From an optimization exercise on the open Yosys and OpenROAD flow, aimed at small area, a short achievable clock period and few clock cycles; shortcuts taken in it are not production practice. In this exercise RTL edits were held to simulation tests only and were not proved equivalent to the original. The series may have gaps, and a smaller design here may also do less where the tests do not look. Power figures rest on the tool's default switching activity, not on a simulated workload.

**Run 1: clock routing**

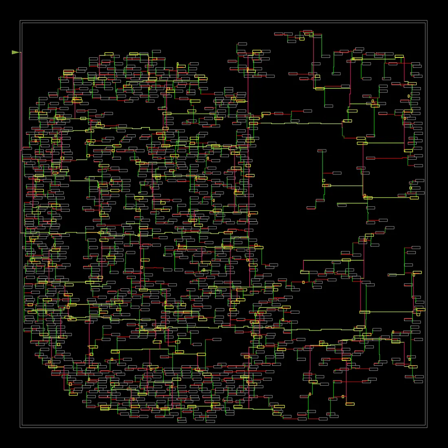
**Run 1: nets reached from selected ports**

Scale: 1 px per micron.
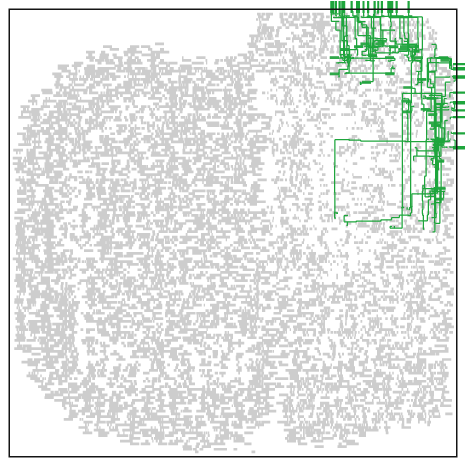
**Run 1: placement density heat map**

The die is cut into 22 by 22 equal tiles; white is low, dark blue is high, 0 to 100% covered.
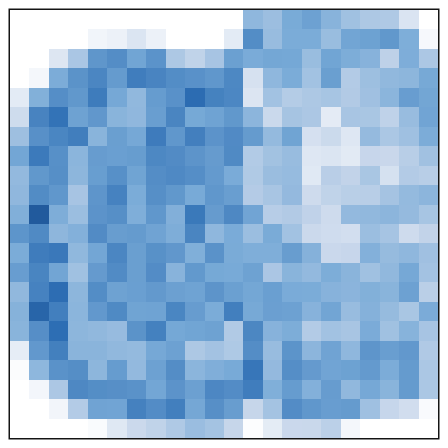
===== flow/config.mk =====
export PLATFORM = sky130hd
export DESIGN_NAME = CHIP
export DESIGN_NICKNAME = CHIP
export VERILOG_FILES = /design/flow/design.v
export SDC_FILE = /design/flow/constraint.sdc
export NUM_CORES = 8
export LEC_CHECK = 0
export CAP_MARGIN = 20
export CORE_MARGIN = 2
export CORE_UTILIZATION = 40
export PLACE_DENSITY = 0.6
export SLEW_MARGIN = 20

===== flow/constraint.sdc =====
create_clock -name core_clock -period 10.0 [get_ports {clk}]
set_input_delay 2.0000 -clock core_clock [delete_from_list [all_inputs] [get_ports {clk}]]
set_output_delay 2.0000 -clock core_clock [all_outputs]
set_load 0.01 [all_outputs]

===== flow/design.v =====
module CHIP(
    clk,
    rst_n,
    mem_wen_D,
    mem_addr_D,
    mem_wdata_D,
    mem_rdata_D,
    mem_addr_I,
    mem_rdata_I);
    input         clk, rst_n ;
    output        mem_wen_D  ;
    output [31:0] mem_addr_D ;
    output [31:0] mem_wdata_D;
    input  [31:0] mem_rdata_D;
    output [31:0] mem_addr_I ;
    input  [31:0] mem_rdata_I;
    reg    [31:0] PC          ;              
    reg    [31:0] PC_nxt      ;              
    wire          regWrite    ;              
    wire   [ 4:0] rs1, rs2, rd;              
    wire   [31:0] rs1_data    ;              
    wire   [31:0] rs2_data    ;              
    wire   [31:0] rd_data     ;              
    reg   [1:0]state, state_nxt;
    reg   [2:0]  itype, itype_nxt;  
    reg   [2:0]  func, func_nxt; 
    reg   [31:0] imm           ;
    reg   [31:0] alu_out       ;
    reg   [31:0] alu_out_nxt   ;
    reg   check_branch         ;
    reg   [31:0] write_rd      ;
    reg   [31:0] write_rd_nxt  ;
    reg   write, write_nxt     ;
    reg   ctrl, ctrl_nxt       ;  
    reg   [14:0] addr_I        ;
    reg   [14:0] addr_I_nxt    ;
    wire  valid                ;  
    wire  ready                ;  
    wire  [63:0] out           ;  
    parameter ID = 2'b00;
    parameter EX = 2'b01;
    parameter MW = 2'b10;   
    parameter R = 3'b000;
    parameter I = 3'b001;
    parameter S = 3'b010;
    parameter B = 3'b011;
    parameter U = 3'b100;
    parameter J = 3'b101;
    reg_file reg0(                           
        .clk(clk),                           
        .rst_n(rst_n),                       
        .wen(regWrite),                      
        .a1(rs1),                            
        .a2(rs2),                            
        .aw(rd),                             
        .d(rd_data),                         
        .q1(rs1_data),                       
        .q2(rs2_data));                      
    mulDiv mul0(
        .clk(clk),
        .rst_n(rst_n),
        .valid(valid),
        .ready(ready),
        .mode(1'b0),
        .in_A(rs1_data),
        .in_B(rs2_data),
        .out(out));
    assign  mem_wen_D  = ctrl;
    assign  mem_addr_D = alu_out;
    assign  mem_wdata_D = rs2_data;
    assign  mem_addr_I = PC;
    assign  regWrite = write;   
    assign  rs1 = addr_I[9:5];
    assign  rs2 = addr_I[14:10];
    assign  rd  = addr_I[4:0];
    assign  rd_data = (write && rd != 0) ? write_rd : 0;
    assign  valid = (itype == R && func == 3'b010 && state == EX) ? 1'b1 : 1'b0; 
    always @(*) begin
        case(state)
            ID : begin
                state_nxt = EX;
            end
            EX : begin
                state_nxt = ((itype == I && func == 3'b001)||(itype == S && func == 3'b000)) ? MW : ((itype == R && func == 3'b010 && !ready) ? EX : ID);
            end
            MW : begin
                state_nxt = ID;
            end
            default : state_nxt = ID;
        endcase
    end
    always @(*) begin   
        case(state)
            EX: begin
                case(itype)
                    R:begin
                        imm[31:0] = {32{1'b0}};
                    end
                    I:begin
                        imm[11:0]  = mem_rdata_I[31:20];
                        imm[31:12] = {20{imm[11]}};
                    end
                    S:begin
                        imm[11:5]  = mem_rdata_I[31:25];
                        imm[4:0]   = mem_rdata_I[11:7];
                        imm[31:12] = {20{imm[11]}};
                    end
                    B:begin
                        imm[12] = mem_rdata_I[31];
                        imm[11] = mem_rdata_I[7];
                        imm[10:5]  = mem_rdata_I[30:25];
                        imm[4:1]   = mem_rdata_I[11:8];
                        imm[0]  = 1'b0;
                        imm[31:13] = {19{imm[12]}};
                    end
                    U:begin
                        imm[31:12] = mem_rdata_I[31:12];
                        imm[11:0]  = {12{1'b0}};
                    end
                    J:begin
                        imm[20] = mem_rdata_I[31];
                        imm[19:12] =  mem_rdata_I[19:12];
                        imm[11] = mem_rdata_I[20];
                        imm[10:1]  = mem_rdata_I[30:21];
                        imm[0]  = 1'b0;
                        imm[31:21] = {11{imm[20]}};
                    end
                    default : imm = 0;
                endcase
            end
            default : imm = 0; 
        endcase
    end
    always @(*) begin  
        case(state)
            ID:begin
                case(mem_rdata_I[6:0])
                    7'b0110111:begin
                        itype_nxt = U;    
                        addr_I_nxt[4:0] = mem_rdata_I[11:7];
                        addr_I_nxt[9:5] = 5'b0;
                        addr_I_nxt[14:10] = 5'b0;
                        func_nxt = 3'b000;    
                    end
                    7'b0010111:begin
                        itype_nxt = U;    
                        addr_I_nxt[4:0] = mem_rdata_I[11:7];
                        addr_I_nxt[9:5] = 5'b0;
                        addr_I_nxt[14:10] = 5'b0;
                        func_nxt = 3'b001;    
                    end
                    7'b1101111:begin
                        itype_nxt = J;    
                        addr_I_nxt[4:0] = mem_rdata_I[11:7];
                        addr_I_nxt[9:5] = 5'b0;
                        addr_I_nxt[14:10] = 5'b0;
                        func_nxt = 3'b000;    
                    end
                    7'b1100111:begin
                        itype_nxt = I;    
                        addr_I_nxt[4:0] = mem_rdata_I[11:7];
                        addr_I_nxt[9:5] = mem_rdata_I[19:15];
                        addr_I_nxt[14:10] = 5'b0;
                        func_nxt = 3'b000;    
                    end
                    7'b1100011:begin
                        itype_nxt = B;    
                        addr_I_nxt[4:0] = 5'b0;
                        addr_I_nxt[9:5] = mem_rdata_I[19:15];
                        addr_I_nxt[14:10] = mem_rdata_I[24:20];
                        case(mem_rdata_I[14:12])
                            3'b000:begin
                                func_nxt = 3'b000;    
                            end
                            3'b001:begin
                                func_nxt = 3'b001;    
                            end
                            3'b100:begin
                                func_nxt = 3'b010;    
                            end
                            3'b101:begin
                                func_nxt = 3'b011;    
                            end
                        default : func_nxt = func;
                        endcase
                    end
                    7'b0000011:begin
                        itype_nxt = I;    
                        addr_I_nxt[4:0] = mem_rdata_I[11:7];
                        addr_I_nxt[9:5] = mem_rdata_I[19:15];
                        addr_I_nxt[14:10] = 5'b0;
                        func_nxt = 3'b001;    
                    end
                    7'b0100011:begin
                        itype_nxt = S;    
                        addr_I_nxt[4:0] = 5'b0;
                        addr_I_nxt[9:5] = mem_rdata_I[19:15];
                        addr_I_nxt[14:10] = mem_rdata_I[24:20];
                        func_nxt = 3'b000;    
                    end
                    7'b0010011:begin
                        itype_nxt = I;    
                        addr_I_nxt[4:0] = mem_rdata_I[11:7];
                        addr_I_nxt[9:5] = mem_rdata_I[19:15];
                        addr_I_nxt[14:10] = 5'b0;
                        case(mem_rdata_I[14:12])
                            3'b000:begin
                                func_nxt = 3'b010;    
                            end
                            3'b010:begin
                                func_nxt = 3'b011;    
                            end
                            3'b001:begin
                                func_nxt = 3'b100;    
                            end
                            3'b101:begin
                                func_nxt = 3'b101;    
                            end
                            default : func_nxt = func;
                        endcase
                    end
                    7'b0110011:begin
                        itype_nxt = R;    
                        addr_I_nxt[4:0] = mem_rdata_I[11:7];
                        addr_I_nxt[9:5] = mem_rdata_I[19:15];
                        addr_I_nxt[14:10] = mem_rdata_I[24:20];
                        case(mem_rdata_I[31:25])
                            7'b0000000:begin
                                func_nxt = 3'b000;    
                            end
                            7'b0100000:begin
                                func_nxt = 3'b001;    
                            end
                            7'b0000001:begin
                                func_nxt = 3'b010;    
                            end
                            default:begin
                                func_nxt = func;
                            end
                        endcase
                    end
                    default: begin
                        itype_nxt = itype;
                        func_nxt = func;
                        addr_I_nxt = addr_I;
                    end
                endcase
            end
            default: begin
                itype_nxt = itype;
                func_nxt = func;
                addr_I_nxt = addr_I;
            end
        endcase
    end
    always @(*) begin   
        check_branch = 1'b0;
        case(state)
            EX: begin
                case(itype)
                    R:begin         
                        case(func)
                            3'b000:begin     
                                alu_out_nxt = 0;
                                write_rd_nxt = rs1_data + rs2_data;
                                ctrl_nxt = 0;
                                PC_nxt = PC + 4;
                                write_nxt = 1;
                            end
                            3'b001:begin     
                                alu_out_nxt = 0;
                                write_rd_nxt = rs1_data - rs2_data;
                                ctrl_nxt = 0;
                                PC_nxt = PC + 4;
                                write_nxt = 1;
                            end
                            3'b010:begin     
                                if(ready) begin
                                    alu_out_nxt = alu_out;
                                    write_rd_nxt = out[31:0];
                                    ctrl_nxt = 0;
                                    PC_nxt = PC + 4;
                                    write_nxt = 1;
                                end
                                else begin
                                    alu_out_nxt = 0;
                                    write_rd_nxt = write_rd;
                                    ctrl_nxt = 0;
                                    PC_nxt = PC;
                                    write_nxt = 0;
                                end
                            end
                            default:begin
                                alu_out_nxt = alu_out;
                                write_rd_nxt = write_rd;
                                ctrl_nxt = 0;
                                PC_nxt = PC;
                                write_nxt = write;
                            end
                        endcase
                    end
                    I:begin         
                        case(func)
                            3'b000:begin     
                                alu_out_nxt = 0;
                                write_rd_nxt = PC + 4;
                                ctrl_nxt = 0;
                                PC_nxt = rs1_data + imm;
                                write_nxt = 1;
                            end
                            3'b001:begin     
                                alu_out_nxt = rs1_data + imm;
                                write_rd_nxt = write_rd;
                                ctrl_nxt = 0;
                                PC_nxt = PC;
                                write_nxt = 0;
                            end
                            3'b010:begin     
                                alu_out_nxt = 0;
                                write_rd_nxt = rs1_data + imm;
                                ctrl_nxt = 0;
                                PC_nxt = PC + 4;
                                write_nxt = 1;
                            end
                            3'b011:begin     
                                alu_out_nxt = 0;
                                write_rd_nxt = ($signed(rs1_data)<$signed(imm)) ? 1'b1 : 1'b0;
                                ctrl_nxt = 0;
                                PC_nxt = PC + 4;
                                write_nxt = 1;
                            end
                            3'b100:begin     
                                alu_out_nxt = 0;
                                write_rd_nxt = rs1_data <<< imm[4:0];
                                ctrl_nxt = 0;
                                PC_nxt = PC + 4;
                                write_nxt = 1;
                            end
                            3'b101:begin     
                                alu_out_nxt = 0;
                                write_rd_nxt = rs1_data >>> imm[4:0];
                                ctrl_nxt = 0;
                                PC_nxt = PC + 4;
                                write_nxt = 1;
                            end
                            default:begin
                                alu_out_nxt = alu_out;
                                write_rd_nxt = write_rd;
                                ctrl_nxt = 0;
                                PC_nxt = PC;
                                write_nxt = write;
                            end
                        endcase
                    end
                    S:begin         
                        case(func)
                            3'b000:begin     
                                alu_out_nxt = rs1_data + imm;
                                write_rd_nxt = 0;
                                ctrl_nxt = 1;
                                PC_nxt = PC;
                                write_nxt = 0;
                            end
                            default:begin
                                alu_out_nxt = alu_out;
                                write_rd_nxt = write_rd;
                                ctrl_nxt = 0;
                                PC_nxt = PC;
                                write_nxt = write;
                            end
                        endcase
                    end
                    B:begin         
                        case(func)
                            3'b000:begin     
                                check_branch = (rs1_data==rs2_data) ? 1'b1 : 1'b0;
                                alu_out_nxt = 0;
                                write_rd_nxt = 0;
                                ctrl_nxt = 0;
                                PC_nxt = (check_branch) ? (PC+imm) : (PC+4);
                                write_nxt = 0;
                            end
                            3'b001:begin     
                                check_branch = (rs1_data!=rs2_data) ? 1'b1 : 1'b0;
                                alu_out_nxt = 0;
                                write_rd_nxt = 0;
                                ctrl_nxt = 0;
                                PC_nxt = (check_branch) ? (PC+imm) : (PC+4);
                                write_nxt = 0;
                            end
                            3'b010:begin     
                                check_branch = ($signed(rs1_data)<$signed(rs2_data)) ? 1'b1 : 1'b0;
                                alu_out_nxt = 0;
                                write_rd_nxt = 0;
                                ctrl_nxt = 0;
                                PC_nxt = (check_branch) ? (PC+imm) : (PC+4);
                                write_nxt = 0;
                            end
                            3'b011:begin     
                                check_branch = ($signed(rs1_data)>=$signed(rs2_data)) ? 1'b1 : 1'b0;
                                alu_out_nxt = 0;
                                write_rd_nxt = 0;
                                ctrl_nxt = 0;
                                PC_nxt = (check_branch) ? (PC+imm) : (PC+4);
                                write_nxt = 0;
                            end
                            default:begin
                                alu_out_nxt = alu_out;
                                write_rd_nxt = write_rd;
                                ctrl_nxt = 0;
                                PC_nxt = PC;
                                write_nxt = write;
                            end
                        endcase
                    end
                    U:begin         
                        case(func)
                            3'b000:begin     
                                alu_out_nxt = 0;
                                write_rd_nxt = imm;
                                ctrl_nxt = 0;
                                PC_nxt = PC + 4;
                                write_nxt = 1;
                            end
                            3'b001:begin     
                                alu_out_nxt = 0;
                                write_rd_nxt = PC + imm;
                                ctrl_nxt = 0;
                                PC_nxt = PC + 4;
                                write_nxt = 1;
                            end
                            default:begin
                                alu_out_nxt = alu_out;
                                write_rd_nxt = write_rd;
                                ctrl_nxt = 0;
                                PC_nxt = PC;
                                write_nxt = write;
                            end
                        endcase
                    end
                    J:begin         
                        case(func)
                            3'b000:begin     
                                alu_out_nxt = 0;
                                write_rd_nxt = PC + 4;
                                ctrl_nxt = 0;
                                PC_nxt = PC + imm;
                                write_nxt = 1;
                            end
                            default:begin
                                alu_out_nxt = alu_out;
                                write_rd_nxt = write_rd;
                                ctrl_nxt = 0;
                                PC_nxt = PC;
                                write_nxt = write;
                            end
                        endcase
                    end
                    default:begin
                        alu_out_nxt = alu_out;
                        write_rd_nxt = write_rd;
                        ctrl_nxt = 0;
                        PC_nxt = PC;
                        write_nxt = write;
                    end
                endcase
            end
            MW: begin
                write_rd_nxt = (itype == I && func == 3'b001) ? mem_rdata_D : write_rd;
                ctrl_nxt = ctrl;
                alu_out_nxt = alu_out;
                PC_nxt = PC + 4;
                write_nxt = (itype == I && func == 3'b001) ? 1 : 0;
            end
            default:begin
                alu_out_nxt = alu_out;
                write_rd_nxt = write_rd;
                ctrl_nxt = 0;
                PC_nxt = PC;
                write_nxt = 0;
            end
        endcase
    end
    always @(posedge clk or negedge rst_n) begin
        if (!rst_n) begin
            PC <= 32'h00010000;  
            state <= ID;
            itype <= R;    
            func <= 3'b000;    
            write_rd <= 0;
            alu_out <= 0;
            write <= 0;
            ctrl <= 0;
            addr_I <= 0;
        end
        else begin
            PC <= PC_nxt;
            state <= state_nxt;
            itype <= itype_nxt;
            func <= func_nxt;
            write_rd <= write_rd_nxt;
            alu_out <= alu_out_nxt;
            write <= write_nxt;
            ctrl <= ctrl_nxt;
            addr_I <= addr_I_nxt;
        end 
    end
endmodule
module reg_file(clk, rst_n, wen, a1, a2, aw, d, q1, q2);
    parameter BITS = 32;
    parameter word_depth = 32;
    parameter addr_width = 5;  
    input clk, rst_n, wen;  
    input [BITS-1:0] d;
    input [addr_width-1:0] a1, a2, aw;
    output [BITS-1:0] q1, q2;
    reg [BITS-1:0] mem [0:word_depth-1];
    reg [BITS-1:0] mem_nxt [0:word_depth-1];
    integer i;
    assign q1 = mem[a1];
    assign q2 = mem[a2];
    always @(*) begin
        for (i=0; i<word_depth; i=i+1)
            mem_nxt[i] = (wen && (aw == i)) ? d : mem[i];
    end
    always @(posedge clk or negedge rst_n) begin
        if (!rst_n) begin
            mem[0] <= 0;
            for (i=1; i<word_depth; i=i+1) begin
                case(i)
                    32'd2: mem[i] <= 32'hbffffff0;
                    32'd3: mem[i] <= 32'h10008000;
                    default: mem[i] <= 32'h0;
                endcase
            end
        end
        else begin
            mem[0] <= 0;
            for (i=1; i<word_depth; i=i+1)
                mem[i] <= mem_nxt[i];
        end       
    end
endmodule
module mulDiv(clk, rst_n, valid, ready, mode, in_A, in_B, out);
    input         clk, rst_n;
    input         valid, mode;  
    output        ready;
    input  [31:0] in_A, in_B;
    output [63:0] out;
    parameter IDLE = 2'b00;
    parameter MUL  = 2'b01;
    parameter DIV  = 2'b10;
    parameter OUT  = 2'b11;
    reg  [ 1:0] state, state_nxt;
    reg  [ 4:0] counter, counter_nxt;
    reg  [63:0] shreg, shreg_nxt;
    reg  [31:0] alu_in, alu_in_nxt;
    reg  [32:0] alu_out;
    assign  ready = (state==OUT);
    assign  out = shreg;
    always @(*) begin
        case(state)
            IDLE: begin
                if (valid)
                    state_nxt = (mode==1) ? DIV : MUL;
                else
                    state_nxt = IDLE;
            end
            MUL : state_nxt = (counter==5'b11111) ? OUT : MUL;
            DIV : state_nxt = (counter==5'b11111) ? OUT : DIV;
            OUT : state_nxt = IDLE;       
        endcase
    end
    always @(*) begin
        case(state)
            MUL : counter_nxt = counter + 1'b1;
            DIV : counter_nxt = counter + 1'b1;
            default : counter_nxt = 0;
        endcase
    end
    always @(*) begin
        case(state)
            IDLE: begin
                if (valid) alu_in_nxt = in_B;
                else       alu_in_nxt = 0;
            end
            OUT : alu_in_nxt = 0;
            default: alu_in_nxt = alu_in;
        endcase
    end
    always @(*) begin
        case(state)
            MUL: begin 
                if (shreg[0]==1'b1) alu_out = shreg[63:32] + alu_in;
                else                alu_out = shreg[63:32];
            end
            DIV:begin
                if (shreg[62:31] >= alu_in) alu_out = shreg[62:31] - alu_in;
                else                        alu_out = shreg[62:31];
            end
            default: alu_out = 0;
        endcase
    end
    always @( *) begin
        case(state)
            IDLE: begin
                if (valid)begin
                    shreg_nxt[63:32] = 32'b0;
                    shreg_nxt[31:0] = in_A[31:0];
                end                  
                else
                    shreg_nxt = 0;
            end
            MUL: begin
                shreg_nxt[63:31] = alu_out[32:0];
                shreg_nxt[30:0] = shreg[31:1];
            end
            DIV: begin
                if (shreg[62:31] >= alu_in)begin
                    shreg_nxt[63:32] = alu_out[31:0];
                    shreg_nxt[31:1] = shreg[30:0];
                    shreg_nxt[0] = 1;
                end 
                else begin
                    shreg_nxt[63:32] = alu_out[31:0];
                    shreg_nxt[31:1] = shreg[30:0];
                    shreg_nxt[0] = 0;
                end                        
            end
            default: shreg_nxt = shreg;
        endcase
    end
    always @(posedge clk or negedge rst_n) begin
        if (!rst_n) begin
            state <= IDLE;
            counter <= 0;
            shreg <= 0;
            alu_in <= 0;
        end
        else begin
            state <= state_nxt;
            counter <= counter_nxt;
            shreg <= shreg_nxt;
            alu_in <= alu_in_nxt;
        end
    end
endmodule

===== flow/run.sh =====
#!/bin/bash
# synth_recipe.tcl (not shown) runs the flow's synth.tcl, then flattens the netlist and writes it again
# the make line also repeats each setting of config.mk as NAME=value (left out here)
make -C /OpenROAD-flow-scripts/flow DESIGN_CONFIG=/design/flow/config.mk WORK_HOME=/design/flow/orfs CLKGATE_MAP_FILE= SYNTH_SCRIPT=/design/flow/synth_recipe.tcl finish

==> reports/results.ini, run 1 <==
[critical_path]
r2r_start=addr_I[9]$_DFFE_PN0P_
critPathLaunch=addr_I[9]$_DFFE_PN0P_
startpoint_type=register
end_kind=register
crit_family=simple AND/OR/NAND/NOR gates
cp_max_fo=26
cp_slowest_stage_delay_ns=0.96
critPathArrivalTime_ns=9.93
crit_slowest_cell=nor4_2
path_buf_inv=0
cp.required_ns=10.70
cp_cell_sequence=nand2b_1 -> nor2_1 -> a2111o_1 -> nor4_2 -> nand2_1 -> ha_1 -> or3_1 -> or4_1 -> nor3_1 -> a221o_1 -> a2111oi_0 -> a311oi_1 -> nor2_1 -> a2111oi_1 -> o21ai_0 -> and3_1

[global_routing]
grt_max_degree=176
grtUsageTotal_pct=44.1
grt_pass1_vias=77000
grt_pass1_wl_microns=622000
antenna_found_initial=39
overflow=0

[place]
gp_congestion=1.08
place_area_sq_um=83300
place_inst=10900
place_ws_ns=1.20
hpwlAfterDp_microns=305000

[synth]
yosysMostFrequentCell=dfrtp_1
synthFlopType=dfrtp_1
synthAdderAreaFrac_pct=3.93
synth-xor-area-share_pct=1.58
syn-cell-area_sq_um=78200
synth_edf_count=0
syn_area_per_cell_sq_um=9.06
async_reset_ff_share_pct=100
yosysSeqAreaShare_pct=39.0
synth_compound_area_share_pct=24.7
synth.area.top_cells=dfrtp_1, mux2_2, o21ai_0
synthesis.nets=8938
ys_ff_latch=1216
synth_top_area_share_pct=38.0
yosysWarningCount=5
synth_top_family_by_area=compound AO/OA/AOI/OAI gates
synth.top_cells.by_count=dfrtp_1, nand2_1, o21ai_0, clkbuf_1, mux2_2
ys_types=120
yosysTopAreaCell=dfrtp_1
synthSimpleGateAreaFrac_pct=16.8
synthMuxAreaShare_pct=9.39
syn_inst=8630

[final_layout]
top_regs=reg0.mem: 992 flops, mul0.shreg: 64 flops
n_fill_cell=18700
finish.instance_area_sq_um=88400
syn_to_final_growth_pct=13.1
drive_gt1_share_pct=15.3
nNetsFinal=8847
largest_register_ffs=992
regMostFlops=reg0.mem

[power]
cellPowerDensity_nw_per_um2=255
ir_drop_uv=241
top_power_group=combinational logic
p_seq_share_pct=28.9
clkPwrFrac_pct=24.5
p_switching_uw=11000
leakage_uw=0.0394
pwr-share-comb_pct=46.5
p_int_uw=11500
power_uw=22500
comb-power_uw=10500
clock_net_power_uw=5530
switching_share_pct=48.9

[die]
die_x_microns=446
die-area_sq_um=199000
die_height_microns=446
rows=162

[cts]
postCtsHoldBufs=0
cts_sinks=1216
htreeDepth=4
cts_root_buffer=clkbuf_16
post_cts_buffers=0
cts-resized-gates=0
clock_path_buffers=3

[timing]
fin_crit_ns=9.23
tightest_slew_ns=1.41
final-setup-viol-count=0
slew_violations=0
rsz0062_at_grt=no
hold_violations=0
fin_crit_sh_pct=92.3
max_freq_ghz=0.108
holdWs_ns=0.459
max_slew_margin_pct=6.29
finalSetupTns_ns=0

[detailed_routing]
ant_nets=0
remaining_drc_errors=0
routed_wl_microns=452000
wl_per_cell_microns=40.3
viasPerCell=7.34
drt_iter0_markers=14600
drt_first_pass_iters=14
vias=82300

[hold_path]
holdCritStartpoint=mul0.counter[0]$_DFF_PN0_
hold_path.class=register to register

[run]
maxCapViolations=0

[status]
outcome=timing/DRC/antenna clean

Testbench counts for the RTL of run 1, summed over its fixed seeds: cycles 63,243.
About 'clock routing':
number of clock buffers in the layout: 208
Clock Skew: 0.0854 ns
CTS Buf Count: 143
Seq Cell Count: 1216
worst skew pair latency: 0.86 ns

About 'nets reached from selected ports':
Key: green = mem_addr_I [bits 32, direction output, edge 19 top, 13 right, end cells 32, buffers 36, wire 4470 microns]
Top Ports: 163
number of port buffers: 162

About 'placement density heat map':
The mean over all tiles is 43%. The densest ninth of the die: middle left. 0.80% of the tiles are over 75% full. 7.2% of the tiles are nearly empty.
Core ar.: 195000 sq um
final core occ: 45.4%
Initial Util: 40.2%

==> run 1: cell usage in the layout (no fill, tap or decap), types with 36 or more instances in the layout <==
cell type | synthesis | layout
a2111oi_0 | 95 | 94
a211oi_1 | 57 | 57
a21o_1 | 53 | 53
a21oi_1 | 395 | 395
a221o_1 | 42 | 42
a221oi_1 | 179 | 179
a22o_1 | 201 | 201
a22oi_1 | 451 | 451
and3_1 | 393 | 392
and4_1 | 47 | 47
buf_4 | 10 | 290
clkbuf_16 | 0 | 144
clkdlybuf4s50_1 | 0 | 161
dfrtp_1 | 1186 | 1181
ha_1 | 236 | 231
inv_1 | 194 | 194
mux2_2 | 537 | 537
mux2i_1 | 107 | 107
nand2_1 | 940 | 925
nand2b_1 | 52 | 50
nand3_1 | 262 | 258
nand4_1 | 124 | 124
nor2_1 | 430 | 368
nor2_4 | 3 | 50
nor2b_1 | 47 | 45
nor3_1 | 95 | 91
o211ai_1 | 55 | 55
o21ai_0 | 814 | 813
o21bai_1 | 40 | 40
o221ai_1 | 41 | 41
o22ai_1 | 50 | 50
o31ai_1 | 36 | 36
xnor2_1 | 100 | 100
xor2_1 | 41 | 41
==> run 1: path summary, 6_finish.rpt <==
path	slack [ns]	cells past startpoint	end
min	0.46	1	mul0.counter[0]$_DFF_PN0_
max reg2reg	0.77	16	write_rd[29]$_DFFE_PN0P_
min reg2reg	0.46	1	mul0.counter[0]$_DFF_PN0_
max in group asynchronous	6.60	3	addr_I[8]$_DFFE_PN0P_
max	0.77	16	write_rd[29]$_DFFE_PN0P_
min in group asynchronous	1.07	1	mul0.shreg[61]$_DFFE_PN0P_
==> run 1: layout make-up <==
| class | instances | area, sq um | share of cell area, % |
|---|---|---|---|
| multi-input combinational | 6505 | 44800 | 50.7 |
| sequential | 1216 | 30500 | 34.5 |
| timing repair buffer | 472 | 4220 | 4.78 |
| clock buffer | 208 | 4130 | 4.68 |
| tap | 2542 | 3180 | 3.60 |
| inverter | 201 | 754 | 0.854 |
| clock inverter | 52 | 743 | 0.841 |
| antenna | 23 | 57.6 | 0.0651 |
==> run 1: metal layers <==
layer / vias up / global-route usage [%] / share of wire, %
met4: 50 / 34.7 / 10
li1: 32400 / - / -
met3: 2591 / 18.8 / 14
met2: 7299 / 61.8 / 40
met1: 40000 / 52.8 / 36
met5: - / 0.757 / 0.13
**Run 1: wires after detailed routing**

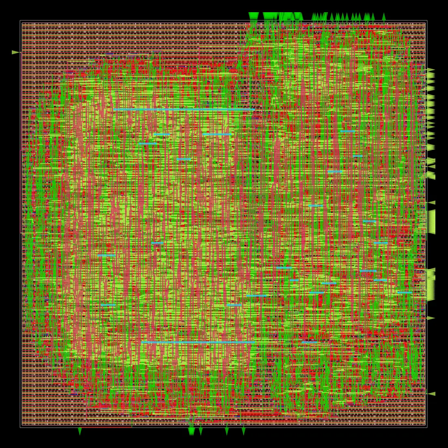

## Run 2: files that changed since run 1, shown whole
==> flow/design.v <==
module CHIP(
    clk,
    rst_n,
    mem_wen_D,
    mem_addr_D,
    mem_wdata_D,
    mem_rdata_D,
    mem_addr_I,
    mem_rdata_I);
    input         clk, rst_n ;
    output        mem_wen_D  ;
    output [31:0] mem_addr_D ;
    output [31:0] mem_wdata_D;
    input  [31:0] mem_rdata_D;
    output [31:0] mem_addr_I ;
    input  [31:0] mem_rdata_I;
    genvar gi;
    integer i;
    reg  [31:0] pc;              
    reg  [31:0] ea, eb;          
    reg  [31:0] ec;              
    reg  [ 4:0] e_rd;
    reg         e_we, e_ld, e_st, e_br, e_pred, e_jalr, e_mul;
    reg         e_sub, e_slt, e_sll, e_srl, e_selc;
    reg  [ 1:0] e_bf;            
    reg  [ 2:0] mcnt;            
    reg  [31:0] acc_s, acc_c;    
    reg  [31:0] m_res, m_sd;
    reg  [ 4:0] m_rd;
    reg         m_we, m_ld, m_st;
    reg  [31:0] rf [1:31];
    reg  [31:1] vld;
    wire [31:0] m_wb = m_ld ? mem_rdata_D : m_res;
    assign mem_wen_D   = m_st;
    assign mem_addr_D  = m_res;
    assign mem_wdata_D = m_sd;
    assign mem_addr_I  = pc;
    generate
        for (gi = 1; gi < 32; gi = gi + 1) begin : g_rf
            always @(posedge clk) begin
                if (m_we && m_rd == gi) rf[gi] <= m_wb;
            end
            always @(posedge clk or negedge rst_n) begin
                if (!rst_n) vld[gi] <= 1'b0;
                else if (m_we && m_rd == gi) vld[gi] <= 1'b1;
            end
        end
    endgenerate
    wire [31:0] ebx  = e_sub ? ~eb : eb;
    wire [31:0] sum  = ea + ebx + {31'd0, e_sub};
    wire        lt   = (ea[31] ^ eb[31]) ? ea[31] : sum[31];
    wire        eq   = (ea == eb);
    reg         taken;
    always @(*) begin
        case (e_bf)
            2'b00: taken = eq;
            2'b01: taken = ~eq;
            2'b10: taken = lt;
            default: taken = ~lt;
        endcase
    end
    wire        redir_br = e_br & (taken ^ e_pred);
    wire        redir    = redir_br | e_jalr;
    wire [31:0] redir_pc = e_jalr ? sum : ec;
    wire [31:0] ear, shr, shr_r;
    generate
        for (gi = 0; gi < 32; gi = gi + 1) begin : g_rev
            assign ear[gi]   = ea[31-gi];
            assign shr_r[gi] = shr[31-gi];
        end
    endgenerate
    assign shr = (e_sll ? ear : ea) >> eb[4:0];
    wire [7:0]  dig    = eb[31:24];
    wire        mfirst = (mcnt == 3'd0);
    wire        mcpa   = mcnt[2];
    reg  [31:0] row [0:9];
    always @(*) begin
        for (i = 0; i < 8; i = i + 1)
            row[i] = dig[i] ? (ea << i) : 32'd0;
        row[8] = mfirst ? 32'd0 : {acc_s[23:0], 8'd0};
        row[9] = mfirst ? 32'd0 : {acc_c[23:0], 8'd0};
    end
    function [63:0] csa;         
        input [31:0] x, y, z;
        begin
            csa[31:0]  = x ^ y ^ z;
            csa[63:32] = {((x[30:0] & y[30:0]) | (x[30:0] & z[30:0]) | (y[30:0] & z[30:0])), 1'b0};
        end
    endfunction
    wire [63:0] l1a = csa(row[0], row[1], row[2]);
    wire [63:0] l1b = csa(row[3], row[4], row[5]);
    wire [63:0] l1c = csa(row[6], row[7], row[8]);
    wire [63:0] l2a = csa(l1a[31:0], l1a[63:32], l1b[31:0]);
    wire [63:0] l2b = csa(l1b[63:32], l1c[31:0], l1c[63:32]);
    wire [63:0] l3a = csa(l2a[31:0], l2a[63:32], l2b[31:0]);
    wire [63:0] l4a = csa(l3a[31:0], l3a[63:32], l2b[63:32]);
    wire [63:0] l5a = csa(l4a[31:0], l4a[63:32], row[9]);
    wire [31:0] mprod = acc_s + acc_c;
    wire        mbusy = e_mul & ~mcpa;       
    reg  [31:0] e_res;
    always @(*) begin
        if (e_selc)      e_res = ec;
        else if (e_slt)  e_res = {31'd0, lt};
        else if (e_sll)  e_res = shr_r;
        else if (e_srl)  e_res = shr;
        else if (e_mul)  e_res = mprod;
        else             e_res = sum;
    end
    wire [31:0] ins = mem_rdata_I;
    wire [4:0]  op  = ins[6:2];
    wire [2:0]  f3  = ins[14:12];
    wire [4:0]  rs1 = ins[19:15];
    wire [4:0]  rs2 = ins[24:20];
    wire [4:0]  rd  = ins[11:7];
    wire is_lui   = (op == 5'b01101);
    wire is_auipc = (op == 5'b00101);
    wire is_jal   = (op == 5'b11011);
    wire is_jalr  = (op == 5'b11001);
    wire is_br    = (op == 5'b11000);
    wire is_ld    = (op == 5'b00000);
    wire is_st    = (op == 5'b01000);
    wire is_opi   = (op == 5'b00100);
    wire is_op    = (op == 5'b01100);
    wire is_mul   = is_op & ins[25];
    wire is_sub   = is_op & ins[30];
    wire is_slti  = is_opi & (f3 == 3'b010);
    wire is_slli  = is_opi & (f3 == 3'b001);
    wire is_srli  = is_opi & (f3 == 3'b101);
    wire use1 = ~(is_lui | is_auipc | is_jal);
    wire use2 = is_op | is_br | is_st;
    wire [31:0] imm_i = {{20{ins[31]}}, ins[31:20]};
    wire [31:0] imm_s = {{20{ins[31]}}, ins[31:25], ins[11:7]};
    wire [31:0] imm_b = {{19{ins[31]}}, ins[31], ins[7], ins[30:25], ins[11:8], 1'b0};
    wire [31:0] imm_u = {ins[31:12], 12'd0};
    wire [31:0] imm_j = {{11{ins[31]}}, ins[31], ins[19:12], ins[20], ins[30:21], 1'b0};
    wire efw  = e_we & ~e_ld;
    wire e1   = efw  && (e_rd == rs1) && use1;
    wire e2   = efw  && (e_rd == rs2);
    wire m1   = m_we && (m_rd == rs1) && use1 && !e1;
    wire m2   = m_we && (m_rd == rs2) && !e2;
    wire f1   = e1 | m1 | ~use1;
    wire f2   = e2 | m2;
    reg  [31:0] rv1, rv2;
    always @(*) begin
        rv1 = (e1 ? e_res : 32'd0) | (m1 ? m_wb : 32'd0);
        rv2 = (e2 ? e_res : 32'd0) | (m2 ? m_wb : 32'd0);
        for (i = 1; i < 32; i = i + 1) begin
            rv1 = rv1 | (((rs1 == i) && vld[i] && !f1) ? rf[i] : 32'd0);
            rv2 = rv2 | (((rs2 == i) && vld[i] && !f2) ? rf[i] : 32'd0);
        end
        rv1 = rv1 | (((rs1 == 5'd2) && !vld[2] && !f1) ? 32'hBFFFFFF0 : 32'd0)
                  | (((rs1 == 5'd3) && !vld[3] && !f1) ? 32'h10008000 : 32'd0);
        rv2 = rv2 | (((rs2 == 5'd2) && !vld[2] && !f2) ? 32'hBFFFFFF0 : 32'd0)
                  | (((rs2 == 5'd3) && !vld[3] && !f2) ? 32'h10008000 : 32'd0);
    end
    wire luse = e_ld && e_we && ((use1 && e_rd == rs1) || (use2 && e_rd == rs2));
    wire [31:0] pc4  = pc + 32'd4;
    wire [31:0] tgt  = pc + (is_jal ? imm_j : is_br ? imm_b : imm_u);
    wire        pred = is_jal | (is_br & ins[31]);
    wire [31:0] npc  = pred ? tgt : pc4;
    wire [31:0] alt  = ((is_br & ~ins[31]) | is_auipc) ? tgt : pc4;
    wire [31:0] ea_n = rv1;
    wire [31:0] eb_n = (is_op | is_br) ? rv2 : is_st ? imm_s : is_lui ? imm_u : imm_i;
    wire [31:0] ec_n = is_st ? rv2 : alt;
    wire hold_d = mbusy | luse;      
    always @(posedge clk or negedge rst_n) begin
        if (!rst_n) begin
            pc <= 32'h00010000;
        end else if (redir) begin
            pc <= redir_pc;
        end else if (!hold_d) begin
            pc <= npc;
        end
    end
    always @(posedge clk or negedge rst_n) begin
        if (!rst_n) begin
            e_we <= 1'b0; e_ld <= 1'b0; e_st <= 1'b0; e_br <= 1'b0;
            e_jalr <= 1'b0; e_mul <= 1'b0; mcnt <= 3'd0;
            e_rd <= 5'd0; e_pred <= 1'b0; e_sub <= 1'b0; e_slt <= 1'b0;
            e_sll <= 1'b0; e_srl <= 1'b0; e_selc <= 1'b0; e_bf <= 2'b00;
        end else if (mbusy) begin
            mcnt <= mcnt + 3'd1;
        end else if (redir | luse) begin
            e_we <= 1'b0; e_ld <= 1'b0; e_st <= 1'b0; e_br <= 1'b0;
            e_jalr <= 1'b0; e_mul <= 1'b0; mcnt <= 3'd0;
            e_selc <= 1'b0; e_slt <= 1'b0; e_sll <= 1'b0; e_srl <= 1'b0;
        end else begin
            e_we   <= (rd != 5'd0) & ~(is_br | is_st);
            e_ld   <= is_ld;
            e_st   <= is_st;
            e_br   <= is_br;
            e_jalr <= is_jalr;
            e_mul  <= is_mul;
            mcnt   <= 3'd0;
            e_rd   <= rd;
            e_pred <= ins[31];
            e_sub  <= is_sub | is_slti | is_br;
            e_slt  <= is_slti;
            e_sll  <= is_slli;
            e_srl  <= is_srli;
            e_selc <= is_jal | is_jalr | is_auipc;
            e_bf   <= {f3[2], f3[0]};
        end
    end
    always @(posedge clk) begin
        if (mbusy) begin
            eb    <= {eb[23:0], 8'd0};
            acc_s <= l5a[31:0];
            acc_c <= l5a[63:32];
        end else begin
            ea <= ea_n;
            eb <= eb_n;
            ec <= ec_n;
        end
    end
    always @(posedge clk or negedge rst_n) begin
        if (!rst_n) begin
            m_we <= 1'b0; m_ld <= 1'b0; m_st <= 1'b0; m_rd <= 5'd0;
        end else begin
            m_we <= e_we & ~mbusy;
            m_ld <= e_ld;
            m_st <= e_st;
            m_rd <= e_rd;
        end
    end
    always @(posedge clk) begin
        m_res <= e_res;
        m_sd  <= ec;
    end
endmodule
==> flow/config.mk <==
export PLATFORM = sky130hd
export DESIGN_NAME = CHIP
export DESIGN_NICKNAME = CHIP
export VERILOG_FILES = /design/flow/design.v
export SDC_FILE = /design/flow/constraint.sdc
export NUM_CORES = 8
export LEC_CHECK = 0
export CAP_MARGIN = 20
export CORE_MARGIN = 2
export CORE_UTILIZATION = 40
export PLACE_DENSITY = 0.6
export SETUP_SLACK_MARGIN = 5
export SLEW_MARGIN = 20
**Run 2: wires after detailed routing**

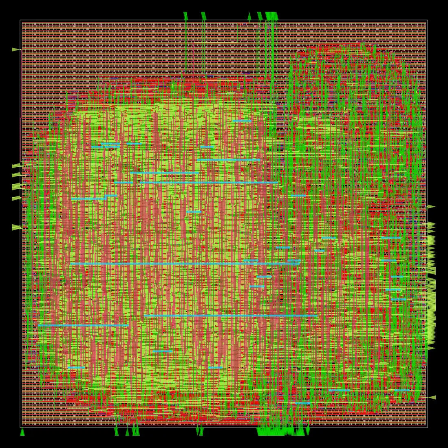
met2 WL: 162000 microns
routed length per instance: 47.2 microns
GRT Util Overall: 44.4%

==> run 2 against run 1 <==
Against the previous run: the layout now fails its checks (capacitance limit, slew limit); sequential share of layout area grew 9.7 points; routed wire length shrank 7.1%; clock power grew 2%; sequential power grew 46%; combinational power grew 75%; cell count shrank 21%; synthesized cell count shrank 30%; global-route usage grew 0.27 points; fmax grew 73%; largest cell class is now sequential cells.
==> reports/results.ini, run 2 <==
[critical_path]
critPathArrivalTime_ns=6.03  ; -3.90 ns
r2r_setup_slack_ns=4.76  ; +3.99 ns
worst_r2r_endpoint=ea[13]$_DFFE_PN_
startpoint_type=input pin
worstRegToRegCells=14  ; -2
cpMostUsedCell=buf_12
path_buf_inv=3  ; +3
cp.depth=12  ; -4
critPathKind=input pin to register
cp.required_ns=10.70  ; about the same
cp_max_fo=9  ; -65%
crit_slowest_cell=or3b_2
cp_slowest_stage_delay_ns=0.74  ; -0.22 ns
r2r_start=e_sub$_DFFE_PN0P_
end_kind=register
crit_family=simple AND/OR/NAND/NOR gates
cp_cell_sequence=clkbuf_4 -> buf_12 -> buf_12 -> or3b_2 -> or4_1 -> nand2_1 -> a221oi_1 -> a21oi_1 -> a31oi_1 -> o21ai_0 -> a211o_1 -> a21o_1

[cts]
postCtsHoldBufs=0  ; unchanged
cts_tree=built
clkTransAtPathRegs_ns=0.06
cts_sinks=1303  ; +7.2%
htreeDepth=4  ; unchanged
cts_buffers=142  ; -0.70%
clock_path_buffers=3  ; unchanged
cts_root_buffer=clkbuf_16
clkLatencyLatePin_ns=0.86  ; about the same

[die]
start_util_pct=40.2  ; about the same
boundaryPins=163  ; unchanged
core-area_sq_um=178000  ; -8.4%
rows=155  ; -4.3%
die-area_sq_um=182000  ; -8.3%
die_x_microns=427  ; -4.3%
die_height_microns=427  ; -4.3%

[power]
clkPwrFrac_pct=16.8  ; -7.7 points
p_seq_uw=9530
ir_drop_uv=252  ; +4.6%
pwr-share-comb_pct=54.9  ; +8.4 points
leakage_uw=0.0303  ; -23%
comb-power_uw=18400  ; +75%
switching_share_pct=47.3  ; -1.6 points
p_seq_share_pct=28.4  ; -0.5 points
clock_net_power_uw=5630  ; +2%
cellPowerDensity_nw_per_um2=393  ; +54%
p_switching_uw=15900  ; +44%
top_power_group=combinational logic
p_int_uw=17700  ; +54%

[timing]
slew_violations=12  ; +12
hold_violations=0  ; unchanged
finalSetupTns_ns=0  ; unchanged
max_freq_ghz=0.188  ; +73%
final-setup-viol-count=0  ; unchanged
finalClockSkew_ns=0.0864  ; +0.00105 ns
fin_crit_ns=5.33  ; -3.90 ns
rsz0062_at_grt=yes
fin_crit_sh_pct=53.3  ; -39 points
max_slew_margin_pct=-0.620  ; -6.9 points
tightest_slew_ns=1.51  ; +0.104 ns

[final_layout]
final_cell_mix=edfxtp_1, nand2_1, a22oi_1, buf_4, a21oi_1
final-instance-count-excl-fill=8888
largest_register_ffs=992  ; unchanged
syn_to_final_growth_pct=19.3
area.sequential_sq_um=37700  ; +24%
final_common_cell=edfxtp_1
regMostFlops=rf
n_fill_cell=16100  ; -14%
multi_input_area_sq_um=33000  ; -26%
drive_gt1_share_pct=16.6  ; +1.3 points
nNetsFinal=6740  ; -24%

[synth]
syn_inst=6084  ; -30%
yosysWarningCount=3  ; -2
synthFlopType=edfxtp_1
syn-cell-area_sq_um=71600  ; -8.4%
synth.area.top_cells=edfxtp_1, fa_1, a22oi_1
synth_top_area_share_pct=46.7  ; +8.8 points
synthesis.nets=6461  ; -28%
ys_ff_latch=1303  ; +7.2%
syn_area_per_cell_sq_um=11.8  ; +30%
synth_edf_count=1114  ; +1114
async_reset_ff_share_pct=7.14  ; -93 points
synth.top_cells.by_count=edfxtp_1, nand2_1, a22oi_1, clkbuf_1, nor2_1
yosysMostFrequentCell=edfxtp_1
ys_types=109  ; -9.2%
yosysTopAreaCell=edfxtp_1
yosysSeqAreaShare_pct=52.7  ; +14 points

[detailed_routing]
vias=68200  ; -17%
remaining_drc_errors=0  ; unchanged
routed_wl_microns=420000  ; -7.1%
viasPerCell=7.68  ; +4.7%
drt_first_pass_iters=13  ; -1
maxUsedRoutingLayer=met5
ant_nets=0  ; unchanged
wl_met1_microns=137000  ; -15%
dr_wl_met3_microns=72800  ; +13%
drt_iter0_markers=16900  ; +15%

[status]
outcome=complete, but fails checks
so_faults=capacitance limit, slew limit

[hold_path]
hold_path.class=register to register
holdCritStartpoint=e_st$_DFFE_PN0N_
hold_end=m_st$_DFF_PN0_
min_path_cells=0  ; -1

[place]
hpwlAfterDp_microns=259000  ; -15%
place_inst=8422  ; -23%
gp_congestion=1.05  ; -3.0%

[global_routing]
grt_pass1_vias=62100  ; -19%
overflow=0  ; unchanged
grt_max_degree=73  ; -59%
grt_pass1_wl_microns=547000  ; -12%
antenna_found_initial=60  ; +54%

[run]
maxCapViolations=1  ; +1

Testbench counts for the RTL of run 2, summed over its fixed seeds: cycles 23,660.
**Run 2: nets reached from selected ports**

Scale: 1.5 px per micron.
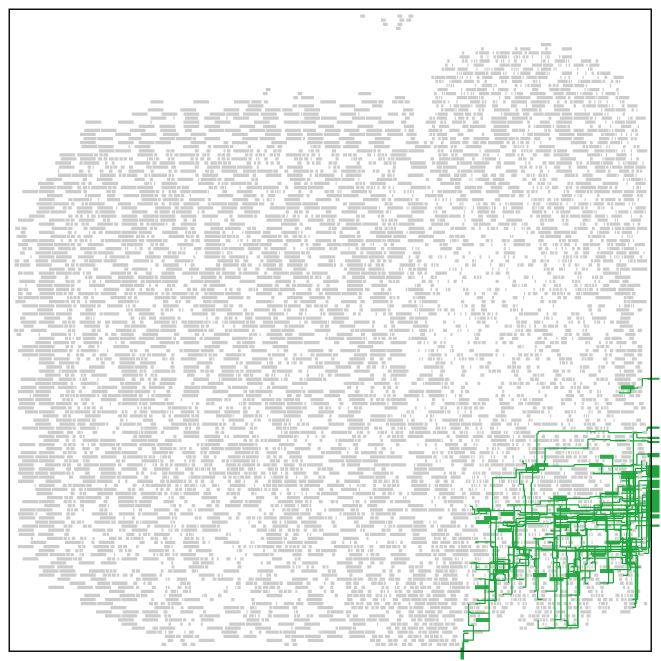
Key: green = mem_addr_I [bits 32, direction output, edge 30 right, 2 bottom, end cells 32, buffers 32, wire 4810 microns]
number of port buffers: 160

## run 2: cell count changes after synthesis, sizes merged, moves of 171 or more
cell,before,now
edfxtp,0,1114
dfrtp,1186,92
o21ai,833,202
mux2,537,55
nand2,941,462
and3,395,44
clkbuf,587,339
and2,22,220
fa,6,199
nor2,441,270
## run 2: timing repair
item	in CTS	in global routing
buffers inserted	90	47
cloned	8	6
resized for setup	275	133
endpoints found under the setup margin	151	127
pin swaps	50	43
hold endpoints to repair	0	0
## run 2: worst max path at each step
stage / to / slack, ns / startpoint
4_1_cts: eb[25]$_DFF_P_ / 4.94 / e_sub$_DFFE_PN0P_
6_report: ec[7]$_DFFE_PN_ / 4.67 / mem_rdata_I[24]
5_1_grt: ec[7]$_DFFE_PN_ / 4.95 / mem_rdata_I[24]
3_5_place_dp: ec[25]$_DFFE_PN_ / 2.28 / mem_rdata_I[20]
2_1_floorplan: ec[20]$_DFFE_PN_ / 4.85 / mem_rdata_I[22]
3_3_place_gp: ec[25]$_DFFE_PN_ / 2.30 / mem_rdata_I[20]
## run 2: layout make-up
type                            instances  area share, %
Antenna cell                           50          0.147
Inverter                              229           1.01
Tap cell                             2355           3.45
Clock buffer                          182           4.51
Sequential cell                      1303           44.2
Timing Repair Buffer                  583           6.88
Multi-Input combinational cell       4104           38.6
Clock inverter                         82           1.26
## run 2: per-stage QoR
stage	power, uW	utilization [%]	hold WS [ns]	setup WS [ns]	area [sq um]
after global placement	26400	43.3	0.363	2.30	77300
final	33600	47.9	0.388	4.67	85400
after CTS	32700	47.3	0.392	4.94	84300
after global routing	34800	47.9	0.406	4.95	85300
after floorplan	18700	-	0.348	4.85	71800
after detailed placement	26600	43.4	0.367	2.28	77300
## run 2: kinds of logic (layout without fill, tap and decap cells)
group	Yosys count	in the layout	synth area share [%]
adder cells (fa/ha/maj)	311	311	7.52
XOR/XNOR	187	187	2.29
multiplexers	161	161	3.24
other	0	50	0
buffers and inverters	680	1076	3.78
AND/OR/NAND/NOR	1629	1632	11.6
AO/OA/AOI/OAI	1813	1813	18.9
flip-flops	1303	1303	52.7
## run 2: per-layer routing
layer / GRT usage [%] / vias to the layer above
li1: - / 24400
met2: 60.8 / 7622
met4: 34.9 / 68
met1: 51.2 / 33500
met3: 23.5 / 2608
met5: 4.37 / -
**Run 2: placement density heat map**

Scale: 1 px per micron. The die is cut into 21 by 21 equal tiles; white is low, dark blue is high, 0 to 100% covered.
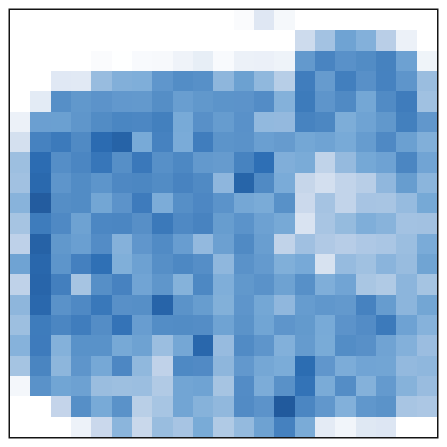

## Run 3: files that changed since run 2, shown whole
==> flow/design.v <==
module CHIP(
    clk,
    rst_n,
    mem_wen_D,
    mem_addr_D,
    mem_wdata_D,
    mem_rdata_D,
    mem_addr_I,
    mem_rdata_I);
    input         clk, rst_n ;
    output        mem_wen_D  ;
    output [31:0] mem_addr_D ;
    output [31:0] mem_wdata_D;
    input  [31:0] mem_rdata_D;
    output [31:0] mem_addr_I ;
    input  [31:0] mem_rdata_I;
    genvar gi;
    integer i;
    reg  [31:0] pc;              
    reg  [31:0] ea, eb;          
    reg  [31:0] ec;              
    reg  [ 4:0] e_rd;
    reg         e_we, e_ld, e_st, e_br, e_pred, e_jalr, e_mul;
    reg         e_kill;          
    wire        E_WE = e_we & ~e_kill, E_LD = e_ld & ~e_kill, E_ST = e_st & ~e_kill;
    wire        E_BR = e_br & ~e_kill, E_JALR = e_jalr & ~e_kill, E_MUL = e_mul & ~e_kill;
    reg         e_sub, e_slt, e_sll, e_srl, e_selc;
    reg  [ 1:0] e_bf;            
    reg         fa, fb, fc;      
    reg  [31:0] m_res, m_sd;
    reg  [31:0] m_x;             
    reg         m_mul;
    reg  [ 4:0] m_rd;
    reg         m_we, m_ld, m_st;
    reg  [31:0] rf [1:31];
    reg  [31:1] vld;
    wire [31:0] m_prod = m_res + m_sd + m_x;
    wire [31:0] m_wb = m_ld ? mem_rdata_D : m_mul ? m_prod : m_res;
    assign mem_wen_D   = m_st;
    assign mem_addr_D  = m_res;
    assign mem_wdata_D = m_sd;
    assign mem_addr_I  = pc;
    generate
        for (gi = 1; gi < 32; gi = gi + 1) begin : g_rf
            always @(posedge clk) begin
                if (m_we && m_rd == gi) rf[gi] <= m_wb;
            end
            always @(posedge clk or negedge rst_n) begin
                if (!rst_n) vld[gi] <= 1'b0;
                else if (m_we && m_rd == gi) vld[gi] <= 1'b1;
            end
        end
    endgenerate
    wire [31:0] A    = fa ? mem_rdata_D : ea;
    wire [31:0] B    = fb ? mem_rdata_D : eb;
    wire [31:0] C    = fc ? mem_rdata_D : ec;
    wire [31:0] ebx  = e_sub ? ~B : B;
    wire [31:0] sum  = A + ebx + {31'd0, e_sub};
    wire        lt   = (A[31] ^ B[31]) ? A[31] : sum[31];
    wire        eq   = (A == B);
    reg         taken;
    always @(*) begin
        case (e_bf)
            2'b00: taken = eq;
            2'b01: taken = ~eq;
            2'b10: taken = lt;
            default: taken = ~lt;
        endcase
    end
    wire        redir_br = E_BR & (taken ^ e_pred);
    wire        redir    = redir_br | E_JALR;
    wire [31:0] redir_pc = e_jalr ? sum : C;
    wire [31:0] ear, shr, shr_r;
    generate
        for (gi = 0; gi < 32; gi = gi + 1) begin : g_rev
            assign ear[gi]   = A[31-gi];
            assign shr_r[gi] = shr[31-gi];
        end
    endgenerate
    assign shr = (e_sll ? ear : A) >> B[4:0];
    reg  [31:0] row [0:16];
    reg  [2:0]  bd;
    reg         b1, b2, bn;
    always @(*) begin
        row[16] = 32'd0;                     
        for (i = 0; i < 16; i = i + 1) begin
            bd = {eb[2*i+1], eb[2*i], (i == 0) ? 1'b0 : eb[2*i-1]};
            b1 = bd[1] ^ bd[0];                                  
            b2 = (bd == 3'b011) | (bd == 3'b100);                
            bn = bd[2] & ~(bd[1] & bd[0]);                       
            row[i] = ((({32{b1}} & ea) | ({32{b2}} & {ea[30:0], 1'b0})) ^ {32{bn}}) << (2*i);
            row[16][2*i] = bn;
        end
    end
    function [63:0] csa;         
        input [31:0] x, y, z;
        begin
            csa[31:0]  = x ^ y ^ z;
            csa[63:32] = {((x[30:0] & y[30:0]) | (x[30:0] & z[30:0]) | (y[30:0] & z[30:0])), 1'b0};
        end
    endfunction
    wire [63:0] t1a = csa(row[0],  row[1],  row[2]);
    wire [63:0] t1b = csa(row[3],  row[4],  row[5]);
    wire [63:0] t1c = csa(row[6],  row[7],  row[8]);
    wire [63:0] t1d = csa(row[9],  row[10], row[11]);
    wire [63:0] t1e = csa(row[12], row[13], row[14]);
    wire [63:0] t2a = csa(t1a[31:0], t1a[63:32], t1b[31:0]);
    wire [63:0] t2b = csa(t1b[63:32], t1c[31:0], t1c[63:32]);
    wire [63:0] t2c = csa(t1d[31:0], t1d[63:32], t1e[31:0]);
    wire [63:0] t2d = csa(t1e[63:32], row[15], row[16]);
    wire [63:0] t3a = csa(t2a[31:0], t2a[63:32], t2b[31:0]);
    wire [63:0] t3b = csa(t2b[63:32], t2c[31:0], t2c[63:32]);
    wire [63:0] t4a = csa(t3a[31:0], t3a[63:32], t3b[31:0]);
    wire [63:0] t4b = csa(t3b[63:32], t2d[31:0], t2d[63:32]);
    wire [63:0] t5a = csa(t4a[31:0], t4a[63:32], t4b[31:0]);
    reg  [31:0] e_res;
    always @(*) begin
        if (e_selc)      e_res = C;
        else if (e_slt)  e_res = {31'd0, lt};
        else if (e_sll)  e_res = shr_r;
        else if (e_srl)  e_res = shr;
        else             e_res = sum;
    end
    wire [31:0] ins = mem_rdata_I;
    wire [4:0]  op  = ins[6:2];
    wire [2:0]  f3  = ins[14:12];
    wire [4:0]  rs1 = ins[19:15];
    wire [4:0]  rs2 = ins[24:20];
    wire [4:0]  rd  = ins[11:7];
    wire is_lui   = (op == 5'b01101);
    wire is_auipc = (op == 5'b00101);
    wire is_jal   = (op == 5'b11011);
    wire is_jalr  = (op == 5'b11001);
    wire is_br    = (op == 5'b11000);
    wire is_ld    = (op == 5'b00000);
    wire is_st    = (op == 5'b01000);
    wire is_opi   = (op == 5'b00100);
    wire is_op    = (op == 5'b01100);
    wire is_mul   = is_op & ins[25];
    wire is_sub   = is_op & ins[30];
    wire is_slti  = is_opi & (f3 == 3'b010);
    wire is_slli  = is_opi & (f3 == 3'b001);
    wire is_srli  = is_opi & (f3 == 3'b101);
    wire use1 = ~(is_lui | is_auipc | is_jal);
    wire use2 = is_op | is_br | is_st;
    wire [31:0] imm_i = {{20{ins[31]}}, ins[31:20]};
    wire [31:0] imm_s = {{20{ins[31]}}, ins[31:25], ins[11:7]};
    wire [31:0] imm_b = {{19{ins[31]}}, ins[31], ins[7], ins[30:25], ins[11:8], 1'b0};
    wire [31:0] imm_u = {ins[31:12], 12'd0};
    wire [31:0] imm_j = {{11{ins[31]}}, ins[31], ins[19:12], ins[20], ins[30:21], 1'b0};
    wire efw  = E_WE & ~E_LD & ~E_MUL;
    wire e1   = efw  && (e_rd == rs1) && use1;
    wire e2   = efw  && (e_rd == rs2);
    wire m1   = m_we && (m_rd == rs1) && use1 && !e1;
    wire m2   = m_we && (m_rd == rs2) && !e2;
    wire f1   = e1 | m1 | ~use1;
    wire f2   = e2 | m2;
    reg  [31:0] rv1, rv2;
    always @(*) begin
        rv1 = (e1 ? e_res : 32'd0) | (m1 ? m_wb : 32'd0);
        rv2 = (e2 ? e_res : 32'd0) | (m2 ? m_wb : 32'd0);
        for (i = 1; i < 32; i = i + 1) begin
            rv1 = rv1 | (((rs1 == i) && vld[i] && !f1) ? rf[i] : 32'd0);
            rv2 = rv2 | (((rs2 == i) && vld[i] && !f2) ? rf[i] : 32'd0);
        end
        rv1 = rv1 | (((rs1 == 5'd2) && !vld[2] && !f1) ? 32'hBFFFFFF0 : 32'd0)
                  | (((rs1 == 5'd3) && !vld[3] && !f1) ? 32'h10008000 : 32'd0);
        rv2 = rv2 | (((rs2 == 5'd2) && !vld[2] && !f2) ? 32'hBFFFFFF0 : 32'd0)
                  | (((rs2 == 5'd3) && !vld[3] && !f2) ? 32'h10008000 : 32'd0);
    end
    wire eld  = E_LD & E_WE;
    wire fa_n = eld && use1 && (e_rd == rs1);
    wire fb_n = eld && (is_op | is_br) && (e_rd == rs2);
    wire lmul = eld && is_mul && ((e_rd == rs1) || (e_rd == rs2));
    wire fc_n = eld && is_st && (e_rd == rs2);
    wire luse = (E_MUL && E_WE && ((use1 && e_rd == rs1) || (use2 && e_rd == rs2))) || lmul;
    wire [31:0] pc4  = pc + 32'd4;
    wire [31:0] tgt  = pc + (is_jal ? imm_j : is_br ? imm_b : imm_u);
    wire        pred = is_jal | (is_br & ins[31]);
    wire [31:0] npc  = pred ? tgt : pc4;
    wire [31:0] alt  = ((is_br & ~ins[31]) | is_auipc) ? tgt : pc4;
    wire [31:0] ea_n = rv1;
    wire [31:0] eb_n = (is_op | is_br) ? rv2 : is_st ? imm_s : is_lui ? imm_u : imm_i;
    wire [31:0] ec_n = is_st ? rv2 : alt;
    wire hold_d = luse;              
    always @(posedge clk or negedge rst_n) begin
        if (!rst_n) begin
            pc <= 32'h00010000;
        end else if (redir) begin
            pc <= redir_pc;
        end else if (!hold_d) begin
            pc <= npc;
        end
    end
    always @(posedge clk or negedge rst_n) begin
        if (!rst_n) e_kill <= 1'b1;
        else        e_kill <= redir | luse;
    end
    always @(posedge clk) begin
        e_we   <= (rd != 5'd0) & ~(is_br | is_st);
        e_ld   <= is_ld;
        e_st   <= is_st;
        e_br   <= is_br;
        e_jalr <= is_jalr;
        e_mul  <= is_mul;
        e_rd   <= rd;
        e_pred <= ins[31];
        e_sub  <= is_sub | is_slti | is_br;
        e_slt  <= is_slti;
        e_sll  <= is_slli;
        e_srl  <= is_srli;
        e_selc <= is_jal | is_jalr | is_auipc;
        e_bf   <= {f3[2], f3[0]};
    end
    always @(posedge clk or negedge rst_n) begin
        if (!rst_n) begin
            fa <= 1'b0; fb <= 1'b0; fc <= 1'b0;
        end else begin
            fa <= fa_n; fb <= fb_n; fc <= fc_n;
        end
    end
    always @(posedge clk) begin
        ea <= ea_n;
        eb <= eb_n;
        ec <= ec_n;
    end
    always @(posedge clk or negedge rst_n) begin
        if (!rst_n) begin
            m_we <= 1'b0; m_ld <= 1'b0; m_st <= 1'b0; m_mul <= 1'b0; m_rd <= 5'd0;
        end else begin
            m_we  <= E_WE;
            m_ld  <= E_LD;
            m_st  <= E_ST;
            m_mul <= E_MUL;
            m_rd  <= e_rd;
        end
    end
    always @(posedge clk) begin
        m_res <= e_mul ? t5a[31:0] : e_res;
        m_sd  <= e_mul ? t5a[63:32] : C;
        m_x   <= t4b[63:32];
    end
endmodule
==> flow/config.mk <==
export PLATFORM = sky130hd
export DESIGN_NAME = CHIP
export DESIGN_NICKNAME = CHIP
export VERILOG_FILES = /design/flow/design.v
export SDC_FILE = /design/flow/constraint.sdc
export NUM_CORES = 8
export LEC_CHECK = 0
export CAP_MARGIN = 30
export CORE_MARGIN = 2
export CORE_UTILIZATION = 50
export PLACE_DENSITY = 0.7
export SETUP_SLACK_MARGIN = 5
export SLEW_MARGIN = 30
**Run 3: placement density heat map**

Scale: 1 px per micron. The die is cut into 40 by 40 equal tiles; white is low, dark blue is high, 0 to 100% covered.
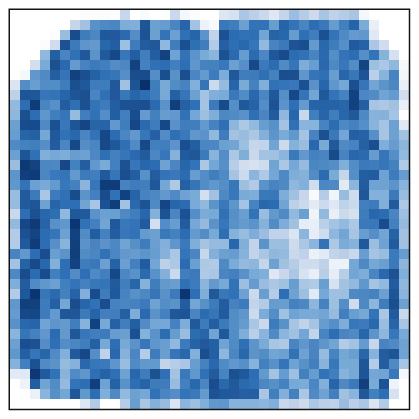
The mean over all tiles is 57%. The densest ninth of the die: middle left. The fullest tile reaches 100%. 22% of the tiles are over 75% full. 4.3% of the tiles are nearly empty.
Initial Util: 50.4%
final core occ: 60.9%
Core ar.: 154000 sq um

**Run 3: wires after detailed routing**

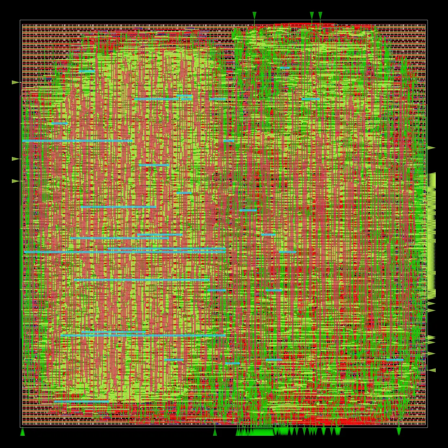
met2 WL: 175000 microns
Top Layer Used: met5
WL met1: 142000 microns

==> run 3 against run 2 <==
Against the previous run: the run now finishes clean; setup slack worse by 0.033 ns; combinational power is 9% lower; die area is 13% lower; register-to-register slack better by 0.15 ns; critical endpoint is now ea[16]$_DFF_P_; core utilization is 13 points higher; first-iteration DRC count is 12% higher; worst hold slack better by 0.0079 ns; sequential cell count is 48 lower; highest routed layer unchanged.
==> reports/results.ini, run 3 <==
[status]
outcome=timing/DRC/antenna clean

[synth]
yosysTopAreaCell=edfxtp_1
synthFlopType=edfxtp_1
yosysMostFrequentCell=edfxtp_1
synthesis.nets=7644  ; +18%
syn-cell-area_sq_um=77900  ; +8.8%
synth_top_area_share_pct=38.3  ; -8.5 points
ys_types=106  ; -2.8%
synth_edf_count=992  ; -11%
async_reset_ff_share_pct=6.06  ; -1.1 points
yosysWarningCount=3  ; unchanged
syn_inst=7179  ; +18%
ys_ff_latch=1255  ; -3.7%
syn_area_per_cell_sq_um=10.8  ; -7.8%
synth.area.top_cells=edfxtp_1, a22oi_1, fa_1
synth.top_cells.by_count=edfxtp_1, a22oi_1, clkbuf_1, nand2_1, a21oi_1
yosysSeqAreaShare_pct=45.5  ; -7.2 points

[power]
p_int_uw=15800  ; -11%
p_seq_share_pct=25.2  ; -3.2 points
ir_drop_uv=659  ; +160%
p_switching_uw=13600  ; -14%
leakage_uw=0.0334  ; +10%
clkPwrFrac_pct=18.1  ; +1.3 points
switching_share_pct=46.3  ; -1.1 points
cellPowerDensity_nw_per_um2=313  ; -20%
power_uw=29400  ; -12%
pwr-share-comb_pct=56.7  ; +1.8 points

[place]
place.port_buffers=160  ; unchanged
place_inst=9072  ; +7.7%
place_ws_ns=2.36  ; +0.0833 ns
place_area_sq_um=83100  ; +7.5%
gp_congestion=1.08  ; +3.5%
hpwlAfterDp_microns=286000  ; +11%

[global_routing]
top_usage_layer=met2
met1_usage_pct=62.4  ; +11 points
grt_pass1_vias=70800  ; +14%
use_met3_pct=29.7  ; +6.2 points
grt_max_degree=66  ; -9.6%
use_met2_pct=74.8  ; +14 points
antenna_found_initial=49  ; -18%
grt_pass1_wl_microns=596000  ; +9.1%
grtUsageTotal_pct=55.0  ; +11 points
overflow=0  ; unchanged

[cts]
clkTransAtPathRegs_ns=0.07  ; about the same
cts_sinks=1255  ; -3.7%
postCtsHoldBufs=0  ; unchanged
cts_buffers=137  ; -3.5%
clock_path_buffers=3  ; unchanged
clkLatencyLatePin_ns=0.85  ; about the same
cts_tree=built
cts_root_buffer=clkbuf_16
htreeDepth=4  ; unchanged

[critical_path]
cpMostUsedCell=nand4_1
cp_max_fo=12  ; +3
crit_slowest_cell=nand3_1
cp_slowest_stage_delay_ns=0.71  ; -0.03 ns
critPathArrivalTime_ns=6.06  ; +0.03 ns
startpoint_type=input pin
end_kind=register
cp.required_ns=10.69  ; about the same
critPathKind=input pin to register
cp_cell_sequence=clkbuf_4 -> xor2_1 -> nor4_2 -> and3_4 -> buf_4 -> nor3_1 -> nand3_1 -> o211ai_1 -> a221oi_1 -> nand4_1 -> nor2_1 -> nand4_1 -> a221o_1

[hold_path]
hold_path.class=register to register

[final_layout]
regMostFlops=rf
final_cell_mix=edfxtp_1, a22oi_1, buf_4, nand2_1, a21oi_1
drive_gt1_share_pct=21.9  ; +5.3 points
nNetsFinal=7956  ; +18%
finish.instance_area_sq_um=94000  ; +10%
syn_to_final_growth_pct=20.7
n_fill_cell=12500  ; -22%
final_common_cell=edfxtp_1
final-instance-count-excl-fill=9688  ; +9.0%
largest_register_ffs=992  ; unchanged

[detailed_routing]
vias=78700  ; +15%
ant_nets=0  ; unchanged
drt_first_pass_iters=17  ; +4
routed_wl_microns=455000  ; +8.3%
remaining_drc_errors=0  ; unchanged
wl_per_cell_microns=46.9  ; -0.67%
viasPerCell=8.12  ; +5.8%
dr_wl_met3_microns=80700  ; +11%
drt_iter0_markers=18900  ; +12%

[timing]
rsz0062_at_grt=yes
finalSetupTns_ns=0  ; unchanged
fin_crit_ns=5.36  ; +0.0325 ns
slew_violations=0  ; -12
final-setup-viol-count=0  ; unchanged
finalClockSkew_ns=0.0701  ; -0.0163 ns
tightest_slew_ns=1.23  ; -0.282 ns
fin_crit_sh_pct=53.6  ; +0.33 points
holdWs_ns=0.396  ; +0.00786 ns
max_freq_ghz=0.186  ; -0.61%
max_slew_margin_pct=15.9  ; +16 points
hold_violations=0  ; unchanged
setup_slack_ns=4.64  ; -0.0325 ns

[run]
maxCapViolations=0  ; -1

[die]
rows=144  ; -7.1%
die_height_microns=399  ; -6.7%
die-area_sq_um=159000  ; -13%
boundaryPins=163  ; unchanged
die_x_microns=399  ; -6.7%

Testbench counts for the RTL of run 3, summed over its fixed seeds: cycles 20,907.
-- run 3: path summary, 6_finish.rpt --
| check | from | to | slack, ns | cells past startpoint |
|---|---|---|---|---|
| hold / removal | e_rd[3]$_DFF_P_ | m_rd[3]$_DFF_PN0_ | 0.40 | 0 |
| setup / recovery | mem_rdata_I[16] | ea[16]$_DFF_P_ | 4.64 | 13 |
| max in group asynchronous | rst_n | fa$_DFF_PN0_ | 7.94 | 2 |
| min in group asynchronous | rst_n | pc[7]$_DFFE_PN0P_ | 1.08 | 1 |
| setup reg to reg | eb[10]$_DFF_P_ | m_res[31]$_DFF_P_ | 4.91 | 19 |
| hold reg to reg | e_rd[3]$_DFF_P_ | m_rd[3]$_DFF_PN0_ | 0.40 | 0 |
-- run 3: cell type report --
| cell class | count | area (sq um) | share of cell area [%] |
|---|---|---|---|
| well taps | 2044 | 2560 | 2.72 |
| diodes | 42 | 105 | 0.112 |
| repair buffers | 783 | 7680 | 8.17 |
| clock inverters | 76 | 922 | 0.981 |
| clock buffers | 174 | 3670 | 3.91 |
| inverters | 332 | 1270 | 1.35 |
| flip-flops and latches | 1255 | 35500 | 37.8 |
| repair inverters | 1 | 5.00 | 0.00532 |
| multi-input cells | 4981 | 42200 | 44.9 |
-- run 3: logic make-up after synthesis --
| kind of cell | count (synthesis) | synth area share (%) |
|---|---|---|
| xor gates and xnor gates | 455 | 5.13 |
| muxes | 295 | 4.52 |
| and+or+nand+nor | 1497 | 9.60 |
| adders and majority gates | 399 | 8.35 |
| AOI/OAI and AO/OA | 2325 | 22.0 |
| buffers and inverters | 953 | 4.93 |
| DFF | 1255 | 45.5 |
-- run 3: power groups by stage --
stage | Combinational (uW) | Clock [uW] | Sequential [uW]
4_1_cts | 15400 | 5260 | 7350
3_5_place_dp | 15000 | 0 | 7460
5_1_grt | 17500 | 5470 | 7410
2_1_floorplan | 8740 | 0 | 7230
3_3_place_gp | 14800 | 0 | 7450
6_report | 16700 | 5330 | 7420
-- run 3: what timing repair did --
item | in CTS | in global routing
pin swaps | 71 | 98
endpoints found under the setup margin | 247 | 193
gates cloned | 14 | 11
gates resized for setup | 557 | 385
buffers inserted | 119 | 175
endpoints found under the hold margin | 0 | 0
-- run 3: worst max-delay path: cells and delay by family --
family,cells,cell delay [ns]
buffers and inverters,2,0.38
AND/OR/NAND/NOR,7,2.12
XOR/XNOR,1,0.22
AO/OA/AOI/OAI,3,1.29
**Run 3: clock routing**

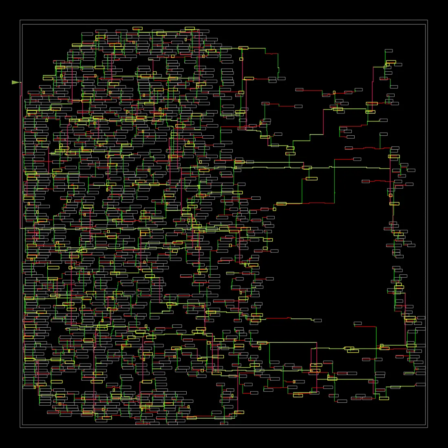

--- run 4 (diff from run 3) ---
--- a/flow/config.mk
+++ b/flow/config.mk
@@ -8,6 +8,6 @@
 export CAP_MARGIN = 30
 export CORE_MARGIN = 2
-export CORE_UTILIZATION = 50
-export PLACE_DENSITY = 0.7
+export CORE_UTILIZATION = 40
+export PLACE_DENSITY = 0.6
 export SETUP_SLACK_MARGIN = 5
 export SLEW_MARGIN = 30
**Run 4: clock routing**

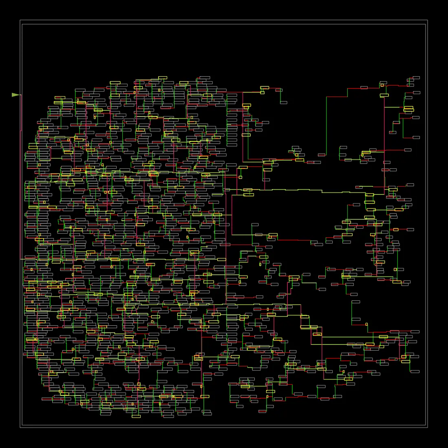
CTS Buf Count: 136
Clock Skew: 0.0566 ns
Clk power: 5200 uW
number of clock buffers in the layout: 169

**Run 4: pin map**

Pins as bars across the die edge, other pins in grey.
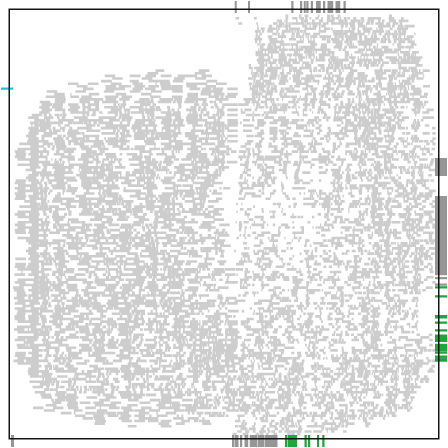
Key: green = mem_addr_I [pins 32, direction output, edge 20 right, 12 bottom]; cyan = clk [pins 1, direction input, edge left]
All pins by edge: 96 right, 46 bottom, 20 top, 1 left.
Chip Width: 445 microns
Chip Height: 445 microns

==> run 4 against run 3 <==
Against the previous run: still clean; power is 3.2% higher; synthesized cell count stayed put; combinational power is 7% higher; register-to-register slack worse by 0.02 ns; critical path type unchanged; critical endpoint is now m_res[27]$_DFF_P_.
==> reports/results.ini, run 4 <==
[place]
place.port_buffers=160  ; unchanged
place_ws_ns=2.37  ; +0.0119 ns
place_inst=9541  ; +5.2%
gp_congestion=1.07  ; -1.4%
hpwlAfterDp_microns=290000  ; +1.6%

[timing]
hold_violations=0  ; unchanged
rsz0062_at_grt=yes
holdWs_ns=0.396  ; -0.000204 ns
fin_crit_sh_pct=52.0  ; -1.6 points
slew_violations=0  ; unchanged
finalSetupTns_ns=0  ; unchanged
fin_crit_ns=5.20  ; -0.159 ns
setup_slack_ns=4.80  ; +0.159 ns
tightest_slew_ns=1.18  ; -0.0491 ns
max_slew_margin_pct=21.5  ; +5.6 points
final-setup-viol-count=0  ; unchanged
max_freq_ghz=0.192  ; +3.1%

[status]
outcome=timing/DRC/antenna clean

[global_routing]
grt_max_degree=66  ; unchanged
grt_pass1_wl_microns=602000  ; +0.88%
grtUsageTotal_pct=44.2  ; -11 points
overflow=0  ; unchanged
grt_pass1_vias=70200  ; -0.82%
antenna_found_initial=35  ; -29%

[detailed_routing]
ant_nets=0  ; unchanged
remaining_drc_errors=0  ; unchanged
drt_first_pass_iters=17  ; unchanged
routed_wl_microns=460000  ; +1.2%
drt_iter0_markers=16300  ; -13%
viasPerCell=7.55  ; -7.0%
wl_per_cell_microns=45.5  ; -3.0%
vias=76400  ; -3.0%

[cts]
postCtsHoldBufs=0  ; unchanged
clkLatencyLatePin_ns=0.83  ; -0.02 ns
clock_path_buffers=3  ; unchanged
cts_root_buffer=clkbuf_16
cts_tree=built
clkTransAtPathRegs_ns=0.06  ; about the same
cts_sinks=1255  ; unchanged
htreeDepth=4  ; unchanged

[synth]
syn-cell-area_sq_um=77900  ; unchanged
ys_types=106  ; unchanged
synth_edf_count=992  ; unchanged
syn_area_per_cell_sq_um=10.8  ; unchanged
synth.area.top_cells=edfxtp_1, a22oi_1, fa_1
yosysMostFrequentCell=edfxtp_1
async_reset_ff_share_pct=6.06  ; unchanged
synthFlopType=edfxtp_1
ys_ff_latch=1255  ; unchanged
syn_inst=7179  ; unchanged
synth.top_cells.by_count=edfxtp_1, a22oi_1, clkbuf_1, nand2_1, a21oi_1
yosysWarningCount=3  ; unchanged
yosysSeqAreaShare_pct=45.5  ; unchanged
yosysTopAreaCell=edfxtp_1
synthesis.nets=7644  ; unchanged
synth_top_area_share_pct=38.3  ; unchanged

[critical_path]
cp_slowest_stage_delay_ns=0.48  ; -0.23 ns
cp_cell_sequence=clkdlybuf4s15_2 -> mux2i_2 -> xnor2_1 -> ha_2 -> nand2_1 -> nor4_4 -> nor2_1 -> o221ai_4 -> a31oi_2 -> xnor2_2 -> o221a_2 -> a22oi_1 -> o21ai_1
r2r_start=eb[7]$_DFF_P_
startpoint_type=input pin
critPathArrivalTime_ns=5.84  ; -0.22 ns
crit_slowest_cell=ha_2
crit_family=compound AO/OA/AOI/OAI gates
critPathLaunch=mem_rdata_D[13]
worstRegToRegCells=19  ; unchanged
cp_max_fo=8  ; -4
path_buf_inv=1  ; -1
cp.required_ns=10.64  ; -0.05 ns
worst_r2r_endpoint=m_res[31]$_DFF_P_
critPathKind=input pin to register
setup.worst_path.end=m_res[27]$_DFF_P_
end_kind=register
r2r_setup_slack_ns=4.89  ; -0.02 ns
cp.depth=13  ; unchanged

[final_layout]
regMostFlops=rf
drive_gt1_share_pct=21.5  ; -0.44 points
nNetsFinal=7904  ; -0.65%
final-instance-count-excl-fill=10100  ; +4.4%
syn_to_final_growth_pct=20.7  ; about the same
final_common_cell=edfxtp_1
largest_register_ffs=992  ; unchanged
final_cell_mix=edfxtp_1, a22oi_1, nand2_1, buf_4, a21oi_1

[run]
maxCapViolations=0  ; unchanged

[power]
ir_drop_uv=669  ; +1.6%
cellPowerDensity_nw_per_um2=323  ; +3.2%
leakage_uw=0.0330  ; -1.1%

[die]
boundaryPins=163  ; unchanged
core-area_sq_um=193000  ; +25%
rows=161  ; +12%
die-area_sq_um=198000  ; +25%
start_util_pct=40.3  ; -10 points

[hold_path]
hold_path.class=register to register

==> run 4: stage by stage <==
step | total power (uW) | utilization, % | instance area (sq um)
finish | 30400 | 48.7 | 94000
global route | 31300 | 48.7 | 93900
detailed placement | 23600 | 43.3 | 83500
global placement | 23500 | 43.2 | 83400
CTS | 29200 | 47.4 | 91400
floorplan | 16000 | - | 78300
==> run 4: cell type report <==
cell class | instances | area, sq um
repair buffers | 737 | 7310
clock buffers | 169 | 3670
multi-input cells | 4977 | 42100
well taps | 2526 | 3160
fillers | 17300 | 99000
diodes | 37 | 92.6
clock inverters | 77 | 805
flip-flops and latches | 1255 | 35500
inverters | 332 | 1280
==> run 4: routing by layer <==
layer,routed length (microns),GRT usage (%)
met2,182000,61.9
met4,52400,36.5
met3,74700,20.9
met1,150000,50.9
met5,951,1.17
==> run 4: how the worst min path moves through the flow <==
| stage | depth (start not counted) | startpoint | slack, ns | end |
|---|---|---|---|---|
| after floorplan | 0 | e_rd[0]$_DFF_P_ | 0.37 | m_rd[0]$_DFF_PN0_ |
| after global placement | 0 | e_rd[4]$_DFF_P_ | 0.38 | m_rd[4]$_DFF_PN0_ |
| after detailed placement | 0 | e_rd[4]$_DFF_P_ | 0.38 | m_rd[4]$_DFF_PN0_ |
| after CTS | 0 | e_rd[0]$_DFF_P_ | 0.39 | m_rd[0]$_DFF_PN0_ |
| after global routing | 0 | e_rd[4]$_DFF_P_ | 0.41 | m_rd[4]$_DFF_PN0_ |
| final | 0 | e_rd[3]$_DFF_P_ | 0.40 | m_rd[3]$_DFF_PN0_ |
==> run 4: kinds of logic after synthesis <==
logic type | Yosys count | share of synthesized area, %
buf+inv | 953 | 4.93
compound gates | 2325 | 22.0
xor+xnor | 455 | 5.13
mux | 295 | 4.52
flops | 1255 | 45.5
simple gates | 1497 | 9.60
fa+ha+maj | 399 | 8.35
==> run 4: timing repair <==
action	in CTS	in global routing
resized for setup	609	313
gates cloned	8	13
setup endpoints to repair	210	182
buffers inserted	143	120
pin swaps	73	110
==> run 4: report_power, final <==
part | total, uW | leakage, uW | internal (uW) | switching (uW)
Combinational | 17800 | 0.0195 | 6300 | 11500
Sequential | 7400 | 0.0114 | 6730 | 672
Clock | 5200 | 0.00217 | 2850 | 2350
**Run 4: power grid**

Scale: 1 px per micron. Pins as bars on the die edge. Tap cells in grey.
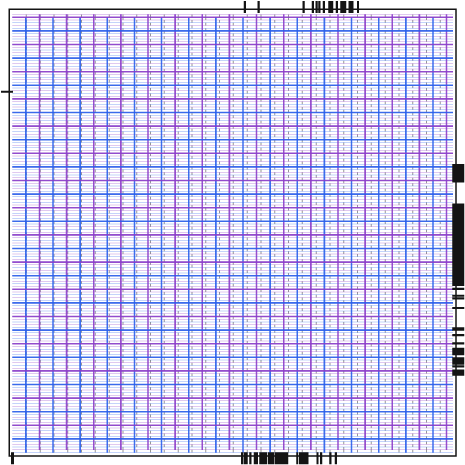

--- run 5 (diff from run 4) ---
--- a/flow/design.v
+++ b/flow/design.v
@@ -29,5 +29,5 @@
     reg         fa, fb, fc;      
     reg  [31:0] m_res, m_sd;
-    reg  [31:0] m_x;             
+    reg  [31:0] m_x, m_y;        
     reg         m_mul;
     reg  [ 4:0] m_rd;
@@ -35,5 +35,5 @@
     reg  [31:0] rf [1:31];
     reg  [31:1] vld;
-    wire [31:0] m_prod = m_res + m_sd + m_x;
+    wire [31:0] m_prod = m_res + m_sd + m_x + m_y;
     wire [31:0] m_wb = m_ld ? mem_rdata_D : m_mul ? m_prod : m_res;
     assign mem_wen_D   = m_st;
@@ -113,5 +113,4 @@
     wire [63:0] t4a = csa(t3a[31:0], t3a[63:32], t3b[31:0]);
     wire [63:0] t4b = csa(t3b[63:32], t2d[31:0], t2d[63:32]);
-    wire [63:0] t5a = csa(t4a[31:0], t4a[63:32], t4b[31:0]);
     reg  [31:0] e_res;
     always @(*) begin
@@ -237,7 +236,8 @@
     end
     always @(posedge clk) begin
-        m_res <= e_mul ? t5a[31:0] : e_res;
-        m_sd  <= e_mul ? t5a[63:32] : C;
-        m_x   <= t4b[63:32];
+        m_res <= e_mul ? t4a[31:0] : e_res;
+        m_sd  <= e_mul ? t4a[63:32] : C;
+        m_x   <= t4b[31:0];
+        m_y   <= t4b[63:32];
     end
 endmodule
**Run 5: power grid**

Scale: 1 px per micron. Pins as bars on the die edge. Tap cells in grey.
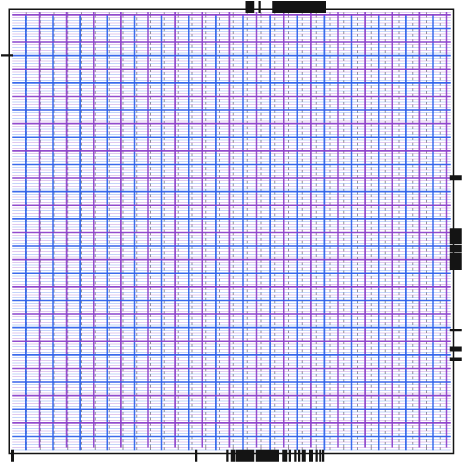
Key: purple = VDD; blue = VSS
The core has 161 rows. 32 straps on met4.
Chip Width: 443 microns
Worst IR Drop VDD: 243 uV

**Run 5: wires after detailed routing**

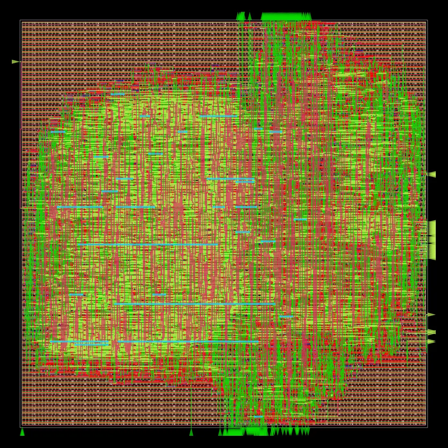
GRT Util Overall: 41.3%
wire length on met3: 66600 microns

==> run 5 against run 4 <==
Against the previous run: combinational power down 17%; non-clock buffer count fell by 179; critical path depth unchanged; global-route usage down 2.9 points; synthesized cell count decreased by 2.8%; worst hold slack got worse by 0.0016 ns; routed wire length decreased by 8.6%; clock-buffer cell count grew 2; critical path type unchanged; largest power group unchanged; highest routed layer unchanged.
==> reports/results.ini, run 5 <==
[synth]
syn-cell-area_sq_um=77000  ; -1.1%
yosysWarningCount=3  ; unchanged
ys_types=97  ; -8.5%
yosysSeqAreaShare_pct=46.6  ; +1.1 points
synth.top_cells.by_count=edfxtp_1, a22oi_1, clkbuf_1, nand2_1, inv_1
ys_ff_latch=1278  ; +1.8%
async_reset_ff_share_pct=5.95  ; -0.11 points
yosysTopAreaCell=edfxtp_1
syn_inst=6977  ; -2.8%
synth_top_area_share_pct=38.7  ; +0.42 points
syn_area_per_cell_sq_um=11.0  ; +1.8%
synthesis.nets=7443  ; -2.6%
yosysMostFrequentCell=edfxtp_1
synthFlopType=edfxtp_1
synth_edf_count=992  ; unchanged

[critical_path]
cp.required_ns=10.75  ; +0.11 ns
cp_max_fo=17  ; +9
startpoint_type=input pin
end_kind=register

[detailed_routing]
maxUsedRoutingLayer=met5
drt_iter0_markers=16000  ; -2.3%
ant_nets=0  ; unchanged
routed-wl-met2_microns=171000  ; -6.3%
routed_wl_microns=420000  ; -8.6%
wl_per_cell_microns=43.1  ; -5.4%
remaining_drc_errors=0  ; unchanged
viasPerCell=7.45  ; -1.3%
drt_first_pass_iters=13  ; -4
wl_met1_microns=135000  ; -9.8%
vias=72800  ; -4.7%

[cts]
clock_path_buffers=3  ; unchanged
clkLatencyLatePin_ns=0.85  ; +0.02 ns
cts_buffers=138  ; +1.5%
htreeDepth=4  ; unchanged
postCtsHoldBufs=0  ; unchanged
cts_root_buffer=clkbuf_16
clkTransAtPathRegs_ns=0.06  ; about the same
cts_tree=built
cts_sinks=1278  ; +1.8%

[die]
core-area_sq_um=192000  ; -0.52%
boundaryPins=163  ; unchanged
start_util_pct=40.1  ; -0.23 points
rows=161  ; unchanged
die-area_sq_um=196000  ; -1.1%
num_tap_cells=2526  ; unchanged

[global_routing]
antenna_found_initial=48  ; +37%
overflow=0  ; unchanged
grt_pass1_vias=67900  ; -3.4%
grt_pass1_wl_microns=563000  ; -6.5%

[final_layout]
largest_register_ffs=992  ; unchanged
drive_gt1_share_pct=18.1  ; -3.4 points
multi_input_gates=4757  ; -4.4%
final_common_cell=edfxtp_1
final_cell_mix=edfxtp_1, a22oi_1, nand2_1, inv_1, a21oi_1
insertedDiodeCount=26  ; -30%
final-instance-count-excl-fill=9766  ; -3.4%
nNetsFinal=7567  ; -4.3%
buffer_area_share_pct=5.86  ; -1.9 points
largestClassByArea=multi-input gates
area.sequential_sq_um=36000  ; +1.2%
n_clock_buffer=171  ; +1.2%
regMostFlops=rf
n_all_buffers=558  ; -24%
multi_input_area_sq_um=40300  ; -4.4%
sh_seq_area_pct=39.7  ; +1.9 points
multi_input_area_share_pct=44.4  ; -0.39 points
sequential_cell_total=1278  ; +1.8%

[timing]
slew_violations=0  ; unchanged
fin_crit_sh_pct=52.4  ; +0.38 points
max_freq_ghz=0.191  ; -0.73%
fin_crit_ns=5.24  ; +0.0381 ns
hold_violations=0  ; unchanged
finalSetupTns_ns=0  ; unchanged
tightest_slew_ns=1.18  ; -0.00156 ns
rsz0062_at_grt=yes
finalClockSkew_ns=0.0555  ; -0.00108 ns

[power]
leakage_uw=0.0325  ; -1.7%
cellPowerDensity_nw_per_um2=303  ; -6.1%
clkPwrFrac_pct=18.8  ; +1.7 points
p_seq_share_pct=27.8  ; +3.4 points
p_int_uw=15200  ; -4.5%
switching_share_pct=44.8  ; -2.9 points
p_switching_uw=12300  ; -15%

[run]
maxCapViolations=0  ; unchanged

[hold_path]
hold_path.class=register to register

[place]
hpwlAfterDp_microns=261000  ; -10%
place_inst=9336  ; -2.1%
place.port_buffers=160  ; unchanged

[status]
outcome=timing/DRC/antenna clean

Testbench counts for the RTL of run 5, summed over its fixed seeds: cycles 20,907.
[run 5: final timing paths]
| path | from | to | slack (ns) | depth (start not counted) |
|---|---|---|---|---|
| max reg2reg | m_res[21]$_DFF_P_ | eb[27]$_DFF_P_ | 5.00 | 17 |
| min reg2reg | e_rd[2]$_DFF_P_ | m_rd[2]$_DFF_PN0_ | 0.39 | 0 |
| max in group asynchronous | rst_n | fa$_DFF_PN0_ | 7.73 | 2 |
| max | mem_rdata_I[3] | ea[12]$_DFF_P_ | 4.76 | 13 |
| min | e_rd[2]$_DFF_P_ | m_rd[2]$_DFF_PN0_ | 0.39 | 0 |
| min in group asynchronous | rst_n | vld[3]$_DFFE_PN0P_ | 1.14 | 1 |
[run 5: cells by family (layout without fill, tap and decap cells)]
family | after synthesis | after routing | synth area share (%)
other cells | 0 | 26 | 0
xor+xnor | 434 | 434 | 4.95
flops | 1278 | 1278 | 46.6
compound gates | 2213 | 2215 | 21.2
buf+inv | 951 | 1179 | 4.79
simple gates | 1380 | 1386 | 9.08
fa+ha+maj | 400 | 400 | 8.49
mux | 321 | 322 | 4.90
[run 5: worst max-delay path, cell delays in order]
cell	delay, ns
buf_2	0.19
and4b_1	0.23
o21ai_1	0.22
o31ai_4	0.10
buf_4	0.18
nor4bb_1	0.80
and3_4	0.69
buf_4	0.55
a22o_1	0.20
a221oi_1	0.05
nand4_1	0.13
or3_1	0.41
a221o_1	0.17
[run 5: timing repair]
action | 4_1_cts | 5_1_grt
setup endpoints to repair | 471 | 296
gates cloned | 10 | 4
buffers inserted | 70 | 63
pin swaps | 53 | 61
resized for setup | 472 | 246
[run 5: metrics by stage]
step	worst slack, ns	power (uW)	area (sq um)
5_1_grt	4.96	28500	90600
6_report	4.76	27500	90600
3_5_place_dp	2.21	20800	82500
4_1_cts	4.87	26400	89100
3_3_place_gp	2.20	20700	82400
2_1_floorplan	4.79	15200	77500
[run 5: power by group through the flow]
stage | sequential, uW | combinational [uW] | clock (uW)
final | 7640 | 14700 | 5160
after global placement | 7700 | 13000 | 0
after CTS | 7610 | 13600 | 5130
after global routing | 7650 | 15500 | 5350
after floorplan | 7440 | 7760 | 0
after detailed placement | 7700 | 13100 | 0
[run 5: per-layer routing]
layer | global-route usage [%] | vias up
met5 | 1.93 | -
li1 | - | 27300
met4 | 34.8 | 58
met2 | 58.8 | 7769
met1 | 47.5 | 35000
met3 | 18.0 | 2585
**Run 5: pin map**

Pins as bars across the die edge, other pins in grey.
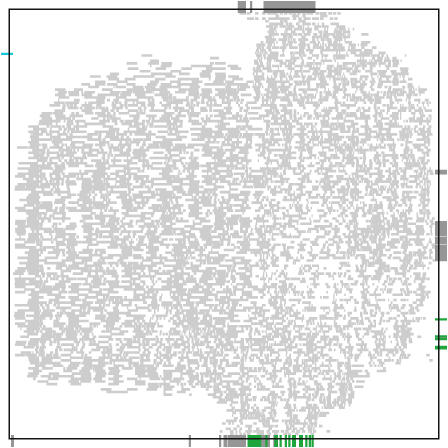

--- run 6 (diff from run 5) ---
==> flow/flow/run.sh (new file) <==
#!/bin/bash
# Standard layout (standard.sh), except that the port buffers are buf_4 cells
# instead of the delay cells that buffer_ports picks by default.
set -euo pipefail
bash standard.sh "BUFFER_PORTS_ARGS=-buffer_cell sky130_fd_sc_hd__buf_4" finish > standard.log 2>&1
==> flow/standard.sh (new file) <==
#!/bin/bash
# synth_recipe.tcl (not shown) runs the flow's synth.tcl, then flattens the netlist and writes it again
# the make line also repeats each setting of config.mk as NAME=value (left out here)
make -C /OpenROAD-flow-scripts/flow DESIGN_CONFIG=/design/flow/config.mk WORK_HOME=/design/flow/orfs CLKGATE_MAP_FILE= SYNTH_SCRIPT=/design/flow/synth_recipe.tcl "${@:-finish}"
removed: flow/run.sh
**Run 6: pin map**

Pins as bars across the die edge, other pins in grey.
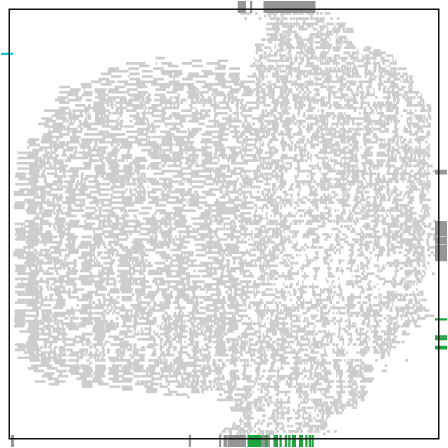
Key: green = mem_addr_I [pins 32, direction output, edge 27 bottom, 5 right]; cyan = clk [pins 1, direction input, edge left]
Chip Height: 443 microns

==> run 6 against run 5 <==
Against the previous run: core utilization fell by 0.47 points; setup slack about the same; cell count shrank 0.44%; synthesized cell count unchanged; critical endpoint is now ea[21]$_DFF_P_; largest cell class unchanged.
==> reports/results.ini, run 6 <==
[status]
outcome=timing/DRC/antenna clean

[final_layout]
final_common_cell=edfxtp_1
fin_util_pct=46.7
syn_to_final_growth_pct=16.5
drive_gt1_share_pct=18.4  ; +0.38 points
largest_register_ffs=992  ; unchanged
final_cell_mix=edfxtp_1, a22oi_1, buf_4, nand2_1, inv_1
regMostFlops=rf
nNetsFinal=7521  ; -0.61%
n_fill_cell=17400

[cts]
cts_tree=built
htreeDepth=4  ; unchanged
postCtsHoldBufs=0  ; unchanged
cts_sinks=1278  ; unchanged
cts-resized-gates=201  ; -57%
clock_path_buffers=3  ; unchanged
post_cts_buffers=26  ; -63%
clkLatencyLatePin_ns=0.83  ; -0.02 ns
cts_buffers=141  ; +2.2%
clkTransAtPathRegs_ns=0.06  ; about the same
cts_root_buffer=clkbuf_16

[timing]
max_slew_margin_pct=20.3
tightest_slew_ns=1.20  ; +0.0188 ns
fin_crit_sh_pct=52.4  ; about the same
finalSetupTns_ns=0  ; unchanged
rsz0062_at_grt=yes
fin_crit_ns=5.24  ; +0.000210 ns
final-setup-viol-count=0
hold_violations=0  ; unchanged
max_freq_ghz=0.191  ; about the same
finalClockSkew_ns=0.0520  ; -0.00355 ns
slew_violations=0  ; unchanged

[synth]
yosysWarningCount=3  ; unchanged
synth_edf_count=992  ; unchanged
yosysMostFrequentCell=edfxtp_1
synth.area.top_cells=edfxtp_1, dfxtp_1, fa_1
synthFlopType=edfxtp_1
async_reset_ff_share_pct=5.95  ; unchanged
yosysTopAreaCell=edfxtp_1
ys_ff_latch=1278  ; unchanged
synth.top_cells.by_count=edfxtp_1, a22oi_1, clkbuf_1, nand2_1, inv_1
synthesis.nets=7443  ; unchanged
yosysSeqAreaShare_pct=46.6  ; unchanged
synth_top_area_share_pct=38.7  ; unchanged
syn_area_per_cell_sq_um=11.0  ; unchanged
syn_inst=6977  ; unchanged
syn-cell-area_sq_um=77000  ; unchanged
ys_types=97  ; unchanged

[critical_path]
crit_family=simple AND/OR/NAND/NOR gates
r2r_setup_slack_ns=4.98  ; -0.02 ns
path_buf_inv=3  ; unchanged
cp_max_fo=19  ; +2
crit_slowest_cell=and3_2
cp_cell_sequence=buf_4 -> and4b_1 -> o21ai_1 -> o31ai_4 -> buf_4 -> nor4bb_1 -> and3_2 -> buf_4 -> a221oi_1 -> nand4_1 -> or3_1 -> a221o_1
cp.required_ns=10.76  ; about the same
cp_slowest_stage_delay_ns=1.10  ; +0.30 ns
startpoint_type=input pin
critPathKind=input pin to register
end_kind=register
cpMostUsedCell=buf_4
critPathArrivalTime_ns=6.00

[global_routing]
overflow=0  ; unchanged
grt_pass1_vias=67300  ; -0.88%
antenna_found_initial=42  ; -13%
grt_max_degree=64
grtUsageTotal_pct=40.6  ; -0.70 points
grt_pass1_wl_microns=554000  ; -1.5%

[detailed_routing]
vias=72600  ; -0.29%
drt_first_pass_iters=14  ; +1
drt_iter0_markers=14800  ; -6.9%
viasPerCell=7.46  ; +0.16%
ant_nets=0  ; unchanged
wl_per_cell_microns=42.8  ; -0.64%
remaining_drc_errors=0  ; unchanged
routed_wl_microns=416000  ; -1.1%

[die]
boundaryPins=163  ; unchanged
core-area_sq_um=192000  ; unchanged
rows=161  ; unchanged
start_util_pct=40.1  ; unchanged
die_x_microns=443  ; unchanged
die-area_sq_um=196000  ; unchanged

[place]
hpwlAfterDp_microns=257000  ; -1.7%
place.port_buffers=160  ; unchanged
gp_congestion=1.05

[power]
leakage_uw=0.0324  ; -0.30%
cellPowerDensity_nw_per_um2=307  ; +1.1%
ir_drop_uv=248  ; +2.2%

[hold_path]
hold_path.class=register to register

[run]
maxCapViolations=0  ; unchanged

**Run 6: nets reached from selected ports**

Scale: 1 px per micron.
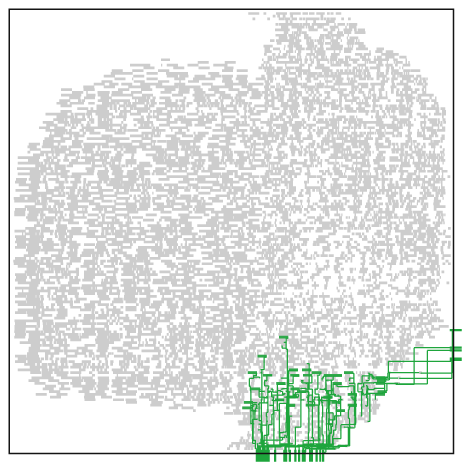
Key: green = mem_addr_I [bits 32, direction output, edge 27 bottom, 5 right, end cells 32, buffers 32, wire 3890 microns]

run 6: cell counts after synthesis:
No cell type changed its count.
run 6: stage by stage:
stage	hold WS, ns	worst slack, ns	instances	total power [uW]	cell area [sq um]
2_1_floorplan	0.368	4.79	6977	15200	77500
3_3_place_gp	0.382	2.69	9321	20700	81900
3_5_place_dp	0.382	2.61	9322	20800	81900
4_1_cts	0.394	4.93	9604	26500	87800
5_1_grt	0.404	4.85	9691	28500	89600
6_report	0.394	4.76	9723	27500	89700
run 6: final timing paths:
kind / start / to / cells after the start
worst max register to register: fb$_DFF_PN0_ / m_res[23]$_DFF_P_ / 15
worst max-delay path: mem_rdata_I[3] / ea[21]$_DFF_P_ / 12
max in group asynchronous: rst_n / fa$_DFF_PN0_ / 2
min in group asynchronous: rst_n / vld[1]$_DFFE_PN0P_ / 1
worst min-delay path: e_rd[0]$_DFF_P_ / m_rd[0]$_DFF_PN0_ / 0
worst min register to register: e_rd[0]$_DFF_P_ / m_rd[0]$_DFF_PN0_ / 0
run 6: final cells by class:
class,count,area [sq um],area share [%]
Sequential cell,1278,36000,40.1
Multi-Input combinational cell,4756,40000,44.5
Timing Repair Buffer,511,4580,5.10
Clock inverter,73,796,0.887
Inverter,367,1390,1.55
Tap cell,2526,3160,3.52
Clock buffer,177,3780,4.21
Antenna cell,35,87.6,0.0976
run 6: worst reg2reg max path, cell delays in order, from the launching register on:
cell and delay (ns):
dfrtp_2 0.40, buf_4 0.46, inv_1 0.42, a21boi_4 0.26, buf_8 0.25, xnor2_2 0.18, ha_4 0.25, a21o_1 0.21
a221oi_4 0.44, a21boi_2 0.17, o211ai_1 0.34, a21boi_0 0.17, o311ai_0 0.37, o21a_2 0.33, a22oi_1 0.11, o21ai_0 0.47
run 6: layer usage:
layer,track usage [%],part of all wire (%)
met3,19.1,16
met4,34.3,11
met1,46.7,33
met2,56.7,40
met5,2.03,0.21
run 6: cells by family after synthesis:
| family | share of synthesized area (%) |
|---|---|
| compound gates | 21.2 |
| simple gates | 9.08 |
| flops | 46.6 |
| buf+inv | 4.79 |
| xor+xnor | 4.95 |
| fa+ha+maj | 8.49 |
| mux | 4.90 |
run 6: power by group:
group	switching, uW	total (uW)	internal, uW
Combinational	9350	14600	5240
Sequential	671	7610	6930
Clock	2310	5320	3010
Total	12300	27500	15200
**Run 6: clock routing**

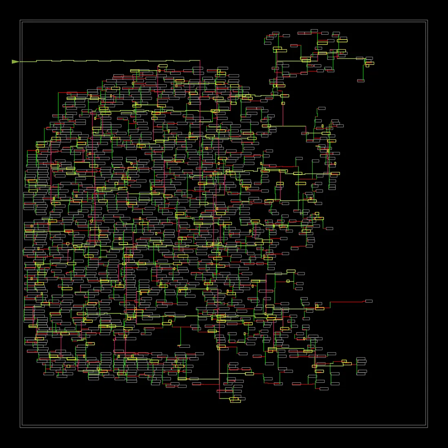

--- run 7 (diff from run 6) ---
--- a/flow/design.v
+++ b/flow/design.v
@@ -25,5 +25,5 @@
     wire        E_WE = e_we & ~e_kill, E_LD = e_ld & ~e_kill, E_ST = e_st & ~e_kill;
     wire        E_BR = e_br & ~e_kill, E_JALR = e_jalr & ~e_kill, E_MUL = e_mul & ~e_kill;
-    reg         e_sub, e_slt, e_sll, e_srl, e_selc;
+    reg         e_sub, e_slt, e_sll, e_srl, e_selc, e_selb;
     reg  [ 1:0] e_bf;            
     reg         fa, fb, fc;      
@@ -116,4 +116,5 @@
     always @(*) begin
         if (e_selc)      e_res = C;
+        else if (e_selb) e_res = B;
         else if (e_slt)  e_res = {31'd0, lt};
         else if (e_sll)  e_res = shr_r;
@@ -149,9 +150,9 @@
     wire [31:0] imm_j = {{11{ins[31]}}, ins[31], ins[19:12], ins[20], ins[30:21], 1'b0};
     wire efw  = E_WE & ~E_LD & ~E_MUL;
-    wire e1   = efw  && (e_rd == rs1) && use1;
+    wire e1   = efw  && (e_rd == rs1);
     wire e2   = efw  && (e_rd == rs2);
-    wire m1   = m_we && (m_rd == rs1) && use1 && !e1;
+    wire m1   = m_we && (m_rd == rs1) && !e1;
     wire m2   = m_we && (m_rd == rs2) && !e2;
-    wire f1   = e1 | m1 | ~use1;
+    wire f1   = e1 | m1;
     wire f2   = e2 | m2;
     reg  [31:0] rv1, rv2;
@@ -169,5 +170,5 @@
     end
     wire eld  = E_LD & E_WE;
-    wire fa_n = eld && use1 && (e_rd == rs1);
+    wire fa_n = eld && (e_rd == rs1);
     wire fb_n = eld && (is_op | is_br) && (e_rd == rs2);
     wire lmul = eld && is_mul && ((e_rd == rs1) || (e_rd == rs2));
@@ -210,4 +211,5 @@
         e_srl  <= is_srli;
         e_selc <= is_jal | is_jalr | is_auipc;
+        e_selb <= is_lui;
         e_bf   <= {f3[2], f3[0]};
     end
**Run 7: clock routing**

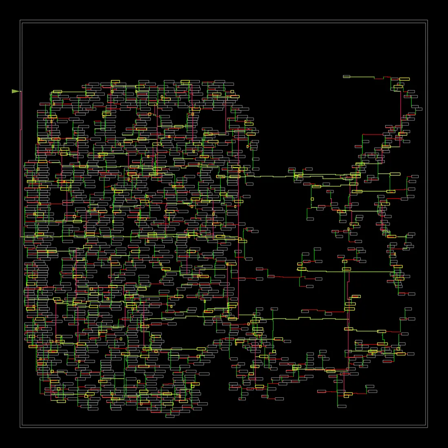
Clock Skew: 0.0693 ns
Clk power: 5240 uW

**Run 7: placement density heat map**

The die is cut into 22 by 22 equal tiles; white is low, dark blue is high, 0 to 100% covered.
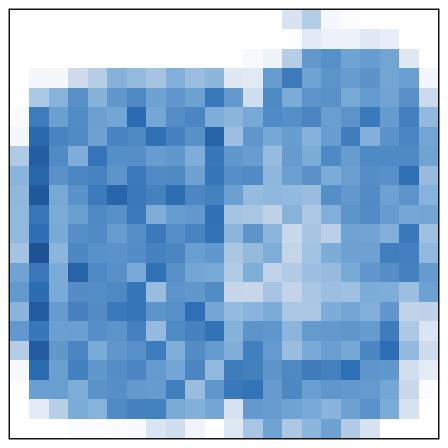
The emptiest ninth of the die: upper left. The mean over all tiles is 45%. 2.9% of the tiles are over 75% full. The densest ninth of the die: middle left. 13% of the tiles are nearly empty.
Core ar.: 192000 sq um
Initial Util: 40.2%
final core occ: 47.7%

==> run 7 against run 6 <==
Against the previous run: die area increased by 0.47%; global-route usage increased by 1.9 points; still clean; routed wire length increased by 5.5%; largest power group unchanged; critical endpoint is now pc[29]$_DFFE_PN0P_.
==> reports/results.ini, run 7 <==
[die]
boundaryPins=163  ; unchanged
rows=161  ; unchanged
die-area_sq_um=197000  ; +0.47%
die_x_microns=444  ; +0.23%
die_height_microns=444  ; +0.23%

[global_routing]
met1_usage_pct=50.0  ; +3.3 points
grt_pass1_vias=68500  ; +1.9%
overflow=0  ; unchanged
top_usage_layer=met2
grt_max_degree=64  ; unchanged
antenna_found_initial=55  ; +31%
grtUsageTotal_pct=42.5  ; +1.9 points
grt_pass1_wl_microns=578000  ; +4.4%
use_met2_pct=58.9  ; +2.2 points
use_met3_pct=20.2  ; +1.1 points

[synth]
synth_edf_count=992  ; unchanged
yosysSeqAreaShare_pct=46.4  ; -0.19 points
synth.area.top_cells=edfxtp_1, a22oi_1, dfxtp_1
synth_top_area_share_pct=38.5  ; -0.18 points
synthesis.nets=7604  ; +2.2%
ys_types=95  ; -2.1%
yosysWarningCount=3  ; unchanged
syn-cell-area_sq_um=77400  ; +0.47%
yosysTopAreaCell=edfxtp_1
syn_area_per_cell_sq_um=10.8  ; -1.8%
async_reset_ff_share_pct=5.94  ; about the same
syn_inst=7138  ; +2.3%
synth.top_cells.by_count=edfxtp_1, a22oi_1, clkbuf_1, nand2_1, a21oi_1
ys_ff_latch=1279  ; +0.078%
yosysMostFrequentCell=edfxtp_1
synthFlopType=edfxtp_1

[place]
hpwlAfterDp_microns=277000  ; +8.0%
place.port_buffers=160  ; unchanged
place_inst=9508  ; +2.0%
gp_congestion=1.12  ; +6.2%

[cts]
cts_root_buffer=clkbuf_16
cts_tree=built
clock_path_buffers=3  ; unchanged
cts_buffers=137  ; -2.8%
postCtsHoldBufs=0  ; unchanged
clkTransAtPathRegs_ns=0.06  ; about the same
cts_sinks=1279  ; +0.078%
htreeDepth=4  ; unchanged
clkLatencyLatePin_ns=0.86  ; +0.03 ns

[detailed_routing]
routed_wl_microns=439000  ; +5.5%
ant_nets=0  ; unchanged
vias=75100  ; +3.5%
wl_per_cell_microns=44.0  ; +2.8%
viasPerCell=7.53  ; +0.83%
drt_first_pass_iters=13  ; -1
drt_iter0_markers=16600  ; +12%
remaining_drc_errors=0  ; unchanged

[final_layout]
drive_gt1_share_pct=20.8  ; +2.4 points
final_common_cell=edfxtp_1
final-instance-count-excl-fill=9981  ; +2.7%
syn_to_final_growth_pct=18.5
largest_register_ffs=992  ; unchanged
regMostFlops=rf
nNetsFinal=7769  ; +3.3%
final_cell_mix=edfxtp_1, a22oi_1, buf_4, nand2_1, inv_1

[timing]
fin_crit_sh_pct=53.0  ; +0.62 points
fin_crit_ns=5.30  ; +0.0622 ns
hold_violations=0  ; unchanged
slew_violations=0  ; unchanged
finalSetupTns_ns=0  ; unchanged
tightest_slew_ns=1.17  ; -0.0267 ns
holdWs_ns=0.384  ; -0.00922 ns
max_freq_ghz=0.189  ; -1.2%
max_slew_margin_pct=22.1  ; +1.8 points
rsz0062_at_grt=yes
final-setup-viol-count=0  ; unchanged

[status]
outcome=timing/DRC/antenna clean

[critical_path]
cp.required_ns=10.70  ; -0.06 ns
cp_max_fo=6  ; -13
startpoint_type=input pin
crit_slowest_cell=o31a_1
path_buf_inv=7  ; +4
crit_family=compound AO/OA/AOI/OAI gates
critPathArrivalTime_ns=6.01  ; about the same
cp_slowest_stage_delay_ns=0.39  ; -0.71 ns
critPathKind=input pin to register
cp_cell_sequence=buf_12 -> mux2i_4 -> xnor2_1 -> ha_2 -> and4_4 -> buf_4 -> a211oi_4 -> o21ai_2 -> o31a_1 -> buf_6 -> buf_6 -> a211oi_4 -> a211oi_4 -> buf_12 -> mux2i_4 -> o31ai_4 -> buf_6 -> buf_6 -> o211ai_1 -> a21boi_2
cpMostUsedCell=buf_6
end_kind=register

[run]
maxCapViolations=0  ; unchanged

[hold_path]
hold_path.class=register to register

[power]
leakage_uw=0.0330  ; +2.0%
ir_drop_uv=502  ; +100%
cellPowerDensity_nw_per_um2=315  ; +2.9%

Testbench counts for the RTL of run 7, summed over its fixed seeds: cycles 20,907.
## run 7: cell types whose count changed after synthesis, sizes merged, moves of 28 or more
| cell | change |
|---|---|
| nand2 | +28 |
| nand3 | +31 |
| a22o | -78 |
| a221oi | -83 |
| clkbuf | +39 |
| a22oi | +41 |
| mux2i | -50 |
| nor2 | +58 |
| nor3 | +29 |
| a222oi | +31 |
## run 7: layer usage
metal | vias up | part of all wire [%]
met1 | 36400 | 33
met3 | 2579 | 17
met2 | 8263 | 39
met4 | 60 | 11
met5 | - | 0.26
li1 | 27800 | -
## run 7: power breakdown
| group | switching [uW] | leakage, uW | total (uW) | internal [uW] |
|---|---|---|---|---|
| Sequential | 641 | 0.0116 | 7630 | 6990 |
| Combinational | 10400 | 0.0192 | 16100 | 5670 |
| Clock | 2410 | 0.00218 | 5240 | 2830 |
| Total | 13400 | 0.0330 | 28900 | 15500 |
## run 7: kinds of logic after synthesis
group	share of synthesized area (%)
fa+ha+maj	8.45
xor+xnor	4.99
mux	4.64
simple gates	9.87
buf+inv	4.92
flops	46.4
compound gates	20.7
## run 7: what timing repair did
item / in CTS / in global routing
setup buffers: 60 / 106
pin swaps: 68 / 100
setup endpoints to repair: 237 / 208
gates resized for setup: 305 / 295
cloned: 0 / 10
## run 7: per-stage QoR
stage | worst slack (ns) | total power, uW | instance area [sq um]
2_1_floorplan | 4.51 | 15200 | 77800
3_3_place_gp | 2.56 | 21300 | 82400
3_5_place_dp | 2.83 | 21500 | 82500
4_1_cts | 4.80 | 27100 | 88900
5_1_grt | 4.70 | 29700 | 91600
6_report | 4.70 | 28900 | 91700
## run 7: final timing paths
kind	start	endpoint	slack, ns	cells after the start
setup / recovery	mem_rdata_D[9]	pc[29]$_DFFE_PN0P_	4.70	20
hold / removal	e_rd[0]$_DFF_P_	m_rd[0]$_DFF_PN0_	0.38	0
setup reg to reg	fb$_DFF_PN0_	pc[29]$_DFFE_PN0P_	4.72	20
hold reg to reg	e_rd[0]$_DFF_P_	m_rd[0]$_DFF_PN0_	0.38	0
max in group asynchronous	rst_n	fa$_DFF_PN0_	7.75	2
min in group asynchronous	rst_n	vld[10]$_DFFE_PN0P_	1.08	1
## run 7: layout make-up
class                   instances  area (sq um)
flip-flops and latches       1279         36000
multi-input cells            4890         40800
diodes                         43           108
well taps                    2526          3160
repair buffers                631          5770
clock inverters                86           958
fillers                     17400        101000
inverters                     364          1390
clock buffers                 162          3570
**Run 7: pin map**

Pins as bars across the die edge, other pins in grey.
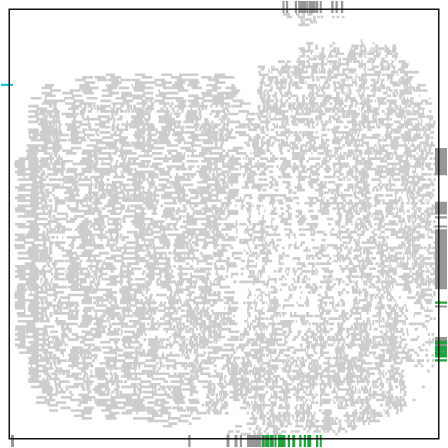

--- run 8 (diff from run 7) ---
==> flow/run.sh (new file) <==
#!/bin/bash
# synth_recipe.tcl (not shown) runs the flow's synth.tcl, then flattens the netlist and writes it again
# the make line also repeats each setting of config.mk as NAME=value (left out here)
make -C /OpenROAD-flow-scripts/flow DESIGN_CONFIG=/design/flow/config.mk WORK_HOME=/design/flow/orfs CLKGATE_MAP_FILE= SYNTH_SCRIPT=/design/flow/synth_recipe.tcl finish
removed: flow/flow/run.sh
removed: flow/standard.sh
**Run 8: pin map**

Pins as bars across the die edge, other pins in grey.
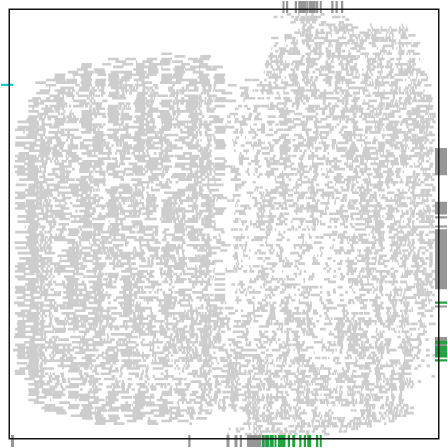
Key: cyan = clk [pins 1, direction input, edge left]; green = mem_addr_I [pins 32, direction output, edge 21 bottom, 11 right]
Chip Height: 444 microns
Chip Width: 444 microns

**Run 8: nets reached from selected ports**

Scale: 1 px per micron.
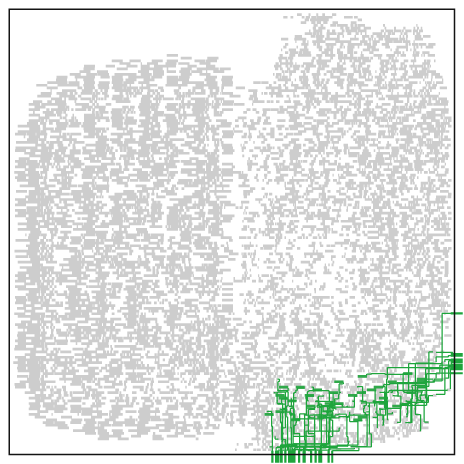
Key: green = mem_addr_I [bits 32, direction output, edge 21 bottom, 11 right, end cells 32, buffers 32, wire 3900 microns]

==> run 8 against run 7 <==
Against the previous run: still clean on timing, DRC and antenna; first-iteration DRC count decreased by 6.9%; design area is 1.8% higher; cell count increased by 0.77%; fmax shrank 0.87%; routed wire length grew 2.6%; critical path depth decreased by 2; core utilization rose by 0.84 points; largest cell class unchanged; largest power group unchanged.
==> reports/results.ini, run 8 <==
[critical_path]
critPathKind=input pin to register
startpoint_type=input pin
worstRegToRegCells=17  ; -15%
cp_max_fo=6  ; unchanged
end_kind=register
critPathArrivalTime_ns=6.06  ; +0.05 ns
cp.required_ns=10.71  ; about the same

[detailed_routing]
maxUsedRoutingLayer=met5
viasPerCell=7.43  ; -1.3%
drt_iter0_markers=15500  ; -6.9%
vias=74700  ; -0.54%
routed_wl_microns=450000  ; +2.6%
remaining_drc_errors=0  ; unchanged
dr_wl_met3_microns=69100  ; -8.2%
wl_per_cell_microns=44.7  ; +1.8%
routed-wl-met2_microns=182000  ; +5.8%
wl_met1_microns=150000  ; +4.9%
drt_first_pass_iters=14  ; +1
ant_nets=0  ; unchanged

[synth]
syn_inst=7138  ; unchanged
synth.top_cells.by_count=edfxtp_1, a22oi_1, clkbuf_1, nand2_1, a21oi_1
synthFlopType=edfxtp_1
yosysSeqAreaShare_pct=46.4  ; unchanged
yosysMostFrequentCell=edfxtp_1
async_reset_ff_share_pct=5.94  ; unchanged
ys_ff_latch=1279  ; unchanged
syn-cell-area_sq_um=77400  ; unchanged
yosysWarningCount=3  ; unchanged
synth_top_area_share_pct=38.5  ; unchanged
syn_area_per_cell_sq_um=10.8  ; unchanged
synthesis.nets=7604  ; unchanged
synth.area.top_cells=edfxtp_1, a22oi_1, dfxtp_1
ys_types=95  ; unchanged
synth_edf_count=992  ; unchanged
yosysTopAreaCell=edfxtp_1

[run]
maxCapViolations=0  ; unchanged

[global_routing]
use_met3_pct=17.9  ; -2.3 points
use_met2_pct=62.4  ; +3.6 points
overflow=0  ; unchanged
grt_pass1_wl_microns=592000  ; +2.4%
antenna_found_initial=39  ; -29%
grt_pass1_vias=69100  ; +0.80%
grt_max_degree=66  ; +3.1%
grtUsageTotal_pct=43.9  ; +1.3 points
top_usage_layer=met2
met1_usage_pct=51.7  ; +1.8 points

[power]
leakage_uw=0.0335  ; +1.4%
power_uw=29400  ; +1.7%
cellPowerDensity_nw_per_um2=315  ; -0.11%
ir_drop_uv=390  ; -22%

[timing]
hold_violations=0  ; unchanged
fin_crit_ns=5.35  ; +0.0463 ns
tightest_slew_ns=1.22  ; +0.0490 ns
max_freq_ghz=0.187  ; -0.87%
holdWs_ns=0.398  ; +0.0133 ns
setup_slack_ns=4.65  ; -0.0463 ns
finalSetupTns_ns=0  ; unchanged
rsz0062_at_grt=yes
max_slew_margin_pct=18.3  ; -3.8 points
slew_violations=0  ; unchanged
fin_crit_sh_pct=53.5  ; +0.46 points
final-setup-viol-count=0  ; unchanged
finalClockSkew_ns=0.0773  ; +0.00799 ns

[die]
num_tap_cells=2526  ; unchanged
start_util_pct=40.2  ; unchanged
boundaryPins=163  ; unchanged
die-area_sq_um=197000  ; unchanged
core-area_sq_um=192000  ; unchanged
rows=161  ; unchanged

[final_layout]
regMostFlops=rf
clockNetworkAreaShare_pct=5.07  ; +0.12 points
syn_to_final_growth_pct=20.6
multi_input_gates=4891  ; +0.020%
insertedDiodeCount=31  ; -28%
fin_util_pct=48.5  ; +0.84 points
drive_gt1_share_pct=20.8  ; about the same
non_clock_inverter_count=365  ; +0.27%
final-instance-count-excl-fill=10100  ; +0.77%
multi_input_area_sq_um=41400  ; +1.4%
finish.instance_area_sq_um=93300  ; +1.8%
buffer_area_share_pct=7.11  ; +0.82 points
n_clock_buffer=180  ; +11%
nNetsFinal=7852  ; +1.1%
largestClassByArea=multi-input gates
largest_register_ffs=992  ; unchanged
n_fill_cell=17300  ; -0.55%
sh_seq_area_pct=38.5  ; -0.69 points
multi_input_area_share_pct=44.3  ; -0.15 points
final_cell_mix=edfxtp_1, a22oi_1, buf_4, nand2_1, inv_1
n_all_buffers=707  ; +12%
area.sequential_sq_um=35900  ; about the same
final_common_cell=edfxtp_1
sequential_cell_total=1279  ; unchanged

[place]
gp_congestion=1.07  ; -4.0%
hpwlAfterDp_microns=290000  ; +4.8%
place_inst=9523  ; +0.16%
place_area_sq_um=83000  ; +0.59%
place_ws_ns=1.75  ; -1.08 ns
place.port_buffers=160  ; unchanged

[hold_path]
min_path_cells=0  ; unchanged
hold_path.class=register to register

[cts]
postCtsHoldBufs=0  ; unchanged
clkTransAtPathRegs_ns=0.07  ; about the same
cts_sinks=1279  ; unchanged
cts_tree=built
cts_buffers=142  ; +3.6%
clock_path_buffers=3  ; unchanged
clkLatencyLatePin_ns=0.84  ; -0.02 ns
cts_root_buffer=clkbuf_16
htreeDepth=4  ; unchanged

[status]
outcome=timing/DRC/antenna clean

==> run 8: cell count changes in the layout (fill, tap and decap cells not counted), moves of 8 or more <==
cell / before / now
buf_4: 521 / 436
buf_6: 42 / 61
clkbuf_1: 20 / 32
clkbuf_2: 0 / 8
clkdlybuf4s50_1: 0 / 116
diode_2: 43 / 31
ha_4: 5 / 14
mux2i_1: 101 / 89
mux2i_4: 18 / 34
o21ai_0: 165 / 153
o21ai_1: 22 / 30
xnor2_1: 320 / 312
xnor2_2: 7 / 15
==> run 8: worst paths after layout <==
kind / startpoint / to / slack [ns]
setup / recovery: mem_rdata_D[13] / eb[27]$_DFF_P_ / 4.65
hold / removal: e_rd[1]$_DFF_P_ / m_rd[1]$_DFF_PN0_ / 0.40
setup reg to reg: fa$_DFF_PN0_ / pc[17]$_DFFE_PN0P_ / 4.78
hold reg to reg: e_rd[1]$_DFF_P_ / m_rd[1]$_DFF_PN0_ / 0.40
max in group asynchronous: rst_n / m_mul$_DFF_PN0_ / 7.71
min in group asynchronous: rst_n / vld[5]$_DFFE_PN0P_ / 1.12
==> run 8: power breakdown <==
group | switching (uW) | internal (uW)
Combinational | 10500 | 5830
Sequential | 656 | 6990
Clock | 2390 | 3020
==> run 8: critical path, stage by stage <==
cell	delay [ns]
buf_6	0.10
buf_12	0.14
mux2i_4	0.27
xnor2_2	0.12
ha_4	0.34
nor2b_4	0.16
buf_6	0.13
nand2b_4	0.04
or4_4	0.43
o311ai_4	0.08
o31a_1	0.35
a21oi_4	0.11
o311a_4	0.37
a21oi_2	0.17
o221ai_1	0.13
buf_4	0.25
a221o_2	0.50
a221o_1	0.32
==> run 8: repair_timing <==
action | CTS | global route
endpoints found under the setup margin | 244 | 179
gates cloned | 3 | 4
resized for setup | 598 | 294
buffers inserted | 133 | 100
pin swaps | 89 | 87
==> run 8: logic make-up (layout without fill, tap and decap cells) <==
family | Yosys count | after routing | synth area share (%)
AOI/OAI and AO/OA | 2210 | 2210 | 20.7
xor gates and xnor gates | 441 | 441 | 4.99
adders and majority gates | 400 | 400 | 8.45
buffers and inverters | 969 | 1331 | 4.92
DFF | 1279 | 1279 | 46.4
muxes | 299 | 300 | 4.64
other | 0 | 31 | 0
and+or+nand+nor | 1540 | 1540 | 9.87

==> port drivers added, routing unchanged <==
How much do the figures lean on ideal ports? The routed layouts below were timed once more, with nothing changed but the port constraints. Step 1: set_driving_cell puts a clkbuf_16 on clk and a buf_2 on each other input, an assumption about the parent block. Step 2 also shifts input and output timing later by t, the mid clock arrival at the registers, as if the neighbouring blocks saw the same clock. Three values: no drivers, after step 1, after step 2; two values: the first two.
run	t, ns	setup slack, ns	worst slew at a driven data input, ns
run 1	0.908	0.769 / 0.769 / 0.769	0.08
run 2	0.920	4.670 / 4.743 / 3.822	0.14
run 3	0.904	4.638 / 4.696 / 3.792	0.16
run 4	0.891	4.797 / 4.854 / 3.963	0.05
run 5	0.897	4.759 / 4.816 / 3.918	0.22
run 6	0.883	4.759 / 4.778 / 3.896	0.26
run 7	0.911	4.697 / 4.723 / 3.823	0.09
run 8	0.890	4.650 / 4.703 / 3.813	0.06
The setup slack of run 7, which loses most, moves by +0.026 ns with the drivers and by -0.874 ns with both steps.
